This design comes from an exercise in tuning for small area on the open sky130 flow, not from production work. Only simulation tests tie the RTL to the original design; equivalence was not proved. The series may have gaps, and a smaller design here may also do less where the tests do not look. Power and IR drop assume default switching activity.

### Supply network, run 1

Scale bar: 100 µm. Pins as bars on the die edge. Tap cells in gray.
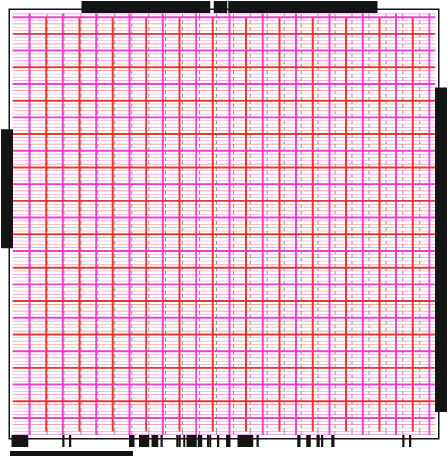
### Cell classes on the final placement, run 1

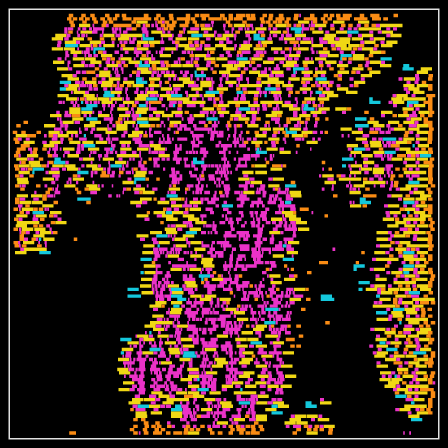
### Clock network drawn from the DEF, run 1

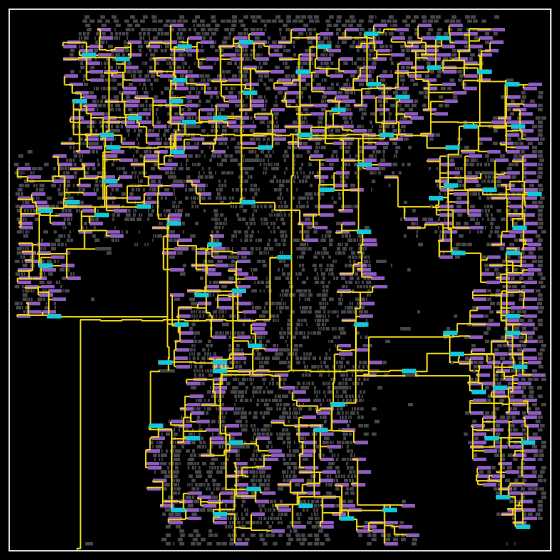
### Metal layers overlaid, run 1

Only two layers are drawn.
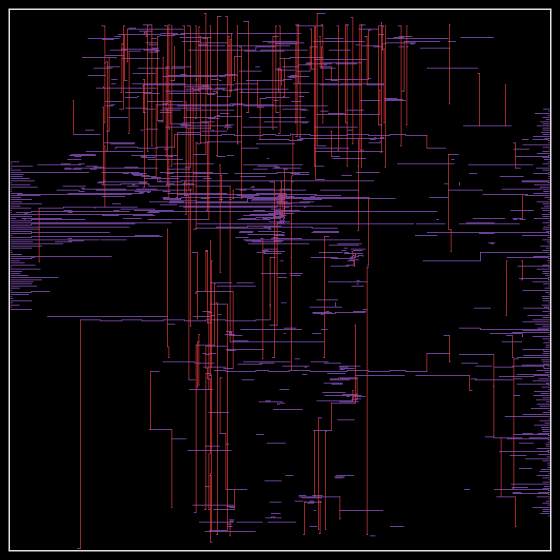
$ cat run.sh
#!/bin/bash
# synth_recipe.tcl (not shown) runs the flow's synth.tcl, then flattens the netlist and writes it again
# the make line also repeats each setting of config.mk as NAME=value (left out here)
make -C /OpenROAD-flow-scripts/flow DESIGN_CONFIG=/design/flow/config.mk WORK_HOME=/design/flow/orfs CLKGATE_MAP_FILE= SYNTH_SCRIPT=/design/flow/synth_recipe.tcl finish
$ cat config.mk
export PLATFORM = sky130hd
export DESIGN_NAME = pulse_gen
export DESIGN_NICKNAME = pulse_gen
export VERILOG_FILES = /design/flow/design.v
export SDC_FILE = /design/flow/constraint.sdc
export NUM_CORES = 4
export LEC_CHECK = 0
export CAP_MARGIN = 20
export CORE_MARGIN = 2
export CORE_UTILIZATION = 30
export SLEW_MARGIN = 20
$ cat constraint.sdc
create_clock -name core_clock -period 10.0 [get_ports {clk}]
set_input_delay 2.0000 -clock core_clock [delete_from_list [all_inputs] [get_ports {clk}]]
set_output_delay 2.0000 -clock core_clock [all_outputs]
set_load 0.01 [all_outputs]
$ cat design.v
module pulse_gen
(
	input wire clk, rst, 
	input wire instr_fifo_empty,
	input wire [31:0] instr_fifo_data,
	output reg instr_fifo_read,
	input wire pulse_fifo_empty,
	input wire [31:0] pulse_fifo_data,
	output reg pulse_fifo_read,
    (* X_INTERFACE_PARAMETER = "FREQ_HZ 250000000"*) output wire [255:0] m_axis_tdata,
    (* X_INTERFACE_PARAMETER = "FREQ_HZ 250000000"*) output wire m_axis_tvalid,
    (* X_INTERFACE_PARAMETER = "FREQ_HZ 250000000"*) input wire m_axis_tready,
	(* X_INTERFACE_PARAMETER = "FREQ_HZ 250000000"*) output reg [255:0] m0_axis_tdata,
    (* X_INTERFACE_PARAMETER = "FREQ_HZ 250000000"*) output wire m0_axis_tvalid,
    (* X_INTERFACE_PARAMETER = "FREQ_HZ 250000000"*) input wire m0_axis_tready,
	output wire [7:0] state_out,
	output wire busy
);
assign m0_axis_tvalid = 1;
reg is_phase_meas_mode; 
reg [15:0] amplitude;
reg [15:0] coarse_delay;
reg [7:0] fine_delay;
reg rst_clock;
reg [45:0] main_clock; 
reg [23:0] clock_period;
reg [15:0] pulses_to_send; 
reg [7:0] dead_pulses, dead_pulses_reg; 
reg [15:0] pulse_len_reg; 
reg [255:0] m_axis_tdata_int;
reg [15:0] pulse_samples_left; 
assign m_axis_tvalid = 1;
wire [255:0] default_pulse = {amplitude,amplitude,amplitude,amplitude,amplitude,amplitude,amplitude,amplitude,amplitude,amplitude,amplitude,amplitude,amplitude,amplitude,amplitude,amplitude};
wire clock_tick = main_clock == 0;
wire clock_pre_tick = main_clock >= (clock_period - 1); 
wire [7:0] FIFO_COMMAND = instr_fifo_data[31:24];
wire [15:0] FIFO_COARSE = instr_fifo_data[23:8];
wire [7:0] FIFO_FINE = instr_fifo_data[7:0];
reg [7:0] pulse_end_return_vector; 
localparam [7:0] command_reset_clock = 0, 
				 command_send_pulse = 1,
				 command_set_period = 2,
				 command_set_phase_meas_mode = 3,
				 command_reset_phase_meas_mode = 4,
				 command_toggle_phase_meas_mode = 5,
				 command_sync_and_stream = 6,
				 command_clear_queue = 7, 
				 command_set_amplitude = 8,
				 command_set_pulse_len = 9;
reg [7:0] state;
assign state_out = state;
localparam [7:0] state_idle  = 0,
				 state_rst_read = 1,
				 state_read = 2,
				 state_wait_tick = 3, 
				 state_wait_pulse = 4,
				 state_toggle_end = 5,
				 state_ss_1 = 6,
				 state_ss_2 = 7,
				 state_ss_3 = 8,
				 state_ss_4 = 9,
				 state_ss_5 = 10,
				 state_ss_6 = 11,
				 state_ss_wait = 12,
				 state_wait_clear = 13,
				 state_ss_sync_send = 14,
				 state_toggle_send = 15;
assign m_axis_tdata = is_phase_meas_mode ? (clock_tick ? get_default_pulse(pulse_len_reg, amplitude) : 0) : m_axis_tdata_int;
assign busy = (state != state_idle) || is_phase_meas_mode;
function [255:0] get_default_pulse;
input [15:0] pulse_len;  
input [15:0] amp; 
integer i;
begin
	if(pulse_len < 16) begin 
		for(i = 0; i < 16; i = i + 1) begin
			if(i < pulse_len) begin
				get_default_pulse[((15-i)<<4)+:16] = amp;
			end
			else begin
				get_default_pulse[((15-i)<<4)+:16] = 16'h0;
			end
		end
	end
	else begin 
		get_default_pulse = {amp,amp,amp,amp,amp,amp,amp,amp,amp,amp,amp,amp,amp,amp,amp,amp};
	end
end
endfunction
task reset_regs();
begin
    coarse_delay <= 0;
    fine_delay <= 0;
    rst_clock <= 0;
    clock_period <= 10; 
    state <= state_idle;
    instr_fifo_read <= 0;
    m_axis_tdata_int <= 0;
	is_phase_meas_mode <= 0;
	pulses_to_send <= 0;
	dead_pulses <= 0;
	amplitude <= 16'h7FFF;
	pulse_len_reg <= 18; 
	pulse_end_return_vector <= state_idle;
	pulse_samples_left <= 0;
	pulse_fifo_read <= 0;
	m0_axis_tdata <= 0;
	dead_pulses_reg <= 0;
end
endtask
always @ (posedge clk or negedge rst) begin
	if(!rst) begin
        reset_regs();
	end
	else begin
		case(state)
			state_idle: begin
				instr_fifo_read <= 0;
				m_axis_tdata_int <= 0;
				rst_clock <= 0;
				if(!instr_fifo_empty) begin
					instr_fifo_read <= 1;
					state <= state_rst_read;
				end
			end
			state_rst_read: begin
				instr_fifo_read <= 0;
				state <= state_read;
			end
			state_read: begin
				case(FIFO_COMMAND)
					command_reset_clock: begin
						rst_clock <= 1;
						m_axis_tdata_int <= get_default_pulse(pulse_len_reg, amplitude);
						state <= state_idle;
					end
					command_send_pulse: begin
						  coarse_delay <= FIFO_COARSE;
						  fine_delay <= FIFO_FINE;
						  state <= state_wait_tick;
					end
					command_set_period: begin
						clock_period <= instr_fifo_data[23:0];
						state <= state_idle;
					end
					command_set_phase_meas_mode: begin
						is_phase_meas_mode <= 1;
						state <= state_idle;
					end
					command_reset_phase_meas_mode: begin
						is_phase_meas_mode <= 0;
						state <= state_idle;
					end
					command_toggle_phase_meas_mode: begin
						pulses_to_send <= instr_fifo_data[15:0];
						is_phase_meas_mode <= 0;
						state <= state_toggle_end;
					end
					command_sync_and_stream: begin
						pulses_to_send <= instr_fifo_data[15:0];
						dead_pulses <= instr_fifo_data[23:16];
						dead_pulses_reg <= instr_fifo_data[23:16];
						state <= state_ss_1;
					end
					command_clear_queue: begin
						if(pulse_fifo_empty) begin
							state <= state_idle;
						end
						else begin
							state <= state_wait_clear;
							pulse_fifo_read <= 1; 
						end
					end
					command_set_amplitude: begin
						amplitude = instr_fifo_data[15:0];
						state <= state_idle;
					end
					command_set_pulse_len: begin
						pulse_len_reg <= instr_fifo_data[15:0];
						state <= state_idle;
					end
					default begin
						  state <= state_idle;
					end
				endcase
			end
			state_wait_clear: begin
				if(pulse_fifo_empty) begin 
					state <= state_idle; 
					pulse_fifo_read <= 0; 
				end
			end
			state_toggle_end: begin
				m_axis_tdata_int <= 0; 
				if(pulses_to_send == 0) begin
					state <= state_idle; 
				end
				else if(clock_pre_tick) begin 
					pulses_to_send = pulses_to_send - 1; 
					pulse_samples_left <= pulse_len_reg < 16 ? 0 : pulse_len_reg - 16; 
					m_axis_tdata_int <= get_default_pulse(pulse_len_reg, amplitude);
					state <= state_toggle_send;
				end
			end
			state_toggle_send: begin
				if(pulse_samples_left < 16) begin
					m_axis_tdata_int <= get_default_pulse(pulse_samples_left, amplitude);
					state <= state_toggle_end;
				end
				else begin
					pulse_samples_left <= pulse_samples_left - 16;
					m_axis_tdata_int <= default_pulse;
				end
			end
			state_ss_1: begin 
				if(pulses_to_send == 0) begin
					m_axis_tdata_int <= 0; 
					if(!pulse_fifo_empty) begin 
						state <= state_ss_wait;
					end
					else begin
						state <= state_idle; 
					end
				end
				else if(clock_pre_tick) begin 
					pulses_to_send = pulses_to_send - 1; 
					pulse_samples_left <= pulse_len_reg < 16 ? 0 : pulse_len_reg - 16; 
					m_axis_tdata_int <= get_default_pulse(pulse_len_reg, amplitude);
					state <= state_ss_sync_send;
				end
			end
			state_ss_sync_send: begin
				if(pulse_samples_left < 16) begin
					m_axis_tdata_int <= get_default_pulse(pulse_samples_left, amplitude);
					state <= state_ss_1;
				end
				else begin
					pulse_samples_left <= pulse_samples_left - 16;
					m_axis_tdata_int <= default_pulse;
				end
			end
			state_ss_wait: begin 
				m0_axis_tdata <= 0;
				if(dead_pulses == 0) begin
					state <= state_ss_2;
					pulse_fifo_read <= 1;
				end
				else if(clock_tick) begin
					dead_pulses <= dead_pulses - 1;
					if(dead_pulses == (dead_pulses_reg >> 1)) begin
						m0_axis_tdata <= get_default_pulse(pulse_len_reg, amplitude);
					end
				end
			end
			state_ss_2: begin
				m_axis_tdata_int <= 0; 
				pulse_fifo_read <= 0;
				state <= state_ss_3;
			end
			state_ss_3: begin 
				coarse_delay <= pulse_fifo_data[23:8];
				fine_delay <= pulse_fifo_data[7:0] & 8'h0F; 
				state <= state_ss_4;
			end
			state_ss_4: begin 
				if(clock_pre_tick) begin
					if(coarse_delay == 0) begin
						start_encoded_pulse();
					end
					else begin
						state <= state_ss_5;
						coarse_delay <= coarse_delay - 1; 
					end
			     end
			end
			state_ss_5: begin
				if(coarse_delay == 0) begin
			        start_encoded_pulse();
			     end
	             else begin 
	                 coarse_delay <= coarse_delay - 1;
	             end
			end
			state_ss_6: begin
				if(pulse_samples_left < 16) begin
					m_axis_tdata_int <= get_default_pulse(pulse_samples_left, amplitude);
					if(!pulse_fifo_empty) begin
						pulse_fifo_read <= 1;
						state <= state_ss_2;
					end
					else begin
						state <= state_idle;
					end
				end
				else begin 
					pulse_samples_left <= pulse_samples_left - 16;
					m_axis_tdata_int <= default_pulse;
				end
			end
			state_wait_tick: begin
			     if(clock_pre_tick) begin
					if(coarse_delay == 0) begin
						m_axis_tdata_int <= (default_pulse >> (fine_delay << 4));
						state <= state_idle;
					end
					else begin
						state <= state_wait_pulse;
						coarse_delay <= coarse_delay - 1;
					end
			     end
			end 
			state_wait_pulse: begin
			     if(coarse_delay == 0) begin
			         m_axis_tdata_int <= (default_pulse >> (fine_delay << 4));
			         state <= state_idle;
			     end
	             else begin 
	                 coarse_delay <= coarse_delay - 1;
	             end
			end
			default begin
			     reset_regs();
			end
		endcase 
	end
end
always @ (posedge clk or negedge rst) begin
	if(!rst) begin
		main_clock <= 0;
	end
	else begin
		if(rst_clock) begin
			main_clock <= 0;
		end
		else begin
		    if(main_clock >= (clock_period - 1)) begin
			     main_clock <= 0; 
			end
			else begin
			     main_clock <= main_clock + 1;
			end
		end
	end
end
task start_encoded_pulse();
begin
m_axis_tdata_int <= (get_default_pulse(pulse_len_reg, amplitude) >> (fine_delay << 4));
if(pulse_len_reg > 15) begin 
	pulse_samples_left = pulse_len_reg - 16 + fine_delay;
end
else begin
	if(fine_delay + pulse_len_reg > 16) begin
		pulse_samples_left <= fine_delay + pulse_len_reg - 16;
	end
	else begin
		pulse_samples_left <= 0;
	end
end
state <= state_ss_6;
end
endtask
endmodule
==> flow_summary.json, run 1 <==
{
  "outcome": "finished clean",
  "timing.critical_path.slowest_cell_delay_ps": 910,
  "grt_util_all_layers_pct": 24.2,
  "grtUsageMet1_pct": 33.0,
  "port-buffer-count": 574,
  "slack_of_the_worst_reg_to_reg_path_ps": 3120,
  "post-route-min-period_ps": 7500,
  "via_count_of_the_first_global_routing_pass": 31288,
  "layout_common_cells": "672 x sky130_fd_sc_hd__dfrtp_1, 573 x sky130_fd_sc_hd__clkdlybuf4s50_1, 314 x sky130_fd_sc_hd__inv_1, 271 x sky130_fd_sc_hd__o22ai_1, 229 x sky130_fd_sc_hd__nand2_1",
  "grt_antenna_before_repair": 4,
  "detailedRoute.firstIterationViolations": 3518,
  "fin_worst_hold_slack_ps": 482,
  "kind_of_path_behind_the_tightest_hold_check": "register to register",
  "cts_max_path_buffers": 3,
  "globalplace.congestion": 0.955,
  "post_cts_gate_resize_count": 0,
  "ys_seq_elements": 693,
  "clk_transition_reported_paths_ps": 60,
  "io_pins": 595,
  "finalHoldViolCount": 0,
  "wire_length_of_the_first_global_routing_pass_mm": 221,
  "busiest_layer": "met2",
  "grt.met3_usage_pct": 5.19,
  "setup_slack_ps": 2500,
  "worstHoldEndpoint": "m0_axis_tdata[79]$_DFFE_PN0N_",
  "syn_inst": 3623,
  "grt_start_max_net_pins": 236,
  "final-max-slew-violation-count": 0,
  "mostFrequentLayoutCell": "sky130_fd_sc_hd__dfrtp_1",
  "hold_path.startpoint": "m0_axis_tdata[79]$_DFFE_PN0N_",
  "dieHeight_um": 349,
  "final_nets": 4171,
  "syn_area_um2": 35600,
  "power.density_nw_per_um2": 210,
  "grt_overflow_total": 0,
  "post_synth.cell_area_avg_um2": 9.83,
  "cpMaxStageDelayCell": "sky130_fd_sc_hd__nand2b_1",
  "critical_path_required_ps": 8000,
  "skew_ps": 38.8,
  "post_route_cells_drive_above_1_share_pct": 8.54,
  "path_delay_family": "simple AND/OR/NAND/NOR gates",
  "p_leak_nw": 18.5,
  "vias": 32901,
  "insertion_delay_ps": 680,
  "fin_tns_setup_ps": 0,
  "post-route-period-util_pct": 75.0,
  "pre_cts_slack_ps": 3220,
  "routed_wire_length_per_instance_um": 27.0,
  "proportion_of_register_bits_with_asynchronous_set_or_reset_after_synthesis_pct": 100,
  "tightest_slew_ps": 1300,
  "worstPathCellList": "inv_1 -> ha_1 -> or3b_2 -> nor3_2 -> nand2_1 -> o21ai_1 -> nand2b_1 -> o22ai_1 -> clkdlybuf4s50_1",
  "timing.critical_path.from_type": "register",
  "drt_pre_antenna_iters": 17,
  "htree_levels": 3,
  "grtUsageMet2_pct": 36.2,
  "tritoncts.num_buffers": 82,
  "total_setup_violations_reported_at_the_end_of_the_flow": 0,
  "postCtsSetupRepairBufs": 0,
  "post_detailed_placement_half_perimeter_wirelength_mm": 102,
  "cts_tree": "yes",
  "yosys_synthesis_warning_count": 1,
  "area_delta_synth_final_pct": 27.8,
  "ff_to_ff_path_depth": 16,
  "numClockSinks": 693,
  "worstHoldPathCells": 2,
  "numPlacedInstances": 5482,
  "synth.yosys.seq_area_share_pct": 48.8,
  "cts_root_buffer": "sky130_fd_sc_hd__clkbuf_16",
  "synth_flop_cell": "sky130_fd_sc_hd__dfrtp_1",
  "die-area_um2": 121000,
  "largest_registers": "m0_axis_tdata (256), m_axis_tdata_int (256), main_clock (46)",
  "max_freq_mhz": 133,
  "max_cap_violations": 0,
  "die_w_um": 349,
  "critical_path.n_buffers_inverters": 2,
  "crit-reg2reg-capture": "m_axis_tdata_int[104]$_DFFE_PN0P_",
  "placedInstanceArea_um2": 42700,
  "hold_buffers": 0,
  "total_power_mw": 9.57,
  "count_of_non_filler_cells_in_the_finished_layout": 5636,
  "rr_startpoint": "clock_period[2]$_DFFE_PN0P_",
  "routed_wl_mm": 152,
  "crit_type": "register to output pin",
  "worstPathArrival_ps": 5500,
  "rsz_0062_raised_after_global_routing": "no",
  "floorplan.initialDensity_pct": 30.2,
  "synth.lib_cells_used.distinct": 100,
  "vias_per_cell": 5.84,
  "drc": 0,
  "detail-route-antenna-nets": 0,
  "slew_headroom_pct": 13.5,
  "critPathCaptureType": "output pin",
  "largest_fanout_on_the_critical_path": 15
}
About 'Supply network':
Magenta stands for VSS. Red stands for VDD.
25 straps on met5. 127 met1 rails follow the rows. 595 signal pins sit on the boundary. 1,536 tap cells. The core has 126 rows.
core footprint: 118,000 µm²
Peak supply drop: 0.259 mV

About 'Cell classes on the final placement':
Yellow stands for sequential cells, cells 693. Cyan stands for clock drivers and dummy loads, cells 151. Magenta stands for remaining logic cells, cells 2,604. Orange stands for remaining buffers and delay cells, cells 650.
Cell Rows: 126
proportion of cell area occupied by registers: 38.2%
final core utilization: 38.6%
Post-Layout Inst Area: 45,500 µm²

About 'Clock network drawn from the DEF':
Cyan stands for clock-net drivers, count 82. Purple stands for flip-flops, count 693. Yellow stands for clock wires, length 10,300 µm.
There are 83 routed clock nets.

About 'Metal layers overlaid':
Red stands for M4, wire length 8,430 µm. Purple stands for M3, wire length 12,800 µm.

==> run 1: logic make-up (layout without fill, tap and decap cells) <==
logic type	after synthesis	count (layout)	synth area share, %
AOI/OAI and AO/OA	1285	1285	26.6
xor gates and xnor gates	98	98	2.41
adders and majority gates	70	70	2.48
buffers and inverters	645	1116	7.10
DFF	693	693	48.8
muxes	71	71	2.23
other	2	8	0.0211
and+or+nand+nor	759	759	10.4
==> run 1: final cells by class <==
class / count / area [µm²]
Antenna cell: 2 / 5.00
Clock buffer: 128 / 2430
Clock inverter: 23 / 375
Fill cell: 11683 / 72400
Inverter: 315 / 1180
Multi-Input combinational cell: 2289 / 15800
Sequential cell: 693 / 17400
Tap cell: 1536 / 1920
Timing Repair Buffer: 650 / 6400
==> run 1: cells in the mapped netlist (all sizes together), types with 9 or more instances <==
cell type	instances	area share (%)
a211oi	15	0.32
a21o	10	0.23
a21oi	127	1.8
a221oi	11	0.34
a22o	216	5.3
a22oi	54	1.1
a31oi	15	0.26
a32o	143	4.0
and2	11	0.19
and3	10	0.18
buf	78	1.1
clkbuf	252	2.7
dfrtp	674	47
dfstp	19	1.4
ha	69	2.4
inv	314	3.3
mux2	66	2.1
nand2	230	2.4
nand2b	16	0.28
nand3	66	0.97
nand3b	9	0.19
nand4	49	0.86
nor2	183	2.0
nor2b	9	0.16
nor3	67	1.0
nor4	46	0.91
o211ai	10	0.22
o21a	11	0.25
o21ai	206	2.9
o22ai	271	4.8
o2bb2ai	81	2.0
o31ai	23	0.48
or2	13	0.23
or3	19	0.33
or4	11	0.24
xnor2	42	1.0
xor2	56	1.4
==> run 1: routing by layer <==
layer	up-vias	share of wire (%)
met4	2	5.5
met3	372	8.4
met5	-	0.0099
met2	1675	44
met1	16594	42
li1	14258	-
==> run 1: how the worst max path moves through the flow <==
stage | startpoint | end | slack (ps) | cells past startpoint
after floorplan | pulse_len_reg[4]$_DFFE_PN1P_ | m_axis_tdata[182] | 5170 | 10
after global placement | clock_period[2]$_DFFE_PN0P_ | m_axis_tdata_int[250]$_DFFE_PN0P_ | 3330 | 16
after detailed placement | clock_period[2]$_DFFE_PN0P_ | m_axis_tdata_int[104]$_DFFE_PN0P_ | 3220 | 16
after CTS | pulse_len_reg[4]$_DFFE_PN1P_ | m_axis_tdata[54] | 2690 | 9
after global routing | pulse_len_reg[5]$_DFFE_PN0P_ | m_axis_tdata[54] | 2420 | 9
final | pulse_len_reg[4]$_DFFE_PN1P_ | m_axis_tdata[54] | 2500 | 9
==> run 1: tightest hold or removal path, stage by stage, from the launching register on <==
cell	delay, ps
sky130_fd_sc_hd__dfrtp_1	340
sky130_fd_sc_hd__nand2_1	50
sky130_fd_sc_hd__o21ai_0	60
==> run 1: power breakdown <==
| part | total [mW] | leakage, nW | switching, mW | internal (mW) |
|---|---|---|---|---|
| registers | 3.12 | 9.52 | 0.182 | 2.94 |
| clock network | 3.13 | 1.34 | 1.29 | 1.84 |
| logic | 3.32 | 7.68 | 2.49 | 0.821 |
| total | 9.57 | 18.5 | 3.97 | 5.60 |
--- run 2 (changed files replaced; the others as in run 1) ---
==> design.v <==
module pulse_gen
(
	input wire clk, rst,
	input wire instr_fifo_empty,
	input wire [31:0] instr_fifo_data,
	output wire instr_fifo_read,
	input wire pulse_fifo_empty,
	input wire [31:0] pulse_fifo_data,
	output wire pulse_fifo_read,
	output wire [255:0] m_axis_tdata,
	output wire m_axis_tvalid,
	input wire m_axis_tready,
	output wire [255:0] m0_axis_tdata,
	output wire m0_axis_tvalid,
	input wire m0_axis_tready,
	output wire [7:0] state_out,
	output wire busy
);
localparam [3:0] S_IDLE = 0, S_RST_READ = 1, S_READ = 2, S_WAIT_TICK = 3,
                 S_WAIT_PULSE = 4, S_TOGGLE_END = 5, S_SS_1 = 6, S_SS_2 = 7,
                 S_SS_3 = 8, S_SS_4 = 9, S_SS_5 = 10, S_SS_6 = 11,
                 S_SS_WAIT = 12, S_WAIT_CLEAR = 13, S_SS_SYNC_SEND = 14,
                 S_TOGGLE_SEND = 15;
reg [3:0] state;
reg is_phase_meas_mode;
reg [15:0] amplitude;
reg [15:0] pulse_len_reg;
reg [23:0] clock_period;
reg [45:0] main_clock;
reg rst_clock;
reg [15:0] cnt;           
reg [3:0] fine_delay;
reg [7:0] dead_pulses, dead_pulses_reg;
reg [16:0] samples;       
reg [15:0] mask;          
reg m0_on;
assign m_axis_tvalid = 1'b1;
assign m0_axis_tvalid = 1'b1;
assign state_out = {4'b0, state};
assign busy = (state != S_IDLE) || is_phase_meas_mode;
assign instr_fifo_read = (state == S_RST_READ);
assign pulse_fifo_read = (state == S_SS_2) || (state == S_WAIT_CLEAR);
wire clock_tick = main_clock == 0;
wire clock_pre_tick = main_clock >= ({22'b0, clock_period} - 46'd1);
function [15:0] len_mask;
input [15:0] n;
begin
	len_mask = (n[15:4] != 0) ? 16'hFFFF : ~(16'hFFFF >> n[3:0]);
end
endfunction
wire [15:0] pulse_mask = len_mask(pulse_len_reg);
wire [15:0] out_mask = is_phase_meas_mode ? (clock_tick ? pulse_mask : 16'h0) : mask;
wire [15:0] m0_mask = m0_on ? pulse_mask : 16'h0;
genvar g;
generate
	for (g = 0; g < 16; g = g + 1) begin : lanes
		assign m_axis_tdata[g*16 +: 16] = out_mask[g] ? amplitude : 16'h0;
		assign m0_axis_tdata[g*16 +: 16] = m0_mask[g] ? amplitude : 16'h0;
	end
endgenerate
wire [7:0] cmd = instr_fifo_data[31:24];
wire cnt_zero = (cnt == 0);
wire [15:0] cnt_dec = cnt - 16'd1;
wire samples_last = (samples[16:5] == 0);
wire [15:0] samples_tail = samples[4] ? ~(16'hFFFF >> samples[3:0]) : 16'h0;
always @(posedge clk or negedge rst) begin
	if (!rst) begin
		state <= S_IDLE;
		is_phase_meas_mode <= 0;
		amplitude <= 16'h7FFF;
		pulse_len_reg <= 18;
		clock_period <= 10;
		rst_clock <= 0;
		cnt <= 0;
		fine_delay <= 0;
		dead_pulses <= 0;
		dead_pulses_reg <= 0;
		samples <= 0;
		mask <= 0;
		m0_on <= 0;
	end
	else begin
		rst_clock <= 0;
		m0_on <= 0;
		case (state)
			S_IDLE: begin
				mask <= 0;
				if (!instr_fifo_empty) state <= S_RST_READ;
			end
			S_RST_READ: state <= S_READ;
			S_READ: begin
				state <= S_IDLE;
				case (cmd)
					8'd0: begin
						rst_clock <= 1;
						mask <= pulse_mask;
					end
					8'd1: begin
						cnt <= instr_fifo_data[23:8];
						fine_delay <= instr_fifo_data[3:0];
						state <= S_WAIT_TICK;
					end
					8'd2: clock_period <= instr_fifo_data[23:0];
					8'd3: is_phase_meas_mode <= 1;
					8'd4: is_phase_meas_mode <= 0;
					8'd5: begin
						cnt <= instr_fifo_data[15:0];
						is_phase_meas_mode <= 0;
						state <= S_TOGGLE_END;
					end
					8'd6: begin
						cnt <= instr_fifo_data[15:0];
						dead_pulses <= instr_fifo_data[23:16];
						dead_pulses_reg <= instr_fifo_data[23:16];
						state <= S_SS_1;
					end
					8'd7: if (!pulse_fifo_empty) state <= S_WAIT_CLEAR;
					8'd8: amplitude <= instr_fifo_data[15:0];
					8'd9: pulse_len_reg <= instr_fifo_data[15:0];
					default: ;
				endcase
			end
			S_WAIT_CLEAR: if (pulse_fifo_empty) state <= S_IDLE;
			S_TOGGLE_END, S_SS_1: begin
				if (cnt_zero) begin
					mask <= 0;
					if (state == S_TOGGLE_END || pulse_fifo_empty) state <= S_IDLE;
					else state <= S_SS_WAIT;
				end
				else if (clock_pre_tick) begin
					cnt <= cnt_dec;
					samples <= {1'b0, pulse_len_reg};
					mask <= pulse_mask;
					state <= (state == S_TOGGLE_END) ? S_TOGGLE_SEND : S_SS_SYNC_SEND;
				end
				else if (state == S_TOGGLE_END) mask <= 0;
			end
			S_TOGGLE_SEND, S_SS_SYNC_SEND, S_SS_6: begin
				if (samples_last) begin
					mask <= samples_tail;
					if (state == S_TOGGLE_SEND) state <= S_TOGGLE_END;
					else if (state == S_SS_SYNC_SEND) state <= S_SS_1;
					else if (!pulse_fifo_empty) state <= S_SS_2;
					else state <= S_IDLE;
				end
				else begin
					samples <= samples - 17'd16;
					mask <= 16'hFFFF;
				end
			end
			S_SS_WAIT: begin
				if (dead_pulses == 0) state <= S_SS_2;
				else if (clock_tick) begin
					dead_pulses <= dead_pulses - 1;
					if (dead_pulses == (dead_pulses_reg >> 1)) m0_on <= 1;
				end
			end
			S_SS_2: begin
				mask <= 0;
				state <= S_SS_3;
			end
			S_SS_3: begin
				cnt <= pulse_fifo_data[23:8];
				fine_delay <= pulse_fifo_data[3:0];
				state <= S_SS_4;
			end
			S_SS_4, S_SS_5, S_WAIT_TICK, S_WAIT_PULSE: begin
				if (clock_pre_tick || state == S_SS_5 || state == S_WAIT_PULSE) begin
					if (cnt_zero) begin
						if (state == S_SS_4 || state == S_SS_5) begin
							mask <= pulse_mask >> fine_delay;
							samples <= {1'b0, pulse_len_reg} + fine_delay;
							state <= S_SS_6;
						end
						else begin
							mask <= 16'hFFFF >> fine_delay;
							state <= S_IDLE;
						end
					end
					else begin
						cnt <= cnt_dec;
						if (state == S_SS_4) state <= S_SS_5;
						else if (state == S_WAIT_TICK) state <= S_WAIT_PULSE;
					end
				end
			end
		endcase
	end
end
always @(posedge clk or negedge rst) begin
	if (!rst) main_clock <= 0;
	else if (rst_clock || clock_pre_tick) main_clock <= 0;
	else main_clock <= main_clock + 1;
end
endmodule
==> flow_summary.json, run 2 <==
{
  "io_pins": 595,
  "detail-route-antenna-nets": 0,
  "largest_registers": "main_clock (46), clock_period (24), samples (17)",
  "hold_buffers": 0,
  "core.rowCount": 84,
  "timing.critical_path.from_type": "register",
  "post-route-period-util_pct": 67.7,
  "max_freq_mhz": 148,
  "netlist.area_leader.share_pct": 24.9,
  "proportion_of_register_bits_with_asynchronous_set_or_reset_after_synthesis_pct": 100,
  "layout_common_cells": "573 x sky130_fd_sc_hd__clkdlybuf4s50_1, 225 x sky130_fd_sc_hd__nor2_1, 200 x sky130_fd_sc_hd__and2_1, 156 x sky130_fd_sc_hd__dfrtp_1, 149 x sky130_fd_sc_hd__and3_1",
  "via_count_of_the_first_global_routing_pass": 15378,
  "skew_ps": 16.9,
  "largest_fanout_on_the_critical_path": 27,
  "synthSimpleGateAreaFrac_pct": 36.5,
  "synth_xor_area_share_pct": 4.46,
  "htree_levels": 4,
  "critical_path_required_ps": 8000,
  "power.density_nw_per_um2": 147,
  "die_w_um": 234,
  "clk_transition_reported_paths_ps": 70,
  "post_layout_inst_area_um2": 22700,
  "grt_overflow_total": 0,
  "final_nets": 2629,
  "floorplan.initialDensity_pct": 30.3,
  "cts_tree": "yes",
  "post_synth.cell_area_avg_um2": 7.76,
  "worstPathArrival_ps": 4770,
  "synth_mux_area_share_pct": 6.24,
  "power.ir.vdd_worst_mv": 0.131,
  "globalplace.congestion": 0.961,
  "cts_root_buffer": "sky130_fd_sc_hd__clkbuf_16",
  "wire_length_of_the_first_global_routing_pass_mm": 104,
  "critPathCaptureType": "output pin",
  "core_region_area_um2": 52400,
  "detailedRoute.firstIterationViolations": 1354,
  "fin_util_pct": 43.3,
  "synthAdderAreaFrac_pct": 4.73,
  "numClockSinks": 177,
  "fin_worst_hold_slack_ps": 494,
  "port-buffer-count": 574,
  "post-route-min-period_ps": 6770,
  "placedInstanceArea_um2": 22100,
  "synth.most_common_cell": "sky130_fd_sc_hd__nor2_1",
  "pwr-share-comb_pct": 47.3,
  "drt_pre_antenna_iters": 5,
  "tightest_slew_ps": 1140,
  "synth.yosys.seq_area_share_pct": 28.0,
  "grt_start_max_net_pins": 101,
  "internal_power_mw": 1.85,
  "ys_seq_elements": 177,
  "compound_gate_fraction_of_synth_area_pct": 14.5,
  "tritoncts.num_buffers": 17,
  "mostFrequentLayoutCell": "sky130_fd_sc_hd__clkdlybuf4s50_1",
  "total_power_mw": 3.35,
  "sequentialPowerShare_pct": 32.0,
  "yosys-top-cells-count": "225 x sky130_fd_sc_hd__nor2_1, 200 x sky130_fd_sc_hd__and2_1, 158 x sky130_fd_sc_hd__dfrtp_1",
  "dieHeight_um": 234,
  "finalHoldViolCount": 0,
  "kind_of_path_behind_the_tightest_hold_check": "register to register",
  "slew_headroom_pct": 24.2,
  "total_setup_violations_reported_at_the_end_of_the_flow": 0,
  "post_route_cells_drive_above_1_share_pct": 8.04,
  "rsz_0062_raised_after_global_routing": "no",
  "pwr-share-clk_pct": 20.7,
  "fin_tns_setup_ps": 0,
  "combinational_family_with_the_most_area_after_synthesis": "simple AND/OR/NAND/NOR gates",
  "synth.lib_cells_used.distinct": 90,
  "grt_antenna_before_repair": 2,
  "final-max-slew-violation-count": 0,
  "outcome": "finished clean",
  "ys_top_cells_by_area": "sky130_fd_sc_hd__dfrtp_1 25%, sky130_fd_sc_hd__and2_1 7.9%, sky130_fd_sc_hd__and3_1 5.9%, sky130_fd_sc_hd__nor2_1 5.3%, sky130_fd_sc_hd__nor2b_1 5.0%",
  "netSwitchingFraction_pct": 44.8,
  "insertion_delay_ps": 450,
  "p_leak_nw": 9.80,
  "synthDominantAreaCellType": "sky130_fd_sc_hd__dfrtp_1"
}
run 2: through the flow:
| step | instances | setup slack [ps] |
|---|---|---|
| after floorplan | 2054 | 5520 |
| after global placement | 3170 | 3750 |
| after detailed placement | 3170 | 3670 |
| after CTS | 3202 | 3180 |
| after global routing | 3202 | 3040 |
| final | 3205 | 3230 |
run 2: logic make-up after synthesis:
kind of cell	Yosys count
buffers and inverters	216
other	2
xor gates and xnor gates	81
and+or+nand+nor	1066
adders and majority gates	60
muxes	91
AOI/OAI and AO/OA	357
DFF	177
run 2: area by class of cell:
class / instances / area [µm²]
inverter: 46 / 173
multi-input combinational: 1661 / 10700
fill: 5110 / 29700
timing repair buffer: 598 / 5930
sequential: 177 / 4460
clock buffer: 19 / 475
clock inverter: 13 / 118
tap: 688 / 861
antenna: 3 / 7.51
run 2: worst paths after layout:
kind	start	end	slack, ps	cells past startpoint
setup / recovery	pulse_len_reg[10]$_DFFE_PN0P_	m_axis_tdata[74]	3230	9
hold / removal	mask[3]$_DFFE_PN0P_	mask[3]$_DFFE_PN0P_	490	2
setup reg to reg	clock_period[0]$_DFFE_PN0P_	mask[15]$_DFFE_PN0P_	4030	16
hold reg to reg	mask[3]$_DFFE_PN0P_	mask[3]$_DFFE_PN0P_	490	2
max in group asynchronous	rst	is_phase_meas_mode$_DFFE_PN0P_	6970	2
min in group asynchronous	rst	main_clock[27]$_DFF_PN0_	1560	1
run 2: worst max-delay path, stage by stage (launching register included):
cell	delay (ps)
sky130_fd_sc_hd__dfrtp_1	450
sky130_fd_sc_hd__or4_4	600
sky130_fd_sc_hd__or3_1	360
sky130_fd_sc_hd__buf_4	250
sky130_fd_sc_hd__nor2_2	830
sky130_fd_sc_hd__nor2_1	150
sky130_fd_sc_hd__and3_1	250
sky130_fd_sc_hd__a21oi_2	760
sky130_fd_sc_hd__nor2b_1	110
sky130_fd_sc_hd__clkdlybuf4s50_1	520
run 2: power by group through the flow:
stage | Sequential [mW] | Combinational, mW | Clock (mW)
3_5_place_dp | 1.07 | 1.56 | 0
2_1_floorplan | 0.975 | 1.18 | 0
4_1_cts | 1.06 | 1.56 | 0.712
6_report | 1.07 | 1.58 | 0.695
5_1_grt | 1.09 | 1.78 | 0.741
3_3_place_gp | 1.07 | 1.53 | 0
run 2: routing by layer:
layer	vias to the layer above	track usage [%]	wire length [µm]	share of wire, %
li1	8034	-	-	-
met1	8323	33.4	30600	42
met5	-	0	0	0
met2	765	41.6	34800	47
met4	0	11.1	2880	3.9
met3	101	3.42	5200	7.1
### Track usage over the die, run 2

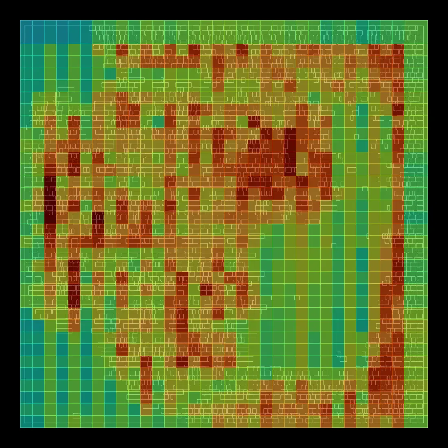
global-route met1 utilization: 33.4%
most congested layer reported by global routing: met2
M2 GR Usage: 41.6%
per-cell routed wire length: 22.9 µm

### Metal layers overlaid, run 2

Only two layers are drawn.
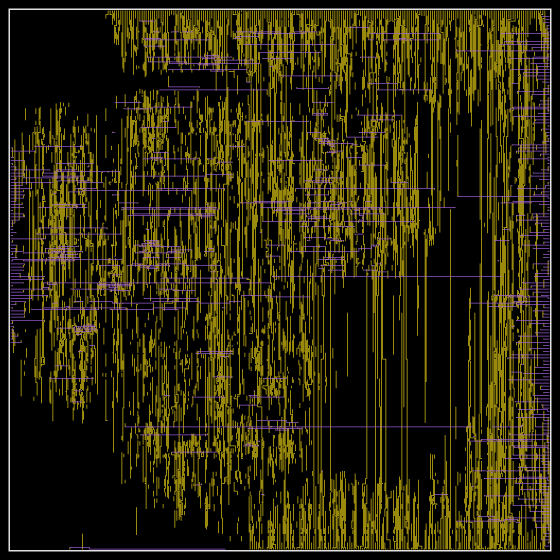
Purple stands for M3, wire length 5,200 µm. Yellow stands for M2, wire length 34.8 mm.
total length of routed wires: 73.5 mm
total number of vias: 17,223
global routing usage summed across all routing layers: 25.4%

--- run 3 (changed files replaced; the others as in run 2) ---
removed: run.sh
==> design.v <==
module pulse_gen
(
	input wire clk, rst,
	input wire instr_fifo_empty,
	input wire [31:0] instr_fifo_data,
	output wire instr_fifo_read,
	input wire pulse_fifo_empty,
	input wire [31:0] pulse_fifo_data,
	output wire pulse_fifo_read,
	output wire [255:0] m_axis_tdata,
	output wire m_axis_tvalid,
	input wire m_axis_tready,
	output wire [255:0] m0_axis_tdata,
	output wire m0_axis_tvalid,
	input wire m0_axis_tready,
	output wire [7:0] state_out,
	output wire busy
);
localparam [3:0] S_IDLE = 0, S_RST_READ = 1, S_READ = 2, S_WAIT_TICK = 3,
                 S_WAIT_PULSE = 4, S_TOGGLE_END = 5, S_SS_1 = 6, S_SS_2 = 7,
                 S_SS_3 = 8, S_SS_4 = 9, S_SS_5 = 10, S_SS_6 = 11,
                 S_SS_WAIT = 12, S_WAIT_CLEAR = 13, S_SS_SYNC_SEND = 14,
                 S_TOGGLE_SEND = 15;
reg [3:0] state;
reg is_phase_meas_mode;
reg [15:0] amplitude_n;    
reg [15:0] pulse_len_reg;
reg [23:0] clock_period;
reg [45:0] main_clock;
reg rst_clock;
reg [15:0] cnt;           
reg [3:0] fine_delay;     
reg [7:0] dead_pulses;
reg [6:0] dead_half;      
reg [11:0] words;         
reg [15:0] mask;          
reg m0_on;
assign m_axis_tvalid = 1'b1;
assign m0_axis_tvalid = 1'b1;
assign state_out = {4'b0, state};
assign busy = (state != S_IDLE) || is_phase_meas_mode;
assign instr_fifo_read = (state == S_RST_READ);
assign pulse_fifo_read = (state == S_SS_2) || (state == S_WAIT_CLEAR);
wire clock_tick = main_clock == 0;
wire clock_pre_tick = main_clock >= ({22'b0, clock_period} - 46'd1);
function [15:0] therm;
input [3:0] n;
begin
	therm = ~(16'hFFFF >> n);
end
endfunction
wire len_long = (pulse_len_reg[15:4] != 0);
wire [15:0] pulse_mask = len_long ? 16'hFFFF : therm(pulse_len_reg[3:0]);
wire [15:0] out_mask = is_phase_meas_mode ? (clock_tick ? pulse_mask : 16'h0) : mask;
wire [15:0] m0_mask = m0_on ? pulse_mask : 16'h0;
genvar g;
generate
	for (g = 0; g < 16; g = g + 1) begin : lanes
		assign m_axis_tdata[g*16 +: 16] = ~(amplitude_n | {16{~out_mask[g]}});
		assign m0_axis_tdata[g*16 +: 16] = ~(amplitude_n | {16{~m0_mask[g]}});
	end
endgenerate
wire [4:0] end_lane = pulse_len_reg[3:0] + fine_delay;
wire [15:0] end_mask = therm(end_lane[3:0]);
wire [15:0] late_mask = ~therm(fine_delay);
wire [15:0] start_mask = late_mask & ((len_long || end_lane[4]) ? 16'hFFFF : end_mask);
wire words_last = (words[11:1] == 0) && !(words[0] && end_lane[4]);
wire [15:0] tail_mask = (words[0] ^ end_lane[4]) ? end_mask : 16'h0;
wire [7:0] cmd = instr_fifo_data[31:24];
wire cnt_zero = (cnt == 0);
always @(posedge clk) begin
	case (state)
		S_RST_READ: fine_delay <= 0;
		S_READ: if (cmd == 8'd1) fine_delay <= instr_fifo_data[3:0];
		S_SS_3: fine_delay <= pulse_fifo_data[3:0];
		default: ;
	endcase
	case (state)
		S_READ: begin
			if (cmd == 8'd1) cnt <= instr_fifo_data[23:8];
			else if (cmd == 8'd5 || cmd == 8'd6) cnt <= instr_fifo_data[15:0];
		end
		S_SS_3: cnt <= pulse_fifo_data[23:8];
		S_TOGGLE_END, S_SS_1, S_WAIT_TICK, S_SS_4:
			if (!cnt_zero && clock_pre_tick) cnt <= cnt - 16'd1;
		S_WAIT_PULSE, S_SS_5:
			if (!cnt_zero) cnt <= cnt - 16'd1;
		default: ;
	endcase
	if (state == S_READ && cmd == 8'd6) begin
		dead_pulses <= instr_fifo_data[23:16];
		dead_half <= instr_fifo_data[23:17];
	end
	else if (state == S_SS_WAIT && dead_pulses != 0 && clock_tick)
		dead_pulses <= dead_pulses - 8'd1;
	case (state)
		S_TOGGLE_END, S_SS_1, S_SS_4, S_SS_5: words <= pulse_len_reg[15:4];
		S_TOGGLE_SEND, S_SS_SYNC_SEND, S_SS_6: if (!words_last) words <= words - 12'd1;
		default: ;
	endcase
end
always @(posedge clk or negedge rst) begin
	if (!rst) begin
		state <= S_IDLE;
		is_phase_meas_mode <= 0;
		amplitude_n <= 16'h8000;
		pulse_len_reg <= 18;
		clock_period <= 10;
		rst_clock <= 0;
		mask <= 0;
		m0_on <= 0;
	end
	else begin
		rst_clock <= (state == S_READ) && (cmd == 8'd0);
		m0_on <= (state == S_SS_WAIT) && (dead_pulses != 0) && clock_tick &&
		         (dead_pulses == {1'b0, dead_half});
		case (state)
			S_IDLE: begin
				mask <= 0;
				if (!instr_fifo_empty) state <= S_RST_READ;
			end
			S_RST_READ: state <= S_READ;
			S_READ: begin
				state <= S_IDLE;
				case (cmd)
					8'd0: mask <= start_mask;
					8'd1: state <= S_WAIT_TICK;
					8'd2: clock_period <= instr_fifo_data[23:0];
					8'd3: is_phase_meas_mode <= 1;
					8'd4: is_phase_meas_mode <= 0;
					8'd5: begin
						is_phase_meas_mode <= 0;
						state <= S_TOGGLE_END;
					end
					8'd6: state <= S_SS_1;
					8'd7: if (!pulse_fifo_empty) state <= S_WAIT_CLEAR;
					8'd8: amplitude_n <= ~instr_fifo_data[15:0];
					8'd9: pulse_len_reg <= instr_fifo_data[15:0];
					default: ;
				endcase
			end
			S_WAIT_CLEAR: if (pulse_fifo_empty) state <= S_IDLE;
			S_TOGGLE_END, S_SS_1: begin
				if (cnt_zero) begin
					mask <= 0;
					if (state == S_TOGGLE_END || pulse_fifo_empty) state <= S_IDLE;
					else state <= S_SS_WAIT;
				end
				else if (clock_pre_tick) begin
					mask <= start_mask;
					state <= (state == S_TOGGLE_END) ? S_TOGGLE_SEND : S_SS_SYNC_SEND;
				end
				else if (state == S_TOGGLE_END) mask <= 0;
			end
			S_TOGGLE_SEND, S_SS_SYNC_SEND, S_SS_6: begin
				if (words_last) begin
					mask <= tail_mask;
					if (state == S_TOGGLE_SEND) state <= S_TOGGLE_END;
					else if (state == S_SS_SYNC_SEND) state <= S_SS_1;
					else if (!pulse_fifo_empty) state <= S_SS_2;
					else state <= S_IDLE;
				end
				else mask <= 16'hFFFF;
			end
			S_SS_WAIT: if (dead_pulses == 0) state <= S_SS_2;
			S_SS_2: begin
				mask <= 0;
				state <= S_SS_3;
			end
			S_SS_3: state <= S_SS_4;
			S_SS_4, S_SS_5: begin
				if (clock_pre_tick || state == S_SS_5) begin
					if (cnt_zero) begin
						mask <= start_mask;
						state <= S_SS_6;
					end
					else state <= S_SS_5;
				end
			end
			S_WAIT_TICK, S_WAIT_PULSE: begin
				if (clock_pre_tick || state == S_WAIT_PULSE) begin
					if (cnt_zero) begin
						mask <= late_mask;
						state <= S_IDLE;
					end
					else state <= S_WAIT_PULSE;
				end
			end
		endcase
	end
end
always @(posedge clk or negedge rst) begin
	if (!rst) main_clock <= 0;
	else if (rst_clock || clock_pre_tick) main_clock <= 0;
	else main_clock <= main_clock + 46'd1;
end
endmodule
==> flow/run.sh <==
#!/bin/bash
# Standard layout, with the smallest buffer on every port and no CTS dummy loads.
set -euo pipefail
export BUFFER_PORTS_ARGS="-buffer_cell sky130_fd_sc_hd__buf_1"
export CTS_ARGS="-sink_clustering_enable -repair_clock_nets -dont_use_dummy_load"
bash standard.sh > standard.log 2>&1
==> standard.sh <==
#!/bin/bash
# synth_recipe.tcl (not shown) runs the flow's synth.tcl, then flattens the netlist and writes it again
# the make line also repeats each setting of config.mk as NAME=value (left out here)
make -C /OpenROAD-flow-scripts/flow DESIGN_CONFIG=/design/flow/config.mk WORK_HOME=/design/flow/orfs CLKGATE_MAP_FILE= SYNTH_SCRIPT=/design/flow/synth_recipe.tcl "${@:-finish}"
==> flow_summary.json, run 3 <==
{
  "layout_common_cells": "587 x sky130_fd_sc_hd__nor2_1, 573 x sky130_fd_sc_hd__buf_1, 131 x sky130_fd_sc_hd__nand2_1, 109 x sky130_fd_sc_hd__dfrtp_1, 85 x sky130_fd_sc_hd__o21ai_0",
  "worstHoldEndpoint": "mask[6]$_DFFE_PN0P_",
  "syn_area_um2": 13400,
  "cts_tree": "yes",
  "critPathCaptureType": "output pin",
  "detail-route-antenna-nets": 0,
  "area_delta_synth_final_pct": 23.6,
  "via_count_of_the_first_global_routing_pass": 13565,
  "outcome": "finished clean",
  "timing.critical_path.from_type": "register",
  "power.ir.vdd_worst_mv": 0.120,
  "register_with_the_most_flip_flops": "main_clock",
  "floorplan.initialDensity_pct": 30.4,
  "mostFrequentLayoutCell": "sky130_fd_sc_hd__nor2_1",
  "critical_path_required_ps": 8000,
  "vias_per_cell": 5.38,
  "total_setup_violations_reported_at_the_end_of_the_flow": 0,
  "post_route_cells_drive_above_1_share_pct": 6.42,
  "routed_wl_mm": 59.4,
  "final-max-slew-violation-count": 0,
  "kind_of_path_behind_the_tightest_hold_check": "register to register",
  "cts_max_path_buffers": 2,
  "p_leak_nw": 7.70,
  "port-buffer-count": 574,
  "postCtsSetupRepairBufs": 0,
  "ys_seq_elements": 172,
  "max_freq_mhz": 165,
  "fillerInstances": 4661,
  "crit-reg2reg-capture": "mask[10]$_DFFE_PN0P_",
  "core_region_area_um2": 44200,
  "tightest_slew_ps": 1130,
  "slack_of_the_worst_reg_to_reg_path_ps": 4040,
  "ys_top_cells_by_area": "sky130_fd_sc_hd__dfrtp_1 22%, sky130_fd_sc_hd__nor2_1 16%, sky130_fd_sc_hd__edfxtp_1 11%, sky130_fd_sc_hd__ha_1 5.4%, sky130_fd_sc_hd__xnor2_1 3.8%",
  "critPathMostFrequentCell": "sky130_fd_sc_hd__nand3_1",
  "post_synth.cell_area_avg_um2": 7.39,
  "skew_ps": 19.1,
  "worstPathArrival_ps": 4080,
  "fin_tns_setup_ps": 0,
  "rsz_0062_raised_after_global_routing": "no",
  "slew_headroom_pct": 24.7,
  "yosys-top-cells-count": "588 x sky130_fd_sc_hd__nor2_1, 132 x sky130_fd_sc_hd__nand2_1, 128 x sky130_fd_sc_hd__clkbuf_1",
  "drc": 0,
  "tritoncts.num_buffers": 17,
  "crit_type": "register to output pin",
  "grt_overflow_total": 0,
  "io_pins": 595,
  "die-area_um2": 46400,
  "core.rowCount": 77,
  "largest_registers": "main_clock (46), clock_period (24)",
  "post_cts_gate_resize_count": 0,
  "yosys_synthesis_warning_count": 1,
  "hold_buffers": 0,
  "critical_path.n_buffers_inverters": 2,
  "synth_flop_cell": "sky130_fd_sc_hd__dfrtp_1",
  "post_detailed_placement_half_perimeter_wirelength_mm": 42.9,
  "synth.yosys.seq_area_share_pct": 33.9,
  "final_nets": 2422,
  "post-route-min-period_ps": 6080,
  "clk_transition_reported_paths_ps": 70,
  "htree_levels": 4,
  "drt_pre_antenna_iters": 6,
  "power.density_nw_per_um2": 179,
  "finalHoldViolCount": 0,
  "grt_antenna_before_repair": 2,
  "ff_to_ff_path_depth": 16,
  "worstHoldPathCells": 2,
  "fin_util_pct": 37.5,
  "hold_path.startpoint": "mask[6]$_DFFE_PN0P_",
  "synth_edf_count": 47,
  "syn_inst": 1817,
  "grt_start_max_net_pins": 73,
  "path_delay_family": "simple AND/OR/NAND/NOR gates",
  "largest_fanout_on_the_critical_path": 19,
  "die_w_um": 216,
  "synthDominantAreaCellType": "sky130_fd_sc_hd__dfrtp_1",
  "globalplace.congestion": 0.915,
  "wire_length_of_the_first_global_routing_pass_mm": 85.4,
  "detailedRoute.firstIterationViolations": 1689,
  "synth.most_common_cell": "sky130_fd_sc_hd__nor2_1",
  "max_cap_violations": 0,
  "insertion_delay_ps": 440,
  "cts_root_buffer": "sky130_fd_sc_hd__clkbuf_16",
  "number_of_flip_flops_in_the_largest_register": 46,
  "netlist.area_leader.share_pct": 22.4,
  "timing.critical_path.slowest_cell_delay_ps": 990,
  "synth.lib_cells_used.distinct": 67,
  "dieHeight_um": 216,
  "post-route-period-util_pct": 60.8,
  "worstPathCellList": "nor4_1 -> nand3_1 -> a21oi_1 -> buf_4 -> nand3_1 -> a31oi_2 -> nor2_1 -> buf_1",
  "proportion_of_register_bits_with_asynchronous_set_or_reset_after_synthesis_pct": 72.7,
  "numClockSinks": 172,
  "rr_startpoint": "clock_period[7]$_DFFE_PN0P_",
  "cpMaxStageDelayCell": "sky130_fd_sc_hd__a31oi_2"
}
[run 3: cell types whose count changed after synthesis, sizes merged, moves of 18 or more]
cell,previous run,this run
edfxtp,0,47
a21oi,97,73
dfrtp,158,120
xnor2,40,58
inv,44,21
and2,200,3
o21ai,129,88
nor3,45,77
mux2,66,40
nor2,231,588
nor2b,126,22
and3,149,19
[run 3: final cells by class]
class,count,area (µm²),share of cell area [%]
Multi-Input combinational cell,1468,8310,50.1
Antenna cell,1,2.50,0.0151
Timing Repair Buffer,611,2460,14.8
Tap cell,592,741,4.47
Sequential cell,172,4560,27.5
Clock buffer,17,425,2.57
Inverter,23,86.3,0.521
[run 3: worst register-to-register path: cells and delay by family, from the launching register on]
kind,cells,cell delay [ps]
and+or+nand+nor,10,3600
AOI/OAI and AO/OA,3,750
adders and majority gates,1,660
DFF,1,430
buffers and inverters,2,420
[run 3: logic make-up (layout without fill, tap and decap cells)]
kind of cell             after synthesis  count (layout)  share of synthesized area, %
AO/OA/AOI/OAI                        260             260                          11.7
multiplexers                          66              66                          5.30
buffers and inverters                181             651                          5.29
XOR/XNOR                             105             105                          6.85
flip-flops                           172             172                          33.9
other                                  2               7                        0.0560
AND/OR/NAND/NOR                      972             972                          31.4
adder cells (fa/ha/maj)               59              59                          5.56
[run 3: worst max path at each step]
| stage | to | from | cells after the start | slack (ps) |
|---|---|---|---|---|
| floorplan | cnt[0]$_DFFE_PP_ | clock_period[7]$_DFFE_PN0P_ | 14 | 4520 |
| CTS | m_axis_tdata[126] | pulse_len_reg[11]$_DFFE_PN0P_ | 9 | 4020 |
| global placement | mask[15]$_DFFE_PN0P_ | clock_period[7]$_DFFE_PN0P_ | 16 | 4300 |
| global route | m_axis_tdata[188] | pulse_len_reg[11]$_DFFE_PN0P_ | 8 | 3570 |
| detailed placement | mask[10]$_DFFE_PN0P_ | clock_period[7]$_DFFE_PN0P_ | 16 | 4110 |
| finish | m_axis_tdata[184] | pulse_len_reg[11]$_DFFE_PN0P_ | 8 | 3920 |
[run 3: per-stage QoR]
step	instance area (µm²)	cells	setup WS (ps)	hold WS (ps)	power [mW]
3_3_place_gp	16100	2863	4300	457	2.37
6_report	16600	2884	3920	472	2.96
4_1_cts	16600	2882	4020	476	2.95
5_1_grt	16600	2884	3570	496	3.16
3_5_place_dp	16100	2865	4110	463	2.41
2_1_floorplan	13400	1821	4520	442	2.00
[run 3: per-layer routing]
layer | wire length, µm | track usage (%) | up-vias
li1 | - | - | 7093
met1 | 24700 | 31.4 | 7374
met2 | 28100 | 40.2 | 911
met3 | 5110 | 5.03 | 130
met4 | 1520 | 6.90 | 2
met5 | 10 | 0.625 | -
[run 3: power breakdown]
| group | internal (mW) | switching, mW |
|---|---|---|
| Clock | 0.295 | 0.248 |
| Combinational | 0.485 | 0.827 |
| Sequential | 0.912 | 0.196 |
| Total | 1.69 | 1.27 |
### Metal layers overlaid, run 3

Only two layers are drawn.
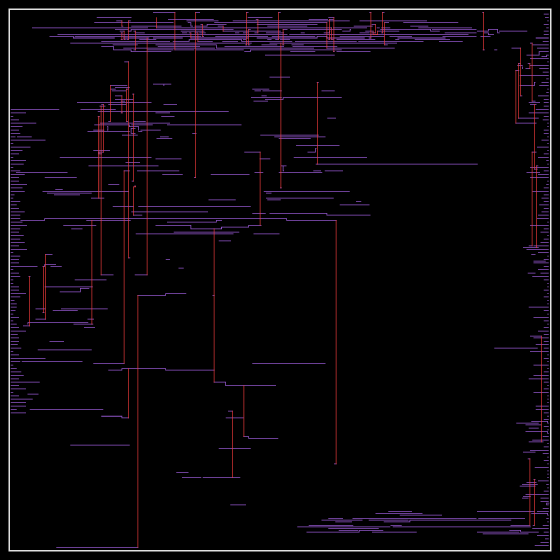
Purple stands for M3, wire length 5,110 µm. Red stands for M4, wire length 1,520 µm.
global routing usage summed across all routing layers: 24.1%
total number of vias: 15,510
per-cell routed wire length: 20.6 µm

### Supply network, run 3

Scale bar: 50 µm. Pins as bars on the die edge. Tap cells in gray.
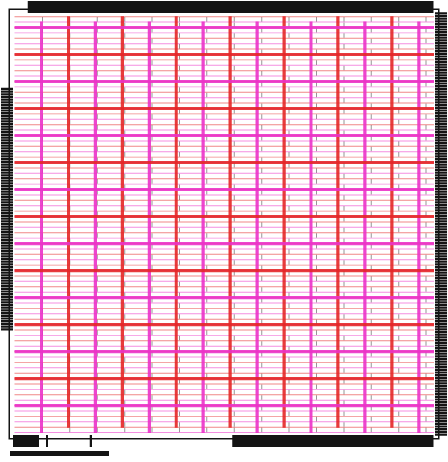
Magenta stands for VSS. Red stands for VDD.
15 straps on met5. 595 signal pins sit on the boundary. The core has 77 rows. 78 met1 rails follow the rows. 15 straps on met4.

==> run 4: a larger rewrite; changed files in full <==
==> design.v <==
module pulse_gen
(
	input wire clk, rst,
	input wire instr_fifo_empty,
	input wire [31:0] instr_fifo_data,
	output wire instr_fifo_read,
	input wire pulse_fifo_empty,
	input wire [31:0] pulse_fifo_data,
	output wire pulse_fifo_read,
	output wire [255:0] m_axis_tdata,
	output wire m_axis_tvalid,
	input wire m_axis_tready,
	output wire [255:0] m0_axis_tdata,
	output wire m0_axis_tvalid,
	input wire m0_axis_tready,
	output wire [7:0] state_out,
	output wire busy
);
localparam [3:0] S_IDLE = 0, S_RST_READ = 1, S_READ = 2, S_WAIT_TICK = 3,
                 S_WAIT_PULSE = 4, S_TOGGLE_END = 5, S_SS_1 = 6, S_SS_2 = 7,
                 S_SS_3 = 8, S_SS_4 = 9, S_SS_5 = 10, S_SS_6 = 11,
                 S_SS_WAIT = 12, S_WAIT_CLEAR = 13, S_SS_SYNC_SEND = 14,
                 S_TOGGLE_SEND = 15;
reg [3:0] state;
reg is_phase_meas_mode;
reg [15:0] amplitude_n;   
reg [15:0] pulse_len_reg;
reg [23:0] clock_period;
reg [45:0] main_clock;
reg clock_tick;           
reg rst_clock;
reg [15:0] cnt_n;         
reg [3:0] fine_delay;     
reg [7:0] dead_n;         
reg [6:0] dead_half;      
reg [11:0] words_n;       
reg word_on;              
reg word_late;            
reg word_end;             
reg m0_on;
assign m_axis_tvalid = 1'b1;
assign m0_axis_tvalid = 1'b1;
assign state_out = {4'b0, state};
assign busy = (state != S_IDLE) || is_phase_meas_mode;
assign instr_fifo_read = (state == S_RST_READ);
assign pulse_fifo_read = (state == S_SS_2) || (state == S_WAIT_CLEAR);
genvar i;
wire [46:0] mc_c;
assign mc_c[0] = 1'b1;
generate
	for (i = 0; i < 46; i = i + 1) begin : mc_chain
		assign mc_c[i+1] = mc_c[i] & main_clock[i];
	end
endgenerate
wire [45:0] mc_inc = main_clock ^ mc_c[45:0];
wire period_zero = (clock_period == 0);
wire clock_pre_tick = period_zero ? mc_c[46] :
	(mc_c[24] || (main_clock[45:24] != 0) || (mc_inc[23:0] >= clock_period));
wire clock_clear = rst_clock || clock_pre_tick;
function [15:0] therm;
input [3:0] n;
begin
	therm = ~(16'hFFFF >> n);
end
endfunction
wire len_long = (pulse_len_reg[15:4] != 0);
wire [15:0] pulse_mask = len_long ? 16'hFFFF : therm(pulse_len_reg[3:0]);
wire [4:0] end_lane = pulse_len_reg[3:0] + fine_delay;
wire [15:0] end_mask = therm(end_lane[3:0]);
wire [15:0] late_mask = ~therm(fine_delay);
wire words_last = (&words_n[11:1]) && !(!words_n[0] && end_lane[4]);
wire tail_on = !words_n[0] ^ end_lane[4];
wire [15:0] mask = {16{word_on}} & (word_late ? late_mask : 16'hFFFF) &
	(word_end ? (end_mask | {16{word_late && (len_long || end_lane[4])}}) : 16'hFFFF);
wire [15:0] out_mask = is_phase_meas_mode ? (clock_tick ? pulse_mask : 16'h0) : mask;
wire [15:0] m0_mask = m0_on ? pulse_mask : 16'h0;
generate
	for (i = 0; i < 16; i = i + 1) begin : lanes
		assign m_axis_tdata[i*16 +: 16] = ~(amplitude_n | {16{~out_mask[i]}});
		assign m0_axis_tdata[i*16 +: 16] = ~(amplitude_n | {16{~m0_mask[i]}});
	end
endgenerate
wire [16:0] cnt_c;
wire [12:0] words_c;
wire [8:0] dead_c;
assign cnt_c[0] = 1'b1;
assign words_c[0] = 1'b1;
assign dead_c[0] = 1'b1;
generate
	for (i = 0; i < 16; i = i + 1) begin : cnt_chain
		assign cnt_c[i+1] = cnt_c[i] & cnt_n[i];
	end
	for (i = 0; i < 12; i = i + 1) begin : words_chain
		assign words_c[i+1] = words_c[i] & words_n[i];
	end
	for (i = 0; i < 8; i = i + 1) begin : dead_chain
		assign dead_c[i+1] = dead_c[i] & dead_n[i];
	end
endgenerate
wire cnt_zero = cnt_c[16];
wire dead_zero = dead_c[8];
wire [7:0] cmd = instr_fifo_data[31:24];
task set_word(input on, input late, input ends);
begin
	word_on <= on;
	word_late <= late;
	word_end <= ends;
end
endtask
always @(posedge clk) begin
	case (state)
		S_RST_READ: fine_delay <= 0;
		S_READ: if (cmd == 8'd1) fine_delay <= instr_fifo_data[3:0];
		S_SS_3: fine_delay <= pulse_fifo_data[3:0];
		default: ;
	endcase
	case (state)
		S_READ: begin
			if (cmd == 8'd1) cnt_n <= ~instr_fifo_data[23:8];
			else if (cmd == 8'd5 || cmd == 8'd6) cnt_n <= ~instr_fifo_data[15:0];
		end
		S_SS_3: cnt_n <= ~pulse_fifo_data[23:8];
		S_TOGGLE_END, S_SS_1, S_WAIT_TICK, S_SS_4:
			if (!cnt_zero && clock_pre_tick) cnt_n <= cnt_n ^ cnt_c[15:0];
		S_WAIT_PULSE, S_SS_5:
			if (!cnt_zero) cnt_n <= cnt_n ^ cnt_c[15:0];
		default: ;
	endcase
	if (state == S_READ && cmd == 8'd6) begin
		dead_n <= ~instr_fifo_data[23:16];
		dead_half <= instr_fifo_data[23:17];
	end
	else if (state == S_SS_WAIT && !dead_zero && clock_tick)
		dead_n <= dead_n ^ dead_c[7:0];
	case (state)
		S_TOGGLE_END, S_SS_1: if (clock_pre_tick) words_n <= ~pulse_len_reg[15:4];
		S_SS_4, S_SS_5: words_n <= ~pulse_len_reg[15:4];
		S_TOGGLE_SEND, S_SS_SYNC_SEND, S_SS_6: if (!words_last) words_n <= words_n ^ words_c[11:0];
		default: ;
	endcase
end
always @(posedge clk or negedge rst) begin
	if (!rst) begin
		state <= S_IDLE;
		is_phase_meas_mode <= 0;
		amplitude_n <= 16'h8000;
		pulse_len_reg <= 18;
		clock_period <= 10;
		rst_clock <= 0;
		word_on <= 0;
		word_late <= 0;
		word_end <= 0;
		m0_on <= 0;
	end
	else begin
		rst_clock <= (state == S_READ) && (cmd == 8'd0);
		m0_on <= (state == S_SS_WAIT) && !dead_zero && clock_tick &&
		         (dead_n == ~{1'b0, dead_half});
		case (state)
			S_IDLE: begin
				set_word(0, 0, 0);
				if (!instr_fifo_empty) state <= S_RST_READ;
			end
			S_RST_READ: state <= S_READ;
			S_READ: begin
				state <= S_IDLE;
				case (cmd)
					8'd0: set_word(1, 1, 1);
					8'd1: state <= S_WAIT_TICK;
					8'd2: clock_period <= instr_fifo_data[23:0];
					8'd3: is_phase_meas_mode <= 1;
					8'd4: is_phase_meas_mode <= 0;
					8'd5: begin
						is_phase_meas_mode <= 0;
						state <= S_TOGGLE_END;
					end
					8'd6: state <= S_SS_1;
					8'd7: if (!pulse_fifo_empty) state <= S_WAIT_CLEAR;
					8'd8: amplitude_n <= ~instr_fifo_data[15:0];
					8'd9: pulse_len_reg <= instr_fifo_data[15:0];
					default: ;
				endcase
			end
			S_WAIT_CLEAR: if (pulse_fifo_empty) state <= S_IDLE;
			S_TOGGLE_END, S_SS_1: begin
				if (cnt_zero) begin
					set_word(0, 0, 0);
					if (state == S_TOGGLE_END || pulse_fifo_empty) state <= S_IDLE;
					else state <= S_SS_WAIT;
				end
				else if (clock_pre_tick) begin
					set_word(1, 1, 1);
					state <= (state == S_TOGGLE_END) ? S_TOGGLE_SEND : S_SS_SYNC_SEND;
				end
				else if (state == S_TOGGLE_END) set_word(0, 0, 0);
			end
			S_TOGGLE_SEND, S_SS_SYNC_SEND, S_SS_6: begin
				if (words_last) begin
					set_word(tail_on, 0, 1);
					if (state == S_TOGGLE_SEND) state <= S_TOGGLE_END;
					else if (state == S_SS_SYNC_SEND) state <= S_SS_1;
					else if (!pulse_fifo_empty) state <= S_SS_2;
					else state <= S_IDLE;
				end
				else set_word(1, 0, 0);
			end
			S_SS_WAIT: if (dead_zero) state <= S_SS_2;
			S_SS_2: begin
				set_word(0, 0, 0);
				state <= S_SS_3;
			end
			S_SS_3: state <= S_SS_4;
			S_SS_4, S_SS_5: begin
				if (clock_pre_tick || state == S_SS_5) begin
					if (cnt_zero) begin
						set_word(1, 1, 1);
						state <= S_SS_6;
					end
					else state <= S_SS_5;
				end
			end
			S_WAIT_TICK, S_WAIT_PULSE: begin
				if (clock_pre_tick || state == S_WAIT_PULSE) begin
					if (cnt_zero) begin
						set_word(1, 1, 0);
						state <= S_IDLE;
					end
					else state <= S_WAIT_PULSE;
				end
			end
		endcase
	end
end
always @(posedge clk or negedge rst) begin
	if (!rst) begin
		main_clock <= 0;
		clock_tick <= 1;
	end
	else begin
		main_clock <= clock_clear ? 46'd0 : mc_inc;
		clock_tick <= clock_clear;
	end
end
endmodule
==> flow_summary.json, run 4 <==
{
  "worstHoldPathCells": 2,
  "rr_startpoint": "main_clock[0]$_DFF_PN0_",
  "drt_pre_antenna_iters": 5,
  "post_route_cells_drive_above_1_share_pct": 5.92,
  "max_cap_violations": 0,
  "globalplace.congestion": 0.930,
  "critical_path_required_ps": 10160,
  "tightest_slew_ps": 1110,
  "register_with_the_most_flip_flops": "main_clock",
  "power.ir.vdd_worst_mv": 0.107,
  "combinational_family_with_the_most_area_after_synthesis": "simple AND/OR/NAND/NOR gates",
  "post-route-min-period_ps": 9530,
  "critPathCaptureType": "register",
  "outcome": "finished clean",
  "die_w_um": 203,
  "synth_mux_area_share_pct": 3.14,
  "insertion_delay_ps": 440,
  "hold_buffers": 0,
  "area_delta_synth_final_pct": 24.4,
  "worstPathArrival_ps": 9690,
  "detail-route-antenna-nets": 0,
  "fillerInstances": 4064,
  "largest_registers": "main_clock (46), clock_period (24)",
  "vias": 13103,
  "synth_flop_cell": "sky130_fd_sc_hd__dfrtp_1",
  "setup_slack_ps": 470,
  "grt_start_max_net_pins": 75,
  "slack_of_the_worst_reg_to_reg_path_ps": 470,
  "synth_xor_area_share_pct": 1.03,
  "critPathMostFrequentCell": "sky130_fd_sc_hd__ha_1",
  "synth.most_common_cell": "sky130_fd_sc_hd__nor2_1",
  "worstHoldEndpoint": "clock_period[3]$_DFFE_PN1P_",
  "syn_area_um2": 11900,
  "placedInstanceArea_um2": 14200,
  "cts_max_path_buffers": 2,
  "post-route-period-util_pct": 95.3,
  "proportion_of_register_bits_with_asynchronous_set_or_reset_after_synthesis_pct": 70.6,
  "vias_per_cell": 5.18,
  "synthAdderAreaFrac_pct": 11.4,
  "drc": 0,
  "compound_gate_fraction_of_synth_area_pct": 11.7,
  "max_freq_mhz": 105,
  "number_of_flip_flops_in_the_largest_register": 46,
  "timing.critical_path.from_type": "register",
  "htree_levels": 4,
  "fin_tns_setup_ps": 0,
  "finalHoldViolCount": 0,
  "grt_antenna_before_repair": 0,
  "yosys_synthesis_warning_count": 1,
  "final-max-slew-violation-count": 0,
  "floorplan.initialDensity_pct": 30.5,
  "ff_to_ff_path_depth": 50,
  "post_synth.cell_area_avg_um2": 7.70,
  "diodes": 0,
  "crit-reg2reg-capture": "words_n[6]$_DFFE_PP_",
  "clk_transition_reported_paths_ps": 60,
  "ys_top_cells_by_area": "sky130_fd_sc_hd__dfrtp_1 23%, sky130_fd_sc_hd__nor2_1 16%, sky130_fd_sc_hd__edfxtp_1 12%, sky130_fd_sc_hd__ha_1 11%, sky130_fd_sc_hd__nand2_1 3.4%",
  "synth.yosys.seq_area_share_pct": 35.8,
  "numClockSinks": 160,
  "p_leak_nw": 7.35,
  "mostFrequentLayoutCell": "sky130_fd_sc_hd__buf_1",
  "synthSimpleGateAreaFrac_pct": 30.0,
  "total_setup_violations_reported_at_the_end_of_the_flow": 0,
  "via_count_of_the_first_global_routing_pass": 11924,
  "post_detailed_placement_half_perimeter_wirelength_mm": 38.3,
  "netlist.area_leader.share_pct": 22.6,
  "tritoncts.num_buffers": 17,
  "port-buffer-count": 574,
  "skew_ps": 38.2,
  "timing.critical_path.slowest_cell_delay_ps": 390,
  "cts_tree": "yes",
  "hold_path.startpoint": "clock_period[3]$_DFFE_PN1P_",
  "grt_util_all_layers_pct": 23.6,
  "yosys-top-cells-count": "518 x sky130_fd_sc_hd__nor2_1, 107 x sky130_fd_sc_hd__dfrtp_1, 106 x sky130_fd_sc_hd__ha_1, 106 x sky130_fd_sc_hd__nand2_1, 92 x sky130_fd_sc_hd__clkbuf_1",
  "layout_common_cells": "573 x sky130_fd_sc_hd__buf_1, 517 x sky130_fd_sc_hd__nor2_1, 106 x sky130_fd_sc_hd__nand2_1, 99 x sky130_fd_sc_hd__dfrtp_1, 98 x sky130_fd_sc_hd__ha_1",
  "synth_edf_count": 47,
  "detailedRoute.firstIterationViolations": 1466,
  "cts_root_buffer": "sky130_fd_sc_hd__clkbuf_16",
  "grt_overflow_total": 0,
  "total_power_mw": 2.27,
  "slew_headroom_pct": 25.8,
  "die-area_um2": 41100,
  "wire_length_of_the_first_global_routing_pass_mm": 72.9,
  "kind_of_path_behind_the_tightest_hold_check": "register to register",
  "cpMaxStageDelayCell": "sky130_fd_sc_hd__dfrtp_1"
}
==> run 4: power by group <==
part	total (mW)	internal [mW]	switching [mW]
registers	0.938	0.811	0.128
clock network	0.527	0.295	0.232
logic	0.800	0.294	0.506
==> run 4: worst max-delay path by stage <==
stage                                        from                    end  slack [ps]
after floorplan           main_clock[0]$_DFF_PN0_     cnt_n[0]$_DFFE_PP_         730
after global placement    main_clock[0]$_DFF_PN0_     cnt_n[8]$_DFFE_PP_         350
after detailed placement  main_clock[0]$_DFF_PN0_     cnt_n[7]$_DFFE_PP_         270
after CTS                 main_clock[0]$_DFF_PN0_    cnt_n[12]$_DFFE_PP_         220
after global routing      main_clock[0]$_DFF_PN0_  word_late$_DFFE_PN0P_        -0.9
final                     main_clock[0]$_DFF_PN0_   words_n[6]$_DFFE_PP_         470
==> run 4: logic make-up (layout without fill, tap and decap cells) <==
family	after synthesis	after routing
fa+ha+maj	107	107
flops	160	160
xor+xnor	14	14
compound gates	205	205
simple gates	826	826
buf+inv	191	657
other cells	2	6
mux	35	35
==> run 4: cell type report <==
cell class | instances | area, µm² | share of cell area, %
Multi-Input combinational cell | 1193 | 6890 | 46.7
Sequential cell | 160 | 4260 | 28.9
Timing Repair Buffer | 604 | 2400 | 16.3
Tap cell | 518 | 648 | 4.39
Clock buffer | 17 | 425 | 2.88
Inverter | 36 | 135 | 0.916
==> run 4: routing by layer <==
metal / wire length [µm] / vias to the layer above / track usage [%] / share of wire, %
li1: - / 6053 / - / -
met1: 21100 / 6188 / 29.1 / 41
met2: 24600 / 764 / 40.0 / 48
met3: 4300 / 96 / 5.76 / 8.3
met4: 1660 / 2 / 8.63 / 3.2
met5: 48 / - / 0.952 / 0.093
==> run 4: repair_timing <==
action | in CTS | in global routing
endpoints found under the setup margin | 0 | 80
resized for setup | 0 | 10
buffers inserted | 0 | 1
hold endpoints to repair | 0 | 0
==> run 4: through the flow <==
stage,hold WS [ps],cells
2_1_floorplan,433,1544
3_3_place_gp,461,2505
3_5_place_dp,465,2507
4_1_cts,477,2524
5_1_grt,561,2528
6_report,538,2528
==> run 4: worst max-delay path: cells and delay by family, from the launching register on <==
kind,cells,cell delay [ps]
flip-flops,1,390
AO/OA/AOI/OAI,3,370
AND/OR/NAND/NOR,1,240
buffers and inverters,1,230
adder cells (fa/ha/maj),45,8050
### Track usage over the die, run 4

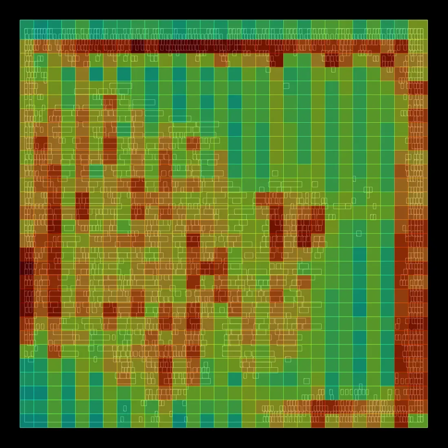
global-route met1 utilization: 29.1%
M2 GR Usage: 40.0%
per-cell routed wire length: 20.5 µm

### Cell classes on the final placement, run 4

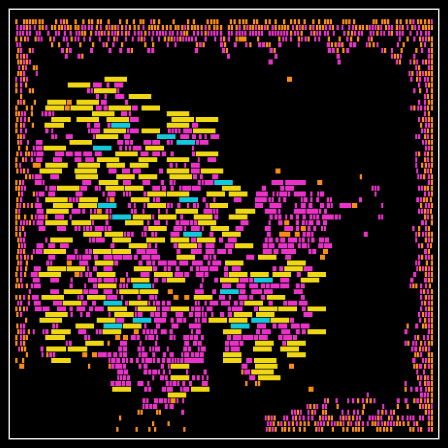
Cyan stands for clock-net drivers, cells 17. Orange stands for remaining buffers and delay cells, cells 604. Yellow stands for sequential cells, cells 160. Magenta stands for remaining logic cells, cells 1,229.
proportion of cell area occupied by registers: 28.9%
core footprint: 38,800 µm²
Post-Layout Inst Area: 14,700 µm²
Cell Rows: 72
final core utilization: 38.0%

## Run 5: what changed since run 4
==> flow/run.sh (replaced) <==
#!/bin/bash
# Standard layout, with the smallest buffer on every port, a clock tree of
# mid-sized buffers and no CTS dummy loads.
set -euo pipefail
export BUFFER_PORTS_ARGS="-buffer_cell sky130_fd_sc_hd__buf_1"
export CTS_ARGS="-sink_clustering_enable -repair_clock_nets -dont_use_dummy_load -buf_list sky130_fd_sc_hd__clkbuf_8 -root_buf sky130_fd_sc_hd__clkbuf_8 -sink_clustering_size 24 -sink_clustering_max_diameter 60"
bash standard.sh > standard.log 2>&1
==> flow_summary.json, run 5 <==
{
  "outcome": "finished clean",
  "vias_per_cell": 5.21,
  "layout_common_cells": "573 x sky130_fd_sc_hd__buf_1, 517 x sky130_fd_sc_hd__nor2_1, 106 x sky130_fd_sc_hd__nand2_1, 99 x sky130_fd_sc_hd__dfrtp_1, 97 x sky130_fd_sc_hd__ha_1",
  "routed_wire_length_per_instance_um": 20.4,
  "register_with_the_most_flip_flops": "main_clock",
  "post_layout_inst_area_um2": 14600,
  "tightest_slew_ps": 1110,
  "grt_util_all_layers_pct": 23.6,
  "yosys-top-cells-count": "518 x sky130_fd_sc_hd__nor2_1, 107 x sky130_fd_sc_hd__dfrtp_1, 106 x sky130_fd_sc_hd__ha_1, 106 x sky130_fd_sc_hd__nand2_1, 92 x sky130_fd_sc_hd__clkbuf_1",
  "post_detailed_placement_half_perimeter_wirelength_mm": 38.3,
  "floorplan.initialDensity_pct": 30.5,
  "htree_levels": 4,
  "yosys_synthesis_warning_count": 1,
  "slew_headroom_pct": 26.1,
  "wire_length_of_the_first_global_routing_pass_mm": 72.9,
  "vias": 13161,
  "via_count_of_the_first_global_routing_pass": 11925,
  "regArea_um2": 4260,
  "p_leak_nw": 7.26,
  "timing.critical_path.slowest_cell_delay_ps": 390,
  "timing.critical_path.from_type": "register",
  "total_setup_violations_reported_at_the_end_of_the_flow": 0,
  "drt_pre_antenna_iters": 6,
  "worstPathArrival_ps": 9640,
  "cpMaxStageDelayCell": "sky130_fd_sc_hd__dfrtp_1",
  "detail-route-antenna-nets": 0,
  "drc": 0,
  "multi_input_area_um2": 6880,
  "post_synth.cell_area_avg_um2": 7.70,
  "post-route-period-util_pct": 95.2,
  "finalHoldViolCount": 0,
  "cts_max_path_buffers": 2,
  "tritoncts.num_buffers": 17,
  "clk_transition_reported_paths_ps": 70,
  "proportion_of_register_bits_with_asynchronous_set_or_reset_after_synthesis_pct": 70.6,
  "mostFrequentLayoutCell": "sky130_fd_sc_hd__buf_1",
  "grt_overflow_total": 0,
  "synth.yosys.seq_area_share_pct": 35.8,
  "area_delta_synth_final_pct": 22.7,
  "cts_root_buffer": "sky130_fd_sc_hd__clkbuf_8",
  "die-area_um2": 41100
}
## run 5: power breakdown
group / switching [mW] / total, mW / leakage [nW] / internal (mW)
combinational: 0.504 / 0.796 / 5.32 / 0.292
sequential: 0.128 / 0.938 / 1.81 / 0.810
clock: 0.210 / 0.360 / 0.122 / 0.150
total: 0.843 / 2.10 / 7.26 / 1.25
## run 5: metrics by stage
step	setup WS (ps)	util (%)	cells	total power, mW	hold WS (ps)
after floorplan	733	-	1544	1.49	433
after global placement	354	36.6	2505	1.71	461
after detailed placement	271	36.7	2507	1.73	465
after CTS	198	37.3	2524	2.08	480
after global routing	17.5	37.5	2528	2.24	564
final	476	37.5	2528	2.10	540
## run 5: what timing repair did
| item | 4_1_cts | 5_1_grt |
|---|---|---|
| hold buffers | 0 | 0 |
| setup buffers | 0 | 1 |
| resized for setup | 0 | 10 |
| endpoints found under the setup margin | 0 | 81 |
## run 5: final timing paths
kind                                              from                          end  slack, ps  cells past startpoint
setup / recovery               main_clock[0]$_DFF_PN0_          cnt_n[12]$_DFFE_PP_        480                     49
hold / removal             clock_period[3]$_DFFE_PN1P_  clock_period[3]$_DFFE_PN1P_        540                      2
setup reg to reg               main_clock[0]$_DFF_PN0_          cnt_n[12]$_DFFE_PP_        480                     49
hold reg to reg            clock_period[3]$_DFFE_PN1P_  clock_period[3]$_DFFE_PN1P_        540                      2
max in group asynchronous                          rst   amplitude_n[6]$_DFFE_PN0P_       7040                      2
min in group asynchronous                          rst   amplitude_n[1]$_DFFE_PN0P_       1550                      1
## run 5: layout make-up
cell class	instances	share of cell area, %
Multi-Input combinational cell	1193	47.3
Sequential cell	160	29.2
Inverter	36	0.929
Tap cell	518	4.45
Clock buffer	17	1.61
Timing Repair Buffer	604	16.5
## run 5: routing by layer
layer | GRT usage, % | share of wire, % | up-vias
li1 | - | - | 6046
met1 | 29.1 | 40 | 6218
met3 | 5.31 | 8.5 | 86
met5 | 0.952 | 0.093 | -
met4 | 8.76 | 3.1 | 2
met2 | 40.1 | 48 | 809
## run 5: cells by family (layout without fill, tap and decap cells)
family,count (synthesis),in the layout,share of synthesized area [%]
AND/OR/NAND/NOR,826,826,30.0
multiplexers,35,35,3.14
buffers and inverters,191,657,6.88
XOR/XNOR,14,14,1.03
flip-flops,160,160,35.8
other,2,6,0.0633
AO/OA/AOI/OAI,205,205,11.7
adder cells (fa/ha/maj),107,107,11.4
## run 5: critical path: cells and delay by family, from the launching register on
family / cells / cell delay, ps
AOI/OAI and AO/OA: 2 / 320
and+or+nand+nor: 2 / 450
adders and majority gates: 45 / 8100
DFF: 1 / 390
### Clock network drawn from the DEF, run 5

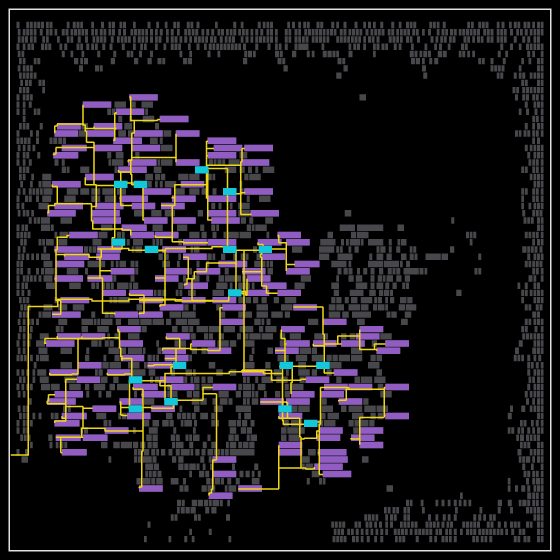
Cyan stands for clock-net drivers, count 17. Purple stands for flip-flops, count 160. Yellow stands for clock wires, length 2,000 µm.
There are 18 routed clock nets.
proportion of power drawn by the clock network: 17.2%
worst skew pair latency: 470 ps
final setup skew: 49.6 ps

### Supply network, run 5

Scale bar: 50 µm. Pins as bars on the die edge. Tap cells in gray.
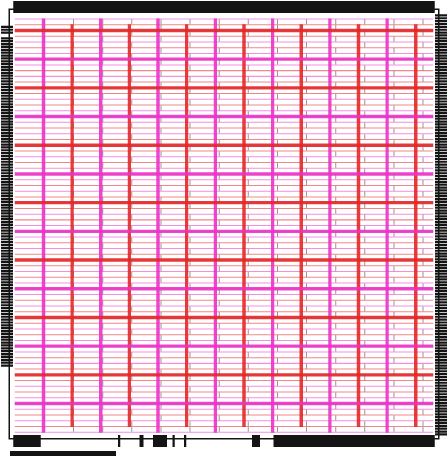
Magenta stands for VSS. Red stands for VDD.
73 met1 rails follow the rows. 595 signal pins sit on the boundary. 518 tap cells. 14 straps on met4. The core has 72 rows.

## Run 6: files that changed since run 5, shown whole
==> design.v <==
module pulse_gen
(
	input wire clk, rst,
	input wire instr_fifo_empty,
	input wire [31:0] instr_fifo_data,
	output wire instr_fifo_read,
	input wire pulse_fifo_empty,
	input wire [31:0] pulse_fifo_data,
	output wire pulse_fifo_read,
	output wire [255:0] m_axis_tdata,
	output wire m_axis_tvalid,
	input wire m_axis_tready,
	output wire [255:0] m0_axis_tdata,
	output wire m0_axis_tvalid,
	input wire m0_axis_tready,
	output wire [7:0] state_out,
	output wire busy
);
localparam [3:0] S_IDLE = 0, S_RST_READ = 1, S_READ = 2, S_WAIT_TICK = 3,
                 S_WAIT_PULSE = 4, S_TOGGLE_END = 5, S_SS_1 = 6, S_SS_2 = 7,
                 S_SS_3 = 8, S_SS_4 = 9, S_SS_5 = 10, S_SS_6 = 11,
                 S_SS_WAIT = 12, S_WAIT_CLEAR = 13, S_SS_SYNC_SEND = 14,
                 S_TOGGLE_SEND = 15;
reg [3:0] state;
reg is_phase_meas_mode;
reg [15:0] amplitude_n;   
reg [15:0] pulse_len_reg;
reg [23:0] clock_period;
reg [45:0] main_clock_p1;  
reg clock_tick;           
reg [15:0] cnt_n;         
reg [3:0] fine_delay;     
reg [7:0] dead_n;         
reg [6:0] dead_half;      
reg [11:0] words_n;       
reg word_on;              
reg word_late;            
reg word_end;             
reg m0_on;
assign m_axis_tvalid = 1'b1;
assign m0_axis_tvalid = 1'b1;
assign state_out = {4'b0, state};
assign busy = (state != S_IDLE) || is_phase_meas_mode;
assign instr_fifo_read = (state == S_RST_READ);
assign pulse_fifo_read = (state == S_SS_2) || (state == S_WAIT_CLEAR);
genvar i;
wire [24:0] mc_c;
wire [22:0] mc_hc;
assign mc_c[0] = 1'b1;
assign mc_hc[0] = &main_clock_p1[23:0];
generate
	for (i = 0; i < 24; i = i + 1) begin : mc_chain
		assign mc_c[i+1] = mc_c[i] & main_clock_p1[i];
	end
	for (i = 0; i < 22; i = i + 1) begin : mc_hchain
		assign mc_hc[i+1] = mc_hc[i] & main_clock_p1[24+i];
	end
endgenerate
wire [45:0] mc_inc = main_clock_p1 ^ {mc_hc[21:0], mc_c[23:0]};
wire mc_high = (main_clock_p1[45:24] != 0);
wire mc_ones = !mc_high && (main_clock_p1[23:0] == 0);
wire clock_pre_tick = mc_ones ||
	((clock_period != 0) && (mc_high || (main_clock_p1[23:0] >= clock_period)));
wire rst_clock = (state == S_IDLE) && word_on && word_late && word_end;
wire clock_clear = rst_clock || clock_pre_tick;
function [15:0] therm;
input [3:0] n;
begin
	therm = ~(16'hFFFF >> n);
end
endfunction
wire len_long = (pulse_len_reg[15:4] != 0);
wire [15:0] pulse_mask = len_long ? 16'hFFFF : therm(pulse_len_reg[3:0]);
wire [4:0] end_lane = pulse_len_reg[3:0] + fine_delay;
wire [15:0] end_mask = therm(end_lane[3:0]);
wire [15:0] late_mask = ~therm(fine_delay);
wire words_last = (&words_n[11:1]) && !(!words_n[0] && end_lane[4]);
wire tail_on = !words_n[0] ^ end_lane[4];
wire [15:0] mask = {16{word_on}} & (word_late ? late_mask : 16'hFFFF) &
	(word_end ? (end_mask | {16{word_late && (len_long || end_lane[4])}}) : 16'hFFFF);
wire [15:0] out_mask = is_phase_meas_mode ? (clock_tick ? pulse_mask : 16'h0) : mask;
wire [15:0] m0_mask = m0_on ? pulse_mask : 16'h0;
generate
	for (i = 0; i < 16; i = i + 1) begin : lanes
		assign m_axis_tdata[i*16 +: 16] = ~(amplitude_n | {16{~out_mask[i]}});
		assign m0_axis_tdata[i*16 +: 16] = ~(amplitude_n | {16{~m0_mask[i]}});
	end
endgenerate
wire cnt_zero = &cnt_n;
wire dead_zero = &dead_n;
wire cnt_count = !cnt_zero && (((state == S_TOGGLE_END || state == S_SS_1 ||
	state == S_WAIT_TICK || state == S_SS_4) && clock_pre_tick) ||
	state == S_WAIT_PULSE || state == S_SS_5);
wire dead_count = (state == S_SS_WAIT) && !dead_zero && clock_tick;
wire words_count = (state == S_TOGGLE_SEND || state == S_SS_SYNC_SEND || state == S_SS_6) &&
	!words_last;
wire words_load = ((state == S_TOGGLE_END || state == S_SS_1) && clock_pre_tick) ||
	state == S_SS_4 || state == S_SS_5;
wire [16:0] cnt_c;
wire [12:0] words_c;
wire [8:0] dead_c;
assign cnt_c[0] = cnt_count;
assign words_c[0] = words_count;
assign dead_c[0] = dead_count;
generate
	for (i = 0; i < 16; i = i + 1) begin : cnt_chain
		assign cnt_c[i+1] = cnt_c[i] & cnt_n[i];
	end
	for (i = 0; i < 12; i = i + 1) begin : words_chain
		assign words_c[i+1] = words_c[i] & words_n[i];
	end
	for (i = 0; i < 8; i = i + 1) begin : dead_chain
		assign dead_c[i+1] = dead_c[i] & dead_n[i];
	end
endgenerate
wire [7:0] cmd = instr_fifo_data[31:24];
task set_word(input on, input late, input ends);
begin
	word_on <= on;
	word_late <= late;
	word_end <= ends;
end
endtask
always @(posedge clk) begin
	case (state)
		S_RST_READ: fine_delay <= 0;
		S_READ: if (cmd == 8'd1) fine_delay <= instr_fifo_data[3:0];
		S_SS_3: fine_delay <= pulse_fifo_data[3:0];
		default: ;
	endcase
	if (state == S_READ && cmd == 8'd1) cnt_n <= ~instr_fifo_data[23:8];
	else if (state == S_READ && (cmd == 8'd5 || cmd == 8'd6)) cnt_n <= ~instr_fifo_data[15:0];
	else if (state == S_SS_3) cnt_n <= ~pulse_fifo_data[23:8];
	else cnt_n <= cnt_n ^ cnt_c[15:0];
	if (state == S_READ && cmd == 8'd6) begin
		dead_n <= ~instr_fifo_data[23:16];
		dead_half <= instr_fifo_data[23:17];
	end
	else dead_n <= dead_n ^ dead_c[7:0];
	if (words_load) words_n <= ~pulse_len_reg[15:4];
	else words_n <= words_n ^ words_c[11:0];
end
always @(posedge clk or negedge rst) begin
	if (!rst) begin
		state <= S_IDLE;
		is_phase_meas_mode <= 0;
		amplitude_n <= 16'h8000;
		pulse_len_reg <= 18;
		clock_period <= 10;
		word_on <= 0;
		word_late <= 0;
		word_end <= 0;
		m0_on <= 0;
	end
	else begin
		m0_on <= (state == S_SS_WAIT) && !dead_zero && clock_tick &&
		         (dead_n == ~{1'b0, dead_half});
		case (state)
			S_IDLE: begin
				set_word(0, 0, 0);
				if (!instr_fifo_empty) state <= S_RST_READ;
			end
			S_RST_READ: state <= S_READ;
			S_READ: begin
				state <= S_IDLE;
				case (cmd)
					8'd0: set_word(1, 1, 1);
					8'd1: state <= S_WAIT_TICK;
					8'd2: clock_period <= instr_fifo_data[23:0];
					8'd3: is_phase_meas_mode <= 1;
					8'd4: is_phase_meas_mode <= 0;
					8'd5: begin
						is_phase_meas_mode <= 0;
						state <= S_TOGGLE_END;
					end
					8'd6: state <= S_SS_1;
					8'd7: if (!pulse_fifo_empty) state <= S_WAIT_CLEAR;
					8'd8: amplitude_n <= ~instr_fifo_data[15:0];
					8'd9: pulse_len_reg <= instr_fifo_data[15:0];
					default: ;
				endcase
			end
			S_WAIT_CLEAR: if (pulse_fifo_empty) state <= S_IDLE;
			S_TOGGLE_END, S_SS_1: begin
				if (cnt_zero) begin
					set_word(0, 0, 0);
					if (state == S_TOGGLE_END || pulse_fifo_empty) state <= S_IDLE;
					else state <= S_SS_WAIT;
				end
				else if (clock_pre_tick) begin
					set_word(1, 1, 1);
					state <= (state == S_TOGGLE_END) ? S_TOGGLE_SEND : S_SS_SYNC_SEND;
				end
				else if (state == S_TOGGLE_END) set_word(0, 0, 0);
			end
			S_TOGGLE_SEND, S_SS_SYNC_SEND, S_SS_6: begin
				if (words_last) begin
					set_word(tail_on, 0, 1);
					if (state == S_TOGGLE_SEND) state <= S_TOGGLE_END;
					else if (state == S_SS_SYNC_SEND) state <= S_SS_1;
					else if (!pulse_fifo_empty) state <= S_SS_2;
					else state <= S_IDLE;
				end
				else set_word(1, 0, 0);
			end
			S_SS_WAIT: if (dead_zero) state <= S_SS_2;
			S_SS_2: begin
				set_word(0, 0, 0);
				state <= S_SS_3;
			end
			S_SS_3: state <= S_SS_4;
			S_SS_4, S_SS_5: begin
				if (clock_pre_tick || state == S_SS_5) begin
					if (cnt_zero) begin
						set_word(1, 1, 1);
						state <= S_SS_6;
					end
					else state <= S_SS_5;
				end
			end
			S_WAIT_TICK, S_WAIT_PULSE: begin
				if (clock_pre_tick || state == S_WAIT_PULSE) begin
					if (cnt_zero) begin
						set_word(1, 1, 0);
						state <= S_IDLE;
					end
					else state <= S_WAIT_PULSE;
				end
			end
		endcase
	end
end
always @(posedge clk or negedge rst) begin
	if (!rst) begin
		main_clock_p1 <= 1;
		clock_tick <= 1;
	end
	else begin
		main_clock_p1 <= clock_clear ? 46'd1 : mc_inc;
		clock_tick <= clock_clear;
	end
end
endmodule
==> flow/run.sh <==
#!/bin/bash
# The standard layout (standard.sh), with three changes that only size cells:
#  - synthesis maps logic with an area-oriented ABC script (flow/area_synth.tcl);
#  - every port still gets its own buffer, the smallest one (buf_1);
#  - CTS builds the clock tree from clkbuf_8 cells and adds no dummy loads.
set -euo pipefail
here=$(cd "$(dirname "$0")" && pwd)
export BUFFER_PORTS_ARGS="-buffer_cell sky130_fd_sc_hd__buf_1"
export CTS_ARGS="-sink_clustering_enable -repair_clock_nets -dont_use_dummy_load -buf_list sky130_fd_sc_hd__clkbuf_8 -root_buf sky130_fd_sc_hd__clkbuf_8 -sink_clustering_size 24 -sink_clustering_max_diameter 60"
bash standard.sh SYNTH_SCRIPT="$here/area_synth.tcl" finish > standard.log 2>&1
==> flow/area.abc <==
strash; &get -n; &st; &dch; &nf -R 1000; &put; topo; dnsize -c
==> flow/area_synth.tcl <==
# The standard synthesis, with ABC mapping the logic by an area-oriented
# script (flow/area.abc) in place of ORFS's speed script. Registers are
# untouched: ABC maps only the combinational logic between them.
set area_abc_script [file join [file dirname [file normalize [info script]]] area.abc]
proc abc {args} {
  set i [lsearch -exact $args -script]
  if {$i >= 0} {
    set args [lreplace $args $i [expr {$i + 1}] -script $::area_abc_script]
  }
  yosys abc {*}$args
}
source [file join [file dirname [file dirname [file normalize [info script]]]] synth_recipe.tcl]
==> flow_summary.json, run 6 <==
{
  "outcome": "finished clean",
  "numClockSinks": 159,
  "fin_tns_setup_ps": 0,
  "proportion_of_register_bits_with_asynchronous_set_or_reset_after_synthesis_pct": 70.4,
  "cpMaxStageDelayCell": "sky130_fd_sc_hd__dfstp_2",
  "total_setup_violations_reported_at_the_end_of_the_flow": 0,
  "largest_fanout_on_the_critical_path": 5,
  "globalplace.congestion": 0.872,
  "post_route_cells_drive_above_1_share_pct": 3.62,
  "max_freq_mhz": 151,
  "syn_area_um2": 10600,
  "finalHoldViolCount": 0,
  "post-route-min-period_ps": 6620,
  "drc": 0,
  "port-buffer-count": 574,
  "skew_ps": 29.5,
  "critical_path_required_ps": 10350,
  "number_of_flip_flops_in_the_largest_register": 46,
  "io_pins": 595,
  "post_cts_gate_resize_count": 0,
  "cts_max_path_buffers": 2,
  "via_count_of_the_first_global_routing_pass": 10756,
  "total_power_mw": 3.54,
  "grt_start_max_net_pins": 63,
  "vias": 12736,
  "routed_wire_length_per_instance_um": 19.7,
  "grt_util_all_layers_pct": 24.0,
  "tritoncts.num_buffers": 17,
  "synth_edf_count": 11,
  "final-max-slew-violation-count": 0,
  "postCtsSetupRepairBufs": 0,
  "cts_tree": "yes",
  "diodes": 0,
  "vias_per_cell": 5.21,
  "ys_seq_elements": 159,
  "yosys_synthesis_warning_count": 1,
  "routed_wl_mm": 48.1,
  "hold_buffers": 0,
  "core.rowCount": 68,
  "critPathCaptureType": "register",
  "grt_antenna_before_repair": 0,
  "detailedRoute.firstIterationViolations": 1471,
  "drt_pre_antenna_iters": 6,
  "ys_top_cells_by_area": "sky130_fd_sc_hd__dfrtp_1 25%, sky130_fd_sc_hd__nor2_1 21%, sky130_fd_sc_hd__ha_1 13%, sky130_fd_sc_hd__dfxtp_1 6.8%, sky130_fd_sc_hd__mux2_1 4.4%",
  "timing.critical_path.from_type": "register",
  "insertion_delay_ps": 460,
  "p_leak_nw": 7.07,
  "final_nets": 2169,
  "register_with_the_most_flip_flops": "main_clock_p1",
  "syn_inst": 1378,
  "synth.yosys.seq_area_share_pct": 36.5,
  "rsz_0062_raised_after_global_routing": "no",
  "mostFrequentLayoutCell": "sky130_fd_sc_hd__nor2_1",
  "grt_overflow_total": 0,
  "max_cap_violations": 0,
  "htree_levels": 4,
  "synth_flop_cell": "sky130_fd_sc_hd__dfrtp_1",
  "slew_headroom_pct": 24.9,
  "synth.most_common_cell": "sky130_fd_sc_hd__nor2_1",
  "netlist.area_leader.share_pct": 24.8,
  "synth.lib_cells_used.distinct": 52,
  "worstPathArrival_ps": 6970,
  "timing.critical_path.slowest_cell_delay_ps": 550,
  "synthDominantAreaCellType": "sky130_fd_sc_hd__dfrtp_1",
  "area_delta_synth_final_pct": 30.4,
  "power.density_nw_per_um2": 257,
  "wire_length_of_the_first_global_routing_pass_mm": 65.5,
  "clk_transition_reported_paths_ps": 90,
  "critPathMostFrequentCell": "sky130_fd_sc_hd__ha_1",
  "post-route-period-util_pct": 66.2,
  "kind_of_path_behind_the_tightest_hold_check": "register to register",
  "crit_type": "register to register",
  "detail-route-antenna-nets": 0,
  "floorplan.initialDensity_pct": 30.6,
  "post_detailed_placement_half_perimeter_wirelength_mm": 33.7,
  "tightest_slew_ps": 1130,
  "yosys-top-cells-count": "592 x sky130_fd_sc_hd__nor2_1, 106 x sky130_fd_sc_hd__ha_1, 105 x sky130_fd_sc_hd__dfrtp_1",
  "die-area_um2": 36800,
  "post_synth.cell_area_avg_um2": 7.68,
  "largest_registers": "main_clock_p1 (46), clock_period (24)",
  "cts_root_buffer": "sky130_fd_sc_hd__clkbuf_8",
  "layout_common_cells": "591 x sky130_fd_sc_hd__nor2_1, 573 x sky130_fd_sc_hd__buf_1, 106 x sky130_fd_sc_hd__ha_1, 90 x sky130_fd_sc_hd__dfrtp_1, 78 x sky130_fd_sc_hd__nand2_1"
}
-- run 6: changes by cell type after synthesis, sizes merged, moves of 50 or more --
cell	before	now
nor2	520	592
buf	63	6
nor3	64	14
clkbuf	92	0
-- run 6: metal layers --
layer,global-route usage [%],vias up,wire [µm]
li1,-,5922,-
met1,29.6,5954,18700
met2,41.6,768,23600
met3,5.34,92,4600
met4,7.25,0,1240
met5,0,-,0
-- run 6: final cells by class --
class	count	area [µm²]
Fill cell	3633	20800
Multi-Input combinational cell	1182	6620
Clock buffer	17	234
Timing Repair Buffer	597	2360
Inverter	35	131
Tap cell	455	569
Sequential cell	159	3880
-- run 6: cells by family after synthesis --
kind of cell	synth area share (%)
compound gates	10.8
xor+xnor	0.828
fa+ha+maj	12.7
buf+inv	1.67
flops	36.5
mux	4.46
other cells	0.0710
simple gates	33.0
-- run 6: through the flow --
stage	setup WS [ps]	area [µm²]	hold WS (ps)	instances	util, %
after floorplan	4200	10600	433	1382	-
after global placement	3390	13500	440	2424	38.9
after detailed placement	3410	13500	449	2426	39.0
after CTS	3340	13700	462	2443	39.7
after global routing	2910	13800	489	2445	39.8
final	3380	13800	462	2445	39.8
-- run 6: worst max-delay path: cells and delay by family (launching register included) --
family          cells  cell delay (ps)
compound gates     12             2210
buf+inv             1               60
flops               1              550
simple gates        4              410
fa+ha+maj          16             3150
xor+xnor            1              140
-- run 6: where the power goes --
group	internal, mW	switching [mW]
Sequential	0.750	0.147
Clock	0.150	0.204
Combinational	0.753	1.54
Total	1.65	1.89
-- run 6: worst paths after layout --
| path | cells past startpoint | from | slack [ps] | endpoint |
|---|---|---|---|---|
| hold reg to reg | 1 | main_clock_p1[0]$_DFF_PN1_ | 460 | main_clock_p1[0]$_DFF_PN1_ |
| setup reg to reg | 34 | clock_period[1]$_DFFE_PN1P_ | 3380 | cnt_n[15]$_DFF_P_ |
| setup / recovery | 34 | clock_period[1]$_DFFE_PN1P_ | 3380 | cnt_n[15]$_DFF_P_ |
| min in group asynchronous | 1 | rst | 1630 | amplitude_n[12]$_DFFE_PN0P_ |
| max in group asynchronous | 2 | rst | 7040 | amplitude_n[1]$_DFFE_PN0P_ |
| hold / removal | 1 | main_clock_p1[0]$_DFF_PN1_ | 460 | main_clock_p1[0]$_DFF_PN1_ |
### Cell classes on the final placement, run 6

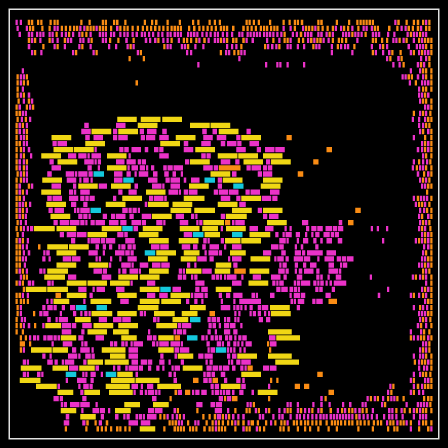
Yellow stands for sequential cells, cells 159. Orange stands for remaining buffers and delay cells, cells 597. Cyan stands for clock-net drivers, cells 17. Magenta stands for remaining logic cells, cells 1,217.

### Supply network, run 6

Scale bar: 50 µm. Pins as bars on the die edge. Tap cells in gray.
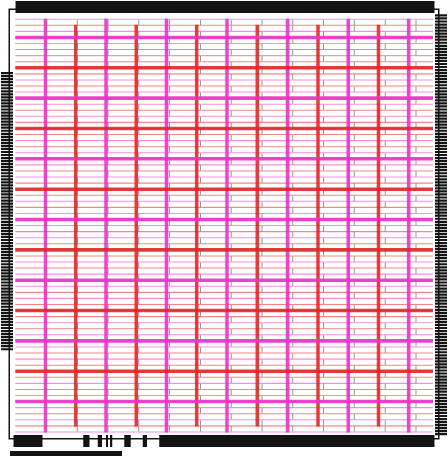
Red stands for VDD. Magenta stands for VSS.
455 tap cells. 69 met1 rails follow the rows. 595 signal pins sit on the boundary. The core has 68 rows.
floorplan die height: 192 µm
Chip Width: 192 µm
Peak supply drop: 0.245 mV
core footprint: 34,600 µm²

## Run 7: what changed since run 6
--- a/design.v
+++ b/design.v
@@ -59,8 +59,25 @@
 wire [45:0] mc_inc = main_clock_p1 ^ {mc_hc[21:0], mc_c[23:0]};
 wire mc_high = (main_clock_p1[45:24] != 0);
 wire mc_ones = !mc_high && (main_clock_p1[23:0] == 0);
-wire clock_pre_tick = mc_ones ||
-	((clock_period != 0) && (mc_high || (main_clock_p1[23:0] >= clock_period)));
+wire [24:0] ge_lo;        
+wire [24:12] ge_hi0, ge_hi1;
+assign ge_lo[0] = 1'b1;
+assign ge_hi0[12] = 1'b0;
+assign ge_hi1[12] = 1'b1;
+generate
+	for (i = 0; i < 12; i = i + 1) begin : ge_chain
+		assign ge_lo[i+1] = (main_clock_p1[i] & ~clock_period[i]) |
+			((main_clock_p1[i] | ~clock_period[i]) & ge_lo[i]);
+	end
+	for (i = 12; i < 24; i = i + 1) begin : ge_sel
+		assign ge_hi0[i+1] = (main_clock_p1[i] & ~clock_period[i]) |
+			((main_clock_p1[i] | ~clock_period[i]) & ge_hi0[i]);
+		assign ge_hi1[i+1] = (main_clock_p1[i] & ~clock_period[i]) |
+			((main_clock_p1[i] | ~clock_period[i]) & ge_hi1[i]);
+	end
+endgenerate
+wire mc_ge = ge_lo[12] ? ge_hi1[24] : ge_hi0[24];
+wire clock_pre_tick = mc_ones || ((clock_period != 0) && (mc_high || mc_ge));
 wire rst_clock = (state == S_IDLE) && word_on && word_late && word_end;
 wire clock_clear = rst_clock || clock_pre_tick;
 function [15:0] therm;
==> flow/area.abc (replaced) <==
strash; &get -n; &st; &dch; &nf -R 20; &put; topo; dnsize -c
==> flow_summary.json, run 7 <==
{
  "outcome": "finished clean",
  "critical_path_required_ps": 10320,
  "area_delta_synth_final_pct": 30.9,
  "synth_mux_area_share_pct": 3.90,
  "netlist.area_leader.share_pct": 25.4,
  "vias": 12668,
  "mostFrequentLayoutCell": "sky130_fd_sc_hd__nor2_1",
  "cts_tree": "yes",
  "post-route-period-util_pct": 75.1,
  "critical_path.n_buffers_inverters": 1,
  "port-buffer-count": 574,
  "skew_ps": 47.3,
  "diodes": 0,
  "final-max-slew-violation-count": 0,
  "syn_inst": 1366,
  "multi_input_area_um2": 6430,
  "crit_type": "register to register",
  "synth.yosys.seq_area_share_pct": 37.3,
  "tritoncts.num_buffers": 17,
  "p_leak_nw": 6.88,
  "fillerInstances": 3615,
  "finalHoldViolCount": 0,
  "total_power_mw": 3.23,
  "fin_worst_hold_slack_ps": 462,
  "via_count_of_the_first_global_routing_pass": 10552,
  "wire_length_of_the_first_global_routing_pass_mm": 66.5,
  "netSwitchingFraction_pct": 51.8,
  "grt_start_max_net_pins": 63,
  "worstPathArrival_ps": 7830,
  "numClockSinks": 159,
  "fin_tns_setup_ps": 0,
  "synth.lib_cells_used.distinct": 54,
  "critPathCaptureType": "register",
  "kind_of_path_behind_the_tightest_hold_check": "register to register",
  "post_route_cells_drive_above_1_share_pct": 3.64,
  "detailedRoute.firstIterationViolations": 1200,
  "vias_per_cell": 5.21,
  "pwr-share-clk_pct": 11.1,
  "number_of_flip_flops_in_the_largest_register": 46,
  "post-route-min-period_ps": 7510,
  "register_with_the_most_flip_flops": "main_clock_p1",
  "post_cts_gate_resize_count": 0,
  "fin_util_pct": 39.6,
  "globalplace.congestion": 0.935,
  "cts_max_path_buffers": 2,
  "cpMaxStageDelayCell": "sky130_fd_sc_hd__dfstp_2",
  "numPlacedInstances": 2415,
  "grt_overflow_total": 0,
  "pre_cts_slack_ps": 2570,
  "largest_fanout_on_the_critical_path": 5,
  "slew_headroom_pct": 26.5,
  "yosys-top-cells-count": "579 x sky130_fd_sc_hd__nor2_1, 105 x sky130_fd_sc_hd__dfrtp_1, 92 x sky130_fd_sc_hd__nand2_1",
  "post_layout_inst_area_um2": 13600,
  "compound_gate_fraction_of_synth_area_pct": 12.2,
  "regArea_um2": 3880,
  "max_cap_violations": 0,
  "timing.critical_path.from_type": "register",
  "yosys_synthesis_warning_count": 1,
  "syn_area_um2": 10400,
  "floorplan.initialDensity_pct": 30.2,
  "synth.most_common_cell": "sky130_fd_sc_hd__nor2_1"
}
run 7: cell count changes after synthesis, moves of 7 or more:
cell	previous run	this run
sky130_fd_sc_hd__a21oi_1	65	58
sky130_fd_sc_hd__clkinv_1	35	27
sky130_fd_sc_hd__ha_1	106	82
sky130_fd_sc_hd__nand2_1	78	92
sky130_fd_sc_hd__nor2_1	592	579
sky130_fd_sc_hd__o21ai_0	51	64
sky130_fd_sc_hd__o22ai_1	1	8
run 7: per-layer routing:
metal / global-route usage, % / vias up / part of all wire, %
met4: 4.03 / 0 / 1.2
met2: 42.0 / 774 / 48
met3: 4.32 / 46 / 8.7
met5: 0 / - / 0
li1: - / 5896 / -
met1: 33.0 / 5952 / 42
run 7: cell families after synthesis:
logic type | after synthesis
AOI/OAI and AO/OA | 206
xor gates and xnor gates | 8
adders and majority gates | 86
buffers and inverters | 33
DFF | 159
muxes | 36
other | 2
and+or+nand+nor | 836
run 7: layout make-up:
cell class / count / share of cell area, %
inverters: 27 / 0.747
multi-input cells: 1178 / 47.4
flip-flops and latches: 159 / 28.6
repair buffers: 596 / 17.3
clock buffers: 17 / 1.73
well taps: 455 / 4.20
run 7: worst paths after layout:
path	from	endpoint	slack, ps	cells past startpoint
min in group asynchronous	rst	amplitude_n[7]$_DFFE_PN0P_	1600	1
setup / recovery	main_clock_p1[0]$_DFF_PN1_	cnt_n[14]$_DFF_P_	2490	39
hold / removal	main_clock_p1[0]$_DFF_PN1_	main_clock_p1[0]$_DFF_PN1_	460	1
hold reg to reg	main_clock_p1[0]$_DFF_PN1_	main_clock_p1[0]$_DFF_PN1_	460	1
setup reg to reg	main_clock_p1[0]$_DFF_PN1_	cnt_n[14]$_DFF_P_	2490	39
max in group asynchronous	rst	amplitude_n[1]$_DFFE_PN0P_	6990	2
run 7: worst register-to-register path: cells and delay by family, from the launching register on:
| family | cells | cell delay [ps] |
|---|---|---|
| AO/OA/AOI/OAI | 19 | 3220 |
| flip-flops | 1 | 550 |
| buffers and inverters | 1 | 80 |
| adder cells (fa/ha/maj) | 18 | 3430 |
| AND/OR/NAND/NOR | 1 | 100 |
run 7: power by group through the flow:
stage          Sequential, mW  Combinational, mW  Clock, mW
3_3_place_gp            0.939               1.89          0
3_5_place_dp            0.940               1.91          0
5_1_grt                 0.949               2.13      0.393
2_1_floorplan           0.877               1.16          0
4_1_cts                 0.928               1.92      0.366
6_report                0.933               1.94      0.357
### Track usage over the die, run 7

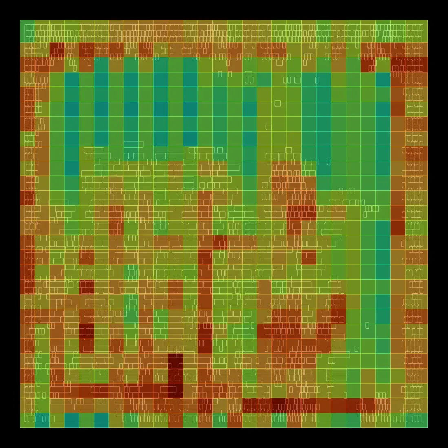
per-cell routed wire length: 19.6 µm
global-route met1 utilization: 33.0%
global routing usage summed across all routing layers: 24.6%
M2 GR Usage: 42.0%

### Supply network, run 7

Scale bar: 50 µm. Pins as bars on the die edge. Tap cells in gray.
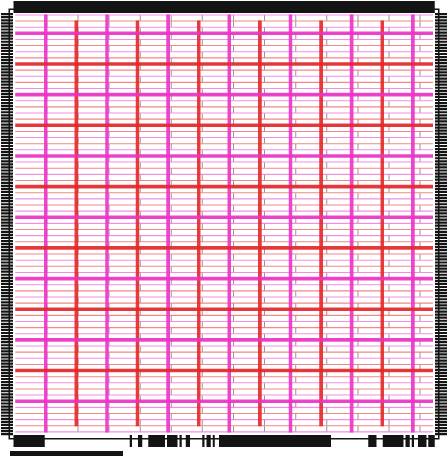
Magenta stands for VSS. Red stands for VDD.
13 straps on met4. 595 signal pins sit on the boundary. 13 straps on met5. The core has 68 rows.
floorplan die height: 190 µm
core footprint: 34,300 µm²
Chip Width: 190 µm
Peak supply drop: 0.122 mV

## Run 8: what changed since run 7
--- a/config.mk
+++ b/config.mk
@@ -5,7 +5,7 @@
 export SDC_FILE = /design/flow/constraint.sdc
 export NUM_CORES = 4
 export LEC_CHECK = 0
-export CAP_MARGIN = 20
+export CAP_MARGIN = 0
 export CORE_MARGIN = 2
 export CORE_UTILIZATION = 30
-export SLEW_MARGIN = 20
+export SLEW_MARGIN = 0
==> flow_summary.json, run 8 <==
{
  "globalplace.congestion": 0.935,
  "tritoncts.num_buffers": 17,
  "core_region_area_um2": 34300,
  "critical_path_required_ps": 10310,
  "vias_per_cell": 5.21,
  "critPathCaptureType": "register",
  "detailedRoute.firstIterationViolations": 1419,
  "largest_fanout_on_the_critical_path": 5,
  "hold_path.startpoint": "main_clock_p1[0]$_DFF_PN1_",
  "cts_tree": "yes",
  "max_cap_violations": 0,
  "post_route_cells_drive_above_1_share_pct": 3.34,
  "final-max-slew-violation-count": 0,
  "yosys-top-cells-count": "579 x sky130_fd_sc_hd__nor2_1, 105 x sky130_fd_sc_hd__dfrtp_1, 92 x sky130_fd_sc_hd__nand2_1",
  "total_power_mw": 3.22,
  "rr_startpoint": "main_clock_p1[0]$_DFF_PN1_",
  "hold_buffers": 0,
  "post-route-period-util_pct": 75.6,
  "fillerInstances": 3578,
  "routed_wire_length_per_instance_um": 19.6,
  "area_delta_synth_final_pct": 30.4,
  "synth.most_common_cell": "sky130_fd_sc_hd__nor2_1",
  "post_detailed_placement_half_perimeter_wirelength_mm": 32.6,
  "syn_area_um2": 10400,
  "finalHoldViolCount": 0,
  "power.ir.vdd_worst_mv": 0.130,
  "number_of_flip_flops_in_the_largest_register": 46,
  "skew_ps": 49.0,
  "grt_util_all_layers_pct": 24.6,
  "numClockSinks": 159,
  "timing.critical_path.from_type": "register",
  "slack_of_the_worst_reg_to_reg_path_ps": 2440,
  "synth.yosys.seq_area_share_pct": 37.3,
  "mostFrequentLayoutCell": "sky130_fd_sc_hd__nor2_1",
  "floorplan.initialDensity_pct": 30.2,
  "grt_start_max_net_pins": 63,
  "cts_max_path_buffers": 2,
  "wire_length_of_the_first_global_routing_pass_mm": 66.5,
  "fin_tns_setup_ps": 0,
  "worstHoldPathCells": 1,
  "dieHeight_um": 190,
  "port-buffer-count": 574,
  "crit-reg2reg-capture": "cnt_n[14]$_DFF_P_",
  "worstHoldEndpoint": "main_clock_p1[0]$_DFF_PN1_",
  "synth.lib_cells_used.distinct": 54,
  "grt_overflow_total": 0,
  "outcome": "finished clean",
  "kind_of_path_behind_the_tightest_hold_check": "register to register",
  "post-route-min-period_ps": 7560,
  "ff_to_ff_path_depth": 39
}
[run 8: cell counts after synthesis]
Identical to the previous run, type by type.
[run 8: how the worst max path moves through the flow]
stage,start,endpoint,slack (ps),depth (start not counted)
after CTS,main_clock_p1[0]$_DFF_PN1_,cnt_n[14]$_DFF_P_,2470,39
after global routing,main_clock_p1[0]$_DFF_PN1_,cnt_n[14]$_DFF_P_,2000,39
after global placement,main_clock_p1[0]$_DFF_PN1_,cnt_n[14]$_DFF_P_,2590,39
final,main_clock_p1[0]$_DFF_PN1_,cnt_n[14]$_DFF_P_,2440,39
after detailed placement,main_clock_p1[0]$_DFF_PN1_,cnt_n[14]$_DFF_P_,2580,39
after floorplan,main_clock_p1[0]$_DFF_PN1_,cnt_n[14]$_DFF_P_,3360,39
[run 8: per-layer routing]
| metal | track usage (%) | share of wire, % |
|---|---|---|
| met5 | 0 | 0 |
| met4 | 4.35 | 1.2 |
| met3 | 5.18 | 9.4 |
| met2 | 41.6 | 48 |
| met1 | 32.7 | 42 |
[run 8: cell type report]
cell class / count / area, µm² / share of cell area [%]
multi-input combinational: 1178 / 6410 / 47.5
antenna: 3 / 7.51 / 0.0555
clock buffer: 17 / 234 / 1.73
inverter: 27 / 101 / 0.750
tap: 455 / 569 / 4.21
timing repair buffer: 594 / 2310 / 17.1
sequential: 159 / 3880 / 28.7
[run 8: worst reg2reg max path: cells and delay by family (launching register included)]
kind | cells | cell delay (ps)
buf+inv | 1 | 90
fa+ha+maj | 18 | 3400
compound gates | 19 | 3280
simple gates | 1 | 100
flops | 1 | 550
[run 8: stage by stage]
step	utilization [%]	instance area, µm²	hold slack (ps)	setup slack [ps]	cells
after global placement	38.7	13300	444	2590	2413
after detailed placement	38.7	13300	454	2580	2413
after CTS	39.4	13500	473	2470	2430
after floorplan	-	10400	433	3360	1370
final	39.4	13500	466	2440	2433
after global routing	39.4	13500	484	2000	2432
[run 8: power breakdown]
group          internal [mW]  switching [mW]
sequential             0.762           0.173
combinational          0.630            1.29
clock                  0.150           0.208
[run 8: cell families after synthesis]
| family | count (synthesis) | synth area share [%] |
|---|---|---|
| and+or+nand+nor | 836 | 34.1 |
| adders and majority gates | 86 | 10.4 |
| other | 2 | 0.0725 |
| xor gates and xnor gates | 8 | 0.676 |
| buffers and inverters | 33 | 1.41 |
| muxes | 36 | 3.90 |
| DFF | 159 | 37.3 |
| AOI/OAI and AO/OA | 206 | 12.2 |
### Cell classes on the final placement, run 8

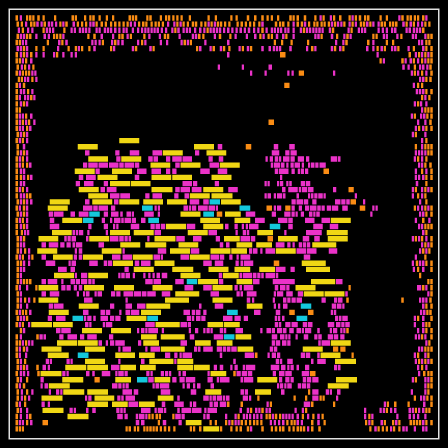
Magenta stands for remaining logic cells, cells 1,205. Yellow stands for sequential cells, cells 159. Cyan stands for clock-net drivers, cells 17. Orange stands for remaining buffers and delay cells, cells 594.

### Metal layers overlaid, run 8

Only two layers are drawn.
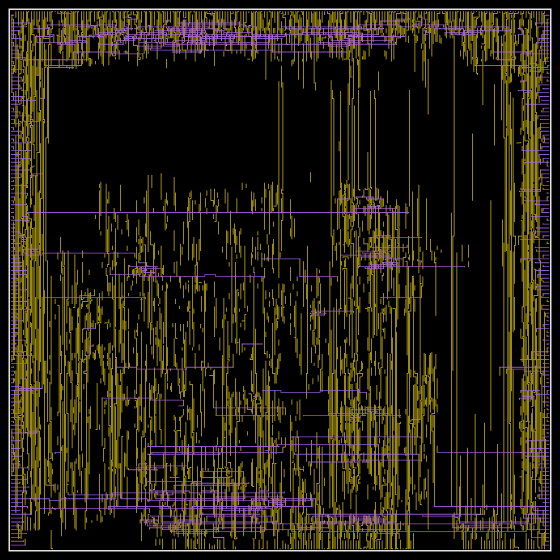
Yellow stands for M2, wire length 22.8 mm. Purple stands for M3, wire length 4,490 µm.

## Run 9: what changed since run 8
--- a/config.mk
+++ b/config.mk
@@ -7,5 +7,5 @@
 export LEC_CHECK = 0
 export CAP_MARGIN = 0
 export CORE_MARGIN = 2
-export CORE_UTILIZATION = 30
+export CORE_UTILIZATION = 45
 export SLEW_MARGIN = 0
==> flow_summary.json, run 9 <==
{
  "dieHeight_um": 156,
  "synthAdderAreaFrac_pct": 10.4,
  "die_w_um": 156,
  "synth_flop_cell": "sky130_fd_sc_hd__dfrtp_1",
  "yosys-top-cells-count": "579 x sky130_fd_sc_hd__nor2_1, 105 x sky130_fd_sc_hd__dfrtp_1, 92 x sky130_fd_sc_hd__nand2_1",
  "combinational_family_with_the_most_area_after_synthesis": "simple AND/OR/NAND/NOR gates",
  "first_reported_error": "[ERROR PPL-0024] Number of IO pins (595) exceeds maximum number of available positions (556). Increase the die perimeter from 623.02um to 809.20um.",
  "floorplan.initialDensity_pct": 45.8,
  "yosys_synthesis_warning_count": 1,
  "synth_mux_area_share_pct": 3.90,
  "synth_xor_area_share_pct": 0.676,
  "syn_inst": 1366,
  "ys_top_cells_by_area": "sky130_fd_sc_hd__dfrtp_1 25%, sky130_fd_sc_hd__nor2_1 21%, sky130_fd_sc_hd__ha_1 9.9%, sky130_fd_sc_hd__dfxtp_1 7.0%, sky130_fd_sc_hd__mux2_1 3.8%",
  "synth_edf_count": 11,
  "ys_seq_elements": 159,
  "synth.most_common_cell": "sky130_fd_sc_hd__nor2_1",
  "synth.lib_cells_used.distinct": 54,
  "synth.yosys.seq_area_share_pct": 37.3,
  "core.rowCount": 55,
  "haltStage": "I/O pin placement (3_2_place_iop)",
  "syn_area_um2": 10400,
  "synthSimpleGateAreaFrac_pct": 34.1,
  "post_synth.cell_area_avg_um2": 7.59,
  "synthDominantAreaCellType": "sky130_fd_sc_hd__dfrtp_1",
  "outcome": "stopped before the end",
  "proportion_of_register_bits_with_asynchronous_set_or_reset_after_synthesis_pct": 70.4,
  "netlist.area_leader.share_pct": 25.4,
  "compound_gate_fraction_of_synth_area_pct": 12.2
}
==> run 9: logic make-up after synthesis <==
logic type,count (synthesis)
compound gates,206
xor+xnor,8
fa+ha+maj,86
buf+inv,33
flops,159
mux,36
other cells,2
simple gates,836
## Run 10: what changed since run 9
--- a/design.v
+++ b/design.v
@@ -58,7 +58,6 @@
 endgenerate
 wire [45:0] mc_inc = main_clock_p1 ^ {mc_hc[21:0], mc_c[23:0]};
 wire mc_high = (main_clock_p1[45:24] != 0);
-wire mc_ones = !mc_high && (main_clock_p1[23:0] == 0);
 wire [24:0] ge_lo;        
 wire [24:12] ge_hi0, ge_hi1;
 assign ge_lo[0] = 1'b1;
@@ -77,6 +76,7 @@
 	end
 endgenerate
 wire mc_ge = ge_lo[12] ? ge_hi1[24] : ge_hi0[24];
+wire mc_ones = !mc_high && (main_clock_p1[23:0] == 0);
 wire clock_pre_tick = mc_ones || ((clock_period != 0) && (mc_high || mc_ge));
 wire rst_clock = (state == S_IDLE) && word_on && word_late && word_end;
 wire clock_clear = rst_clock || clock_pre_tick;
@@ -134,8 +134,6 @@
 task set_word(input on, input late, input ends);
 begin
 	word_on <= on;
-	word_late <= late;
-	word_end <= ends;
 end
 endtask
 always @(posedge clk) begin
@@ -154,6 +152,11 @@
 		dead_half <= instr_fifo_data[23:17];
 	end
 	else dead_n <= dead_n ^ dead_c[7:0];
+	if (!(state == S_SS_1 && !cnt_zero && !clock_pre_tick)) begin
+		word_late <= !(state == S_TOGGLE_SEND || state == S_SS_SYNC_SEND || state == S_SS_6);
+		word_end <= (state == S_TOGGLE_SEND || state == S_SS_SYNC_SEND || state == S_SS_6) ?
+			words_last : !(state == S_WAIT_TICK || state == S_WAIT_PULSE);
+	end
 	if (words_load) words_n <= ~pulse_len_reg[15:4];
 	else words_n <= words_n ^ words_c[11:0];
 end
@@ -165,8 +168,6 @@
 		pulse_len_reg <= 18;
 		clock_period <= 10;
 		word_on <= 0;
-		word_late <= 0;
-		word_end <= 0;
 		m0_on <= 0;
 	end
 	else begin
==> flow/run.sh (replaced) <==
#!/bin/bash
# The standard layout (standard.sh), with four changes that only size cells:
#  - synthesis maps logic with an area-oriented ABC script (flow/area_synth.tcl);
#  - every port still gets its own buffer, the smallest one (buf_1);
#  - tie cells are not copied per port;
#  - CTS builds the clock tree from clkbuf_8 cells and adds no dummy loads.
set -euo pipefail
here=$(cd "$(dirname "$0")" && pwd)
export BUFFER_PORTS_ARGS="-buffer_cell sky130_fd_sc_hd__buf_1"
export SKIP_REPAIR_TIE_FANOUT=1
export CTS_ARGS="-sink_clustering_enable -repair_clock_nets -dont_use_dummy_load -buf_list sky130_fd_sc_hd__clkbuf_8 -root_buf sky130_fd_sc_hd__clkbuf_8 -sink_clustering_size 24 -sink_clustering_max_diameter 60"
bash standard.sh SYNTH_SCRIPT="$here/area_synth.tcl" finish > standard.log 2>&1
--- a/config.mk
+++ b/config.mk
@@ -7,5 +7,5 @@
 export LEC_CHECK = 0
 export CAP_MARGIN = 0
 export CORE_MARGIN = 2
-export CORE_UTILIZATION = 45
+export CORE_UTILIZATION = 30
 export SLEW_MARGIN = 0
==> flow_summary.json, run 10 <==
{
  "outcome": "finished clean",
  "post-route-period-util_pct": 82.7,
  "skew_ps": 38.9,
  "cp-startpoint": "clock_period[1]$_DFFE_PN1P_",
  "critical_path_required_ps": 10310,
  "synth.lib_cells_used.distinct": 51,
  "final_nets": 2135,
  "count_of_non_filler_cells_in_the_finished_layout": 2429,
  "yosys_synthesis_warning_count": 1,
  "max_cap_violations": 0,
  "synth.most_common_cell": "sky130_fd_sc_hd__nor2_1",
  "total_power_mw": 3.04,
  "rr_startpoint": "clock_period[1]$_DFFE_PN1P_",
  "area_delta_synth_final_pct": 30.3,
  "register_with_the_most_flip_flops": "main_clock_p1",
  "floorplan.initialDensity_pct": 30.7,
  "fin_tns_setup_ps": 0,
  "power.density_nw_per_um2": 226,
  "detailedRoute.firstIterationViolations": 944,
  "crit_cells": 41,
  "port-buffer-count": 574,
  "insertion_delay_ps": 450,
  "path_delay_family": "adder cells",
  "tightest_slew_ps": 1230,
  "crit-reg2reg-capture": "cnt_n[15]$_DFF_P_",
  "yosys-top-cells-count": "590 x sky130_fd_sc_hd__nor2_1, 103 x sky130_fd_sc_hd__dfrtp_1, 89 x sky130_fd_sc_hd__nand2_1",
  "ff_to_ff_path_depth": 41,
  "ys_top_cells_by_area": "sky130_fd_sc_hd__dfrtp_1 25%, sky130_fd_sc_hd__nor2_1 21%, sky130_fd_sc_hd__ha_1 9.9%, sky130_fd_sc_hd__dfxtp_1 7.0%, sky130_fd_sc_hd__edfxtp_1 3.8%",
  "numClockSinks": 159,
  "postCtsSetupRepairBufs": 0,
  "largest_fanout_on_the_critical_path": 5,
  "clk_transition_reported_paths_ps": 80,
  "largest_registers": "main_clock_p1 (46), clock_period (24)",
  "post_route_cells_drive_above_1_share_pct": 3.43,
  "timing.critical_path.from_type": "register",
  "wire_length_of_the_first_global_routing_pass_mm": 68.3,
  "mostFrequentLayoutCell": "sky130_fd_sc_hd__nor2_1",
  "synth.yosys.seq_area_share_pct": 37.5,
  "p_leak_nw": 6.73,
  "critical_path.n_buffers_inverters": 2,
  "die-area_um2": 36000,
  "max_freq_mhz": 121,
  "kind_of_path_behind_the_tightest_hold_check": "register to register",
  "via_count_of_the_first_global_routing_pass": 11110,
  "critPathCaptureType": "register",
  "slew_headroom_pct": 17.5,
  "total_setup_violations_reported_at_the_end_of_the_flow": 0,
  "drt_pre_antenna_iters": 5,
  "critPathMostFrequentCell": "sky130_fd_sc_hd__ha_1",
  "layout_common_cells": "590 x sky130_fd_sc_hd__nor2_1, 573 x sky130_fd_sc_hd__buf_1, 89 x sky130_fd_sc_hd__nand2_1, 88 x sky130_fd_sc_hd__dfrtp_1, 82 x sky130_fd_sc_hd__ha_1",
  "htree_levels": 4,
  "worstHoldPathCells": 1,
  "routed_wl_mm": 48.1,
  "post_cts_gate_resize_count": 0,
  "finalHoldViolCount": 0,
  "syn_inst": 1373,
  "dieHeight_um": 190,
  "cts_root_buffer": "sky130_fd_sc_hd__clkbuf_8",
  "setup_slack_ps": 1730,
  "final-max-slew-violation-count": 0,
  "core.rowCount": 67,
  "worstHoldEndpoint": "words_n[8]$_DFF_P_",
  "core_region_area_um2": 33700,
  "worstPathArrival_ps": 8580,
  "drc": 0,
  "cts_tree": "yes",
  "globalplace.congestion": 0.898,
  "crit_type": "register to register",
  "vias": 12582,
  "rsz_0062_raised_after_global_routing": "no",
  "hold_buffers": 0,
  "pre_cts_slack_ps": 1780,
  "number_of_flip_flops_in_the_largest_register": 46,
  "synth_edf_count": 13,
  "detail-route-antenna-nets": 0,
  "fillerInstances": 3543,
  "ys_seq_elements": 159,
  "post_detailed_placement_half_perimeter_wirelength_mm": 32.9,
  "hold_path.startpoint": "pulse_len_reg[12]$_DFFE_PN0P_",
  "grt_overflow_total": 0,
  "proportion_of_register_bits_with_asynchronous_set_or_reset_after_synthesis_pct": 69.2,
  "synth_flop_cell": "sky130_fd_sc_hd__dfrtp_1",
  "vias_per_cell": 5.18,
  "io_pins": 595,
  "numPlacedInstances": 2410,
  "syn_area_um2": 10300,
  "grt_start_max_net_pins": 68,
  "grt_antenna_before_repair": 0,
  "post-route-min-period_ps": 8270,
  "cts_max_path_buffers": 2,
  "netlist.area_leader.share_pct": 24.9,
  "tritoncts.num_buffers": 17,
  "power.ir.vdd_worst_mv": 0.148,
  "cpMaxStageDelayCell": "sky130_fd_sc_hd__a21boi_0",
  "timing.critical_path.slowest_cell_delay_ps": 660,
  "synthDominantAreaCellType": "sky130_fd_sc_hd__dfrtp_1",
  "post_synth.cell_area_avg_um2": 7.53,
  "die_w_um": 190,
  "slack_of_the_worst_reg_to_reg_path_ps": 1730
}
## run 10: stage by stage
step           hold WS [ps]  instance area [µm²]
6_report                472                13500
5_1_grt                 481                13500
4_1_cts                 472                13500
3_5_place_dp            453                13200
3_3_place_gp            448                13200
2_1_floorplan           437                10300
## run 10: report_power, final
group	internal, mW	leakage (nW)	switching (mW)	total (mW)
registers	0.753	1.83	0.141	0.894
logic	0.588	4.78	1.21	1.79
clock network	0.150	0.122	0.206	0.356
## run 10: per-layer routing
metal | GRT usage, % | vias up | wire (µm)
met2 | 41.8 | 684 | 22500
li1 | - | 5895 | -
met4 | 9.15 | 0 | 1370
met5 | 0 | - | 0
met3 | 4.81 | 88 | 3590
met1 | 32.7 | 5915 | 20700
## run 10: worst max path at each step
stage               slack, ps                end
floorplan                2760  cnt_n[15]$_DFF_P_
global placement         1800  cnt_n[15]$_DFF_P_
detailed placement       1780  cnt_n[15]$_DFF_P_
CTS                      1740  cnt_n[14]$_DFF_P_
global route             1090  cnt_n[14]$_DFF_P_
finish                   1730  cnt_n[15]$_DFF_P_
## run 10: logic make-up (layout without fill, tap and decap cells)
logic type / count (synthesis) / count (layout) / synth area share (%)
other: 2 / 3 / 0.0726
adders and majority gates: 86 / 86 / 10.4
xor gates and xnor gates: 10 / 10 / 0.847
muxes: 28 / 28 / 3.05
AOI/OAI and AO/OA: 206 / 206 / 12.0
and+or+nand+nor: 849 / 849 / 34.7
DFF: 159 / 159 / 37.5
buffers and inverters: 33 / 640 / 1.42
## run 10: final cells by class
cell class                      instances  area, µm²  share of cell area [%]
Tap cell                              448        561                    4.16
Inverter                               27        101                   0.752
Multi-Input combinational cell       1181       6360                    47.2
Sequential cell                       159       3890                    28.9
Clock buffer                           17        234                    1.74
Timing Repair Buffer                  596       2320                    17.2
Antenna cell                            1       2.50                  0.0186
### Track usage over the die, run 10

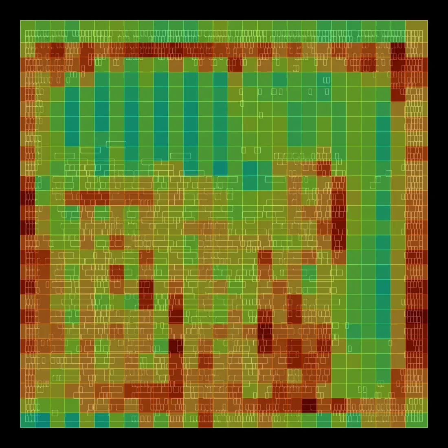
per-cell routed wire length: 19.8 µm
global-route met1 utilization: 32.7%
global routing usage summed across all routing layers: 25.2%
final core utilization: 40.0%

### Supply network, run 10

Scale bar: 50 µm. Pins as bars on the die edge. Tap cells in gray.
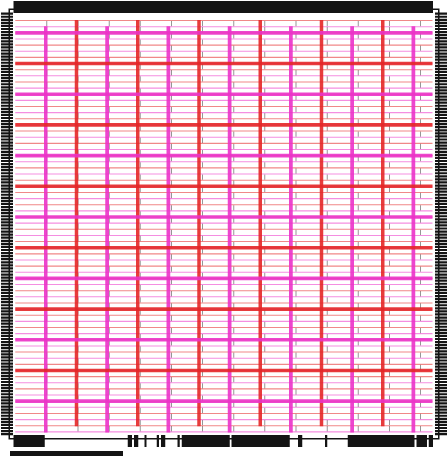
Red stands for VDD. Magenta stands for VSS.
595 signal pins sit on the boundary. 448 tap cells. 68 met1 rails follow the rows. The core has 67 rows.

-- port drivers added, routing unchanged --
The flow's constraints put no driver on any port. The routed layouts listed below were extracted and timed again, unchanged, in two steps.
Step 1 assumes that a clkbuf_16 drives the clock port and a buf_2 every other input.
Step 2, shift: input delay + t, output delay - t, t = (earliest + latest rising clock arrival at the registers) / 2. This alone moves slack from input paths to output paths.
Slacks: ideal ports / drivers / drivers and shift; pairs: ideal ports / drivers.
run | t (ns) | setup WS [ns] | worst setup path after step 2 | worst slew at a driven data input, ns | cell pins on the clock port's net
run 1 | 0.730 | 2.495 / 2.425 / 3.113 | input to register | 0.14 | 1
run 2 | 0.495 | 3.225 / 3.176 / 3.671 | register to output | 0.05 | 1
run 3 | 0.476 | 3.924 / 3.876 / 4.044 | register to register | 0.08 | 1
run 4 | 0.476 | 0.470 / 0.470 / 0.470 | register to register | 0.08 | 1
run 5 | 0.491 | 0.476 / 0.476 / 0.476 | register to register | 0.08 | 1
run 6 | 0.483 | 3.376 / 3.376 / 3.376 | register to register | 0.06 | 1
run 7 | 0.487 | 2.489 / 2.489 / 2.489 | register to register | 0.07 | 1
run 8 | 0.493 | 2.437 / 2.437 / 2.437 | register to register | 0.07 | 1
run 10 | 0.474 | 1.730 / 1.730 / 1.730 | register to register | 0.06 | 1
After both steps setup and hold are still met in every run listed.
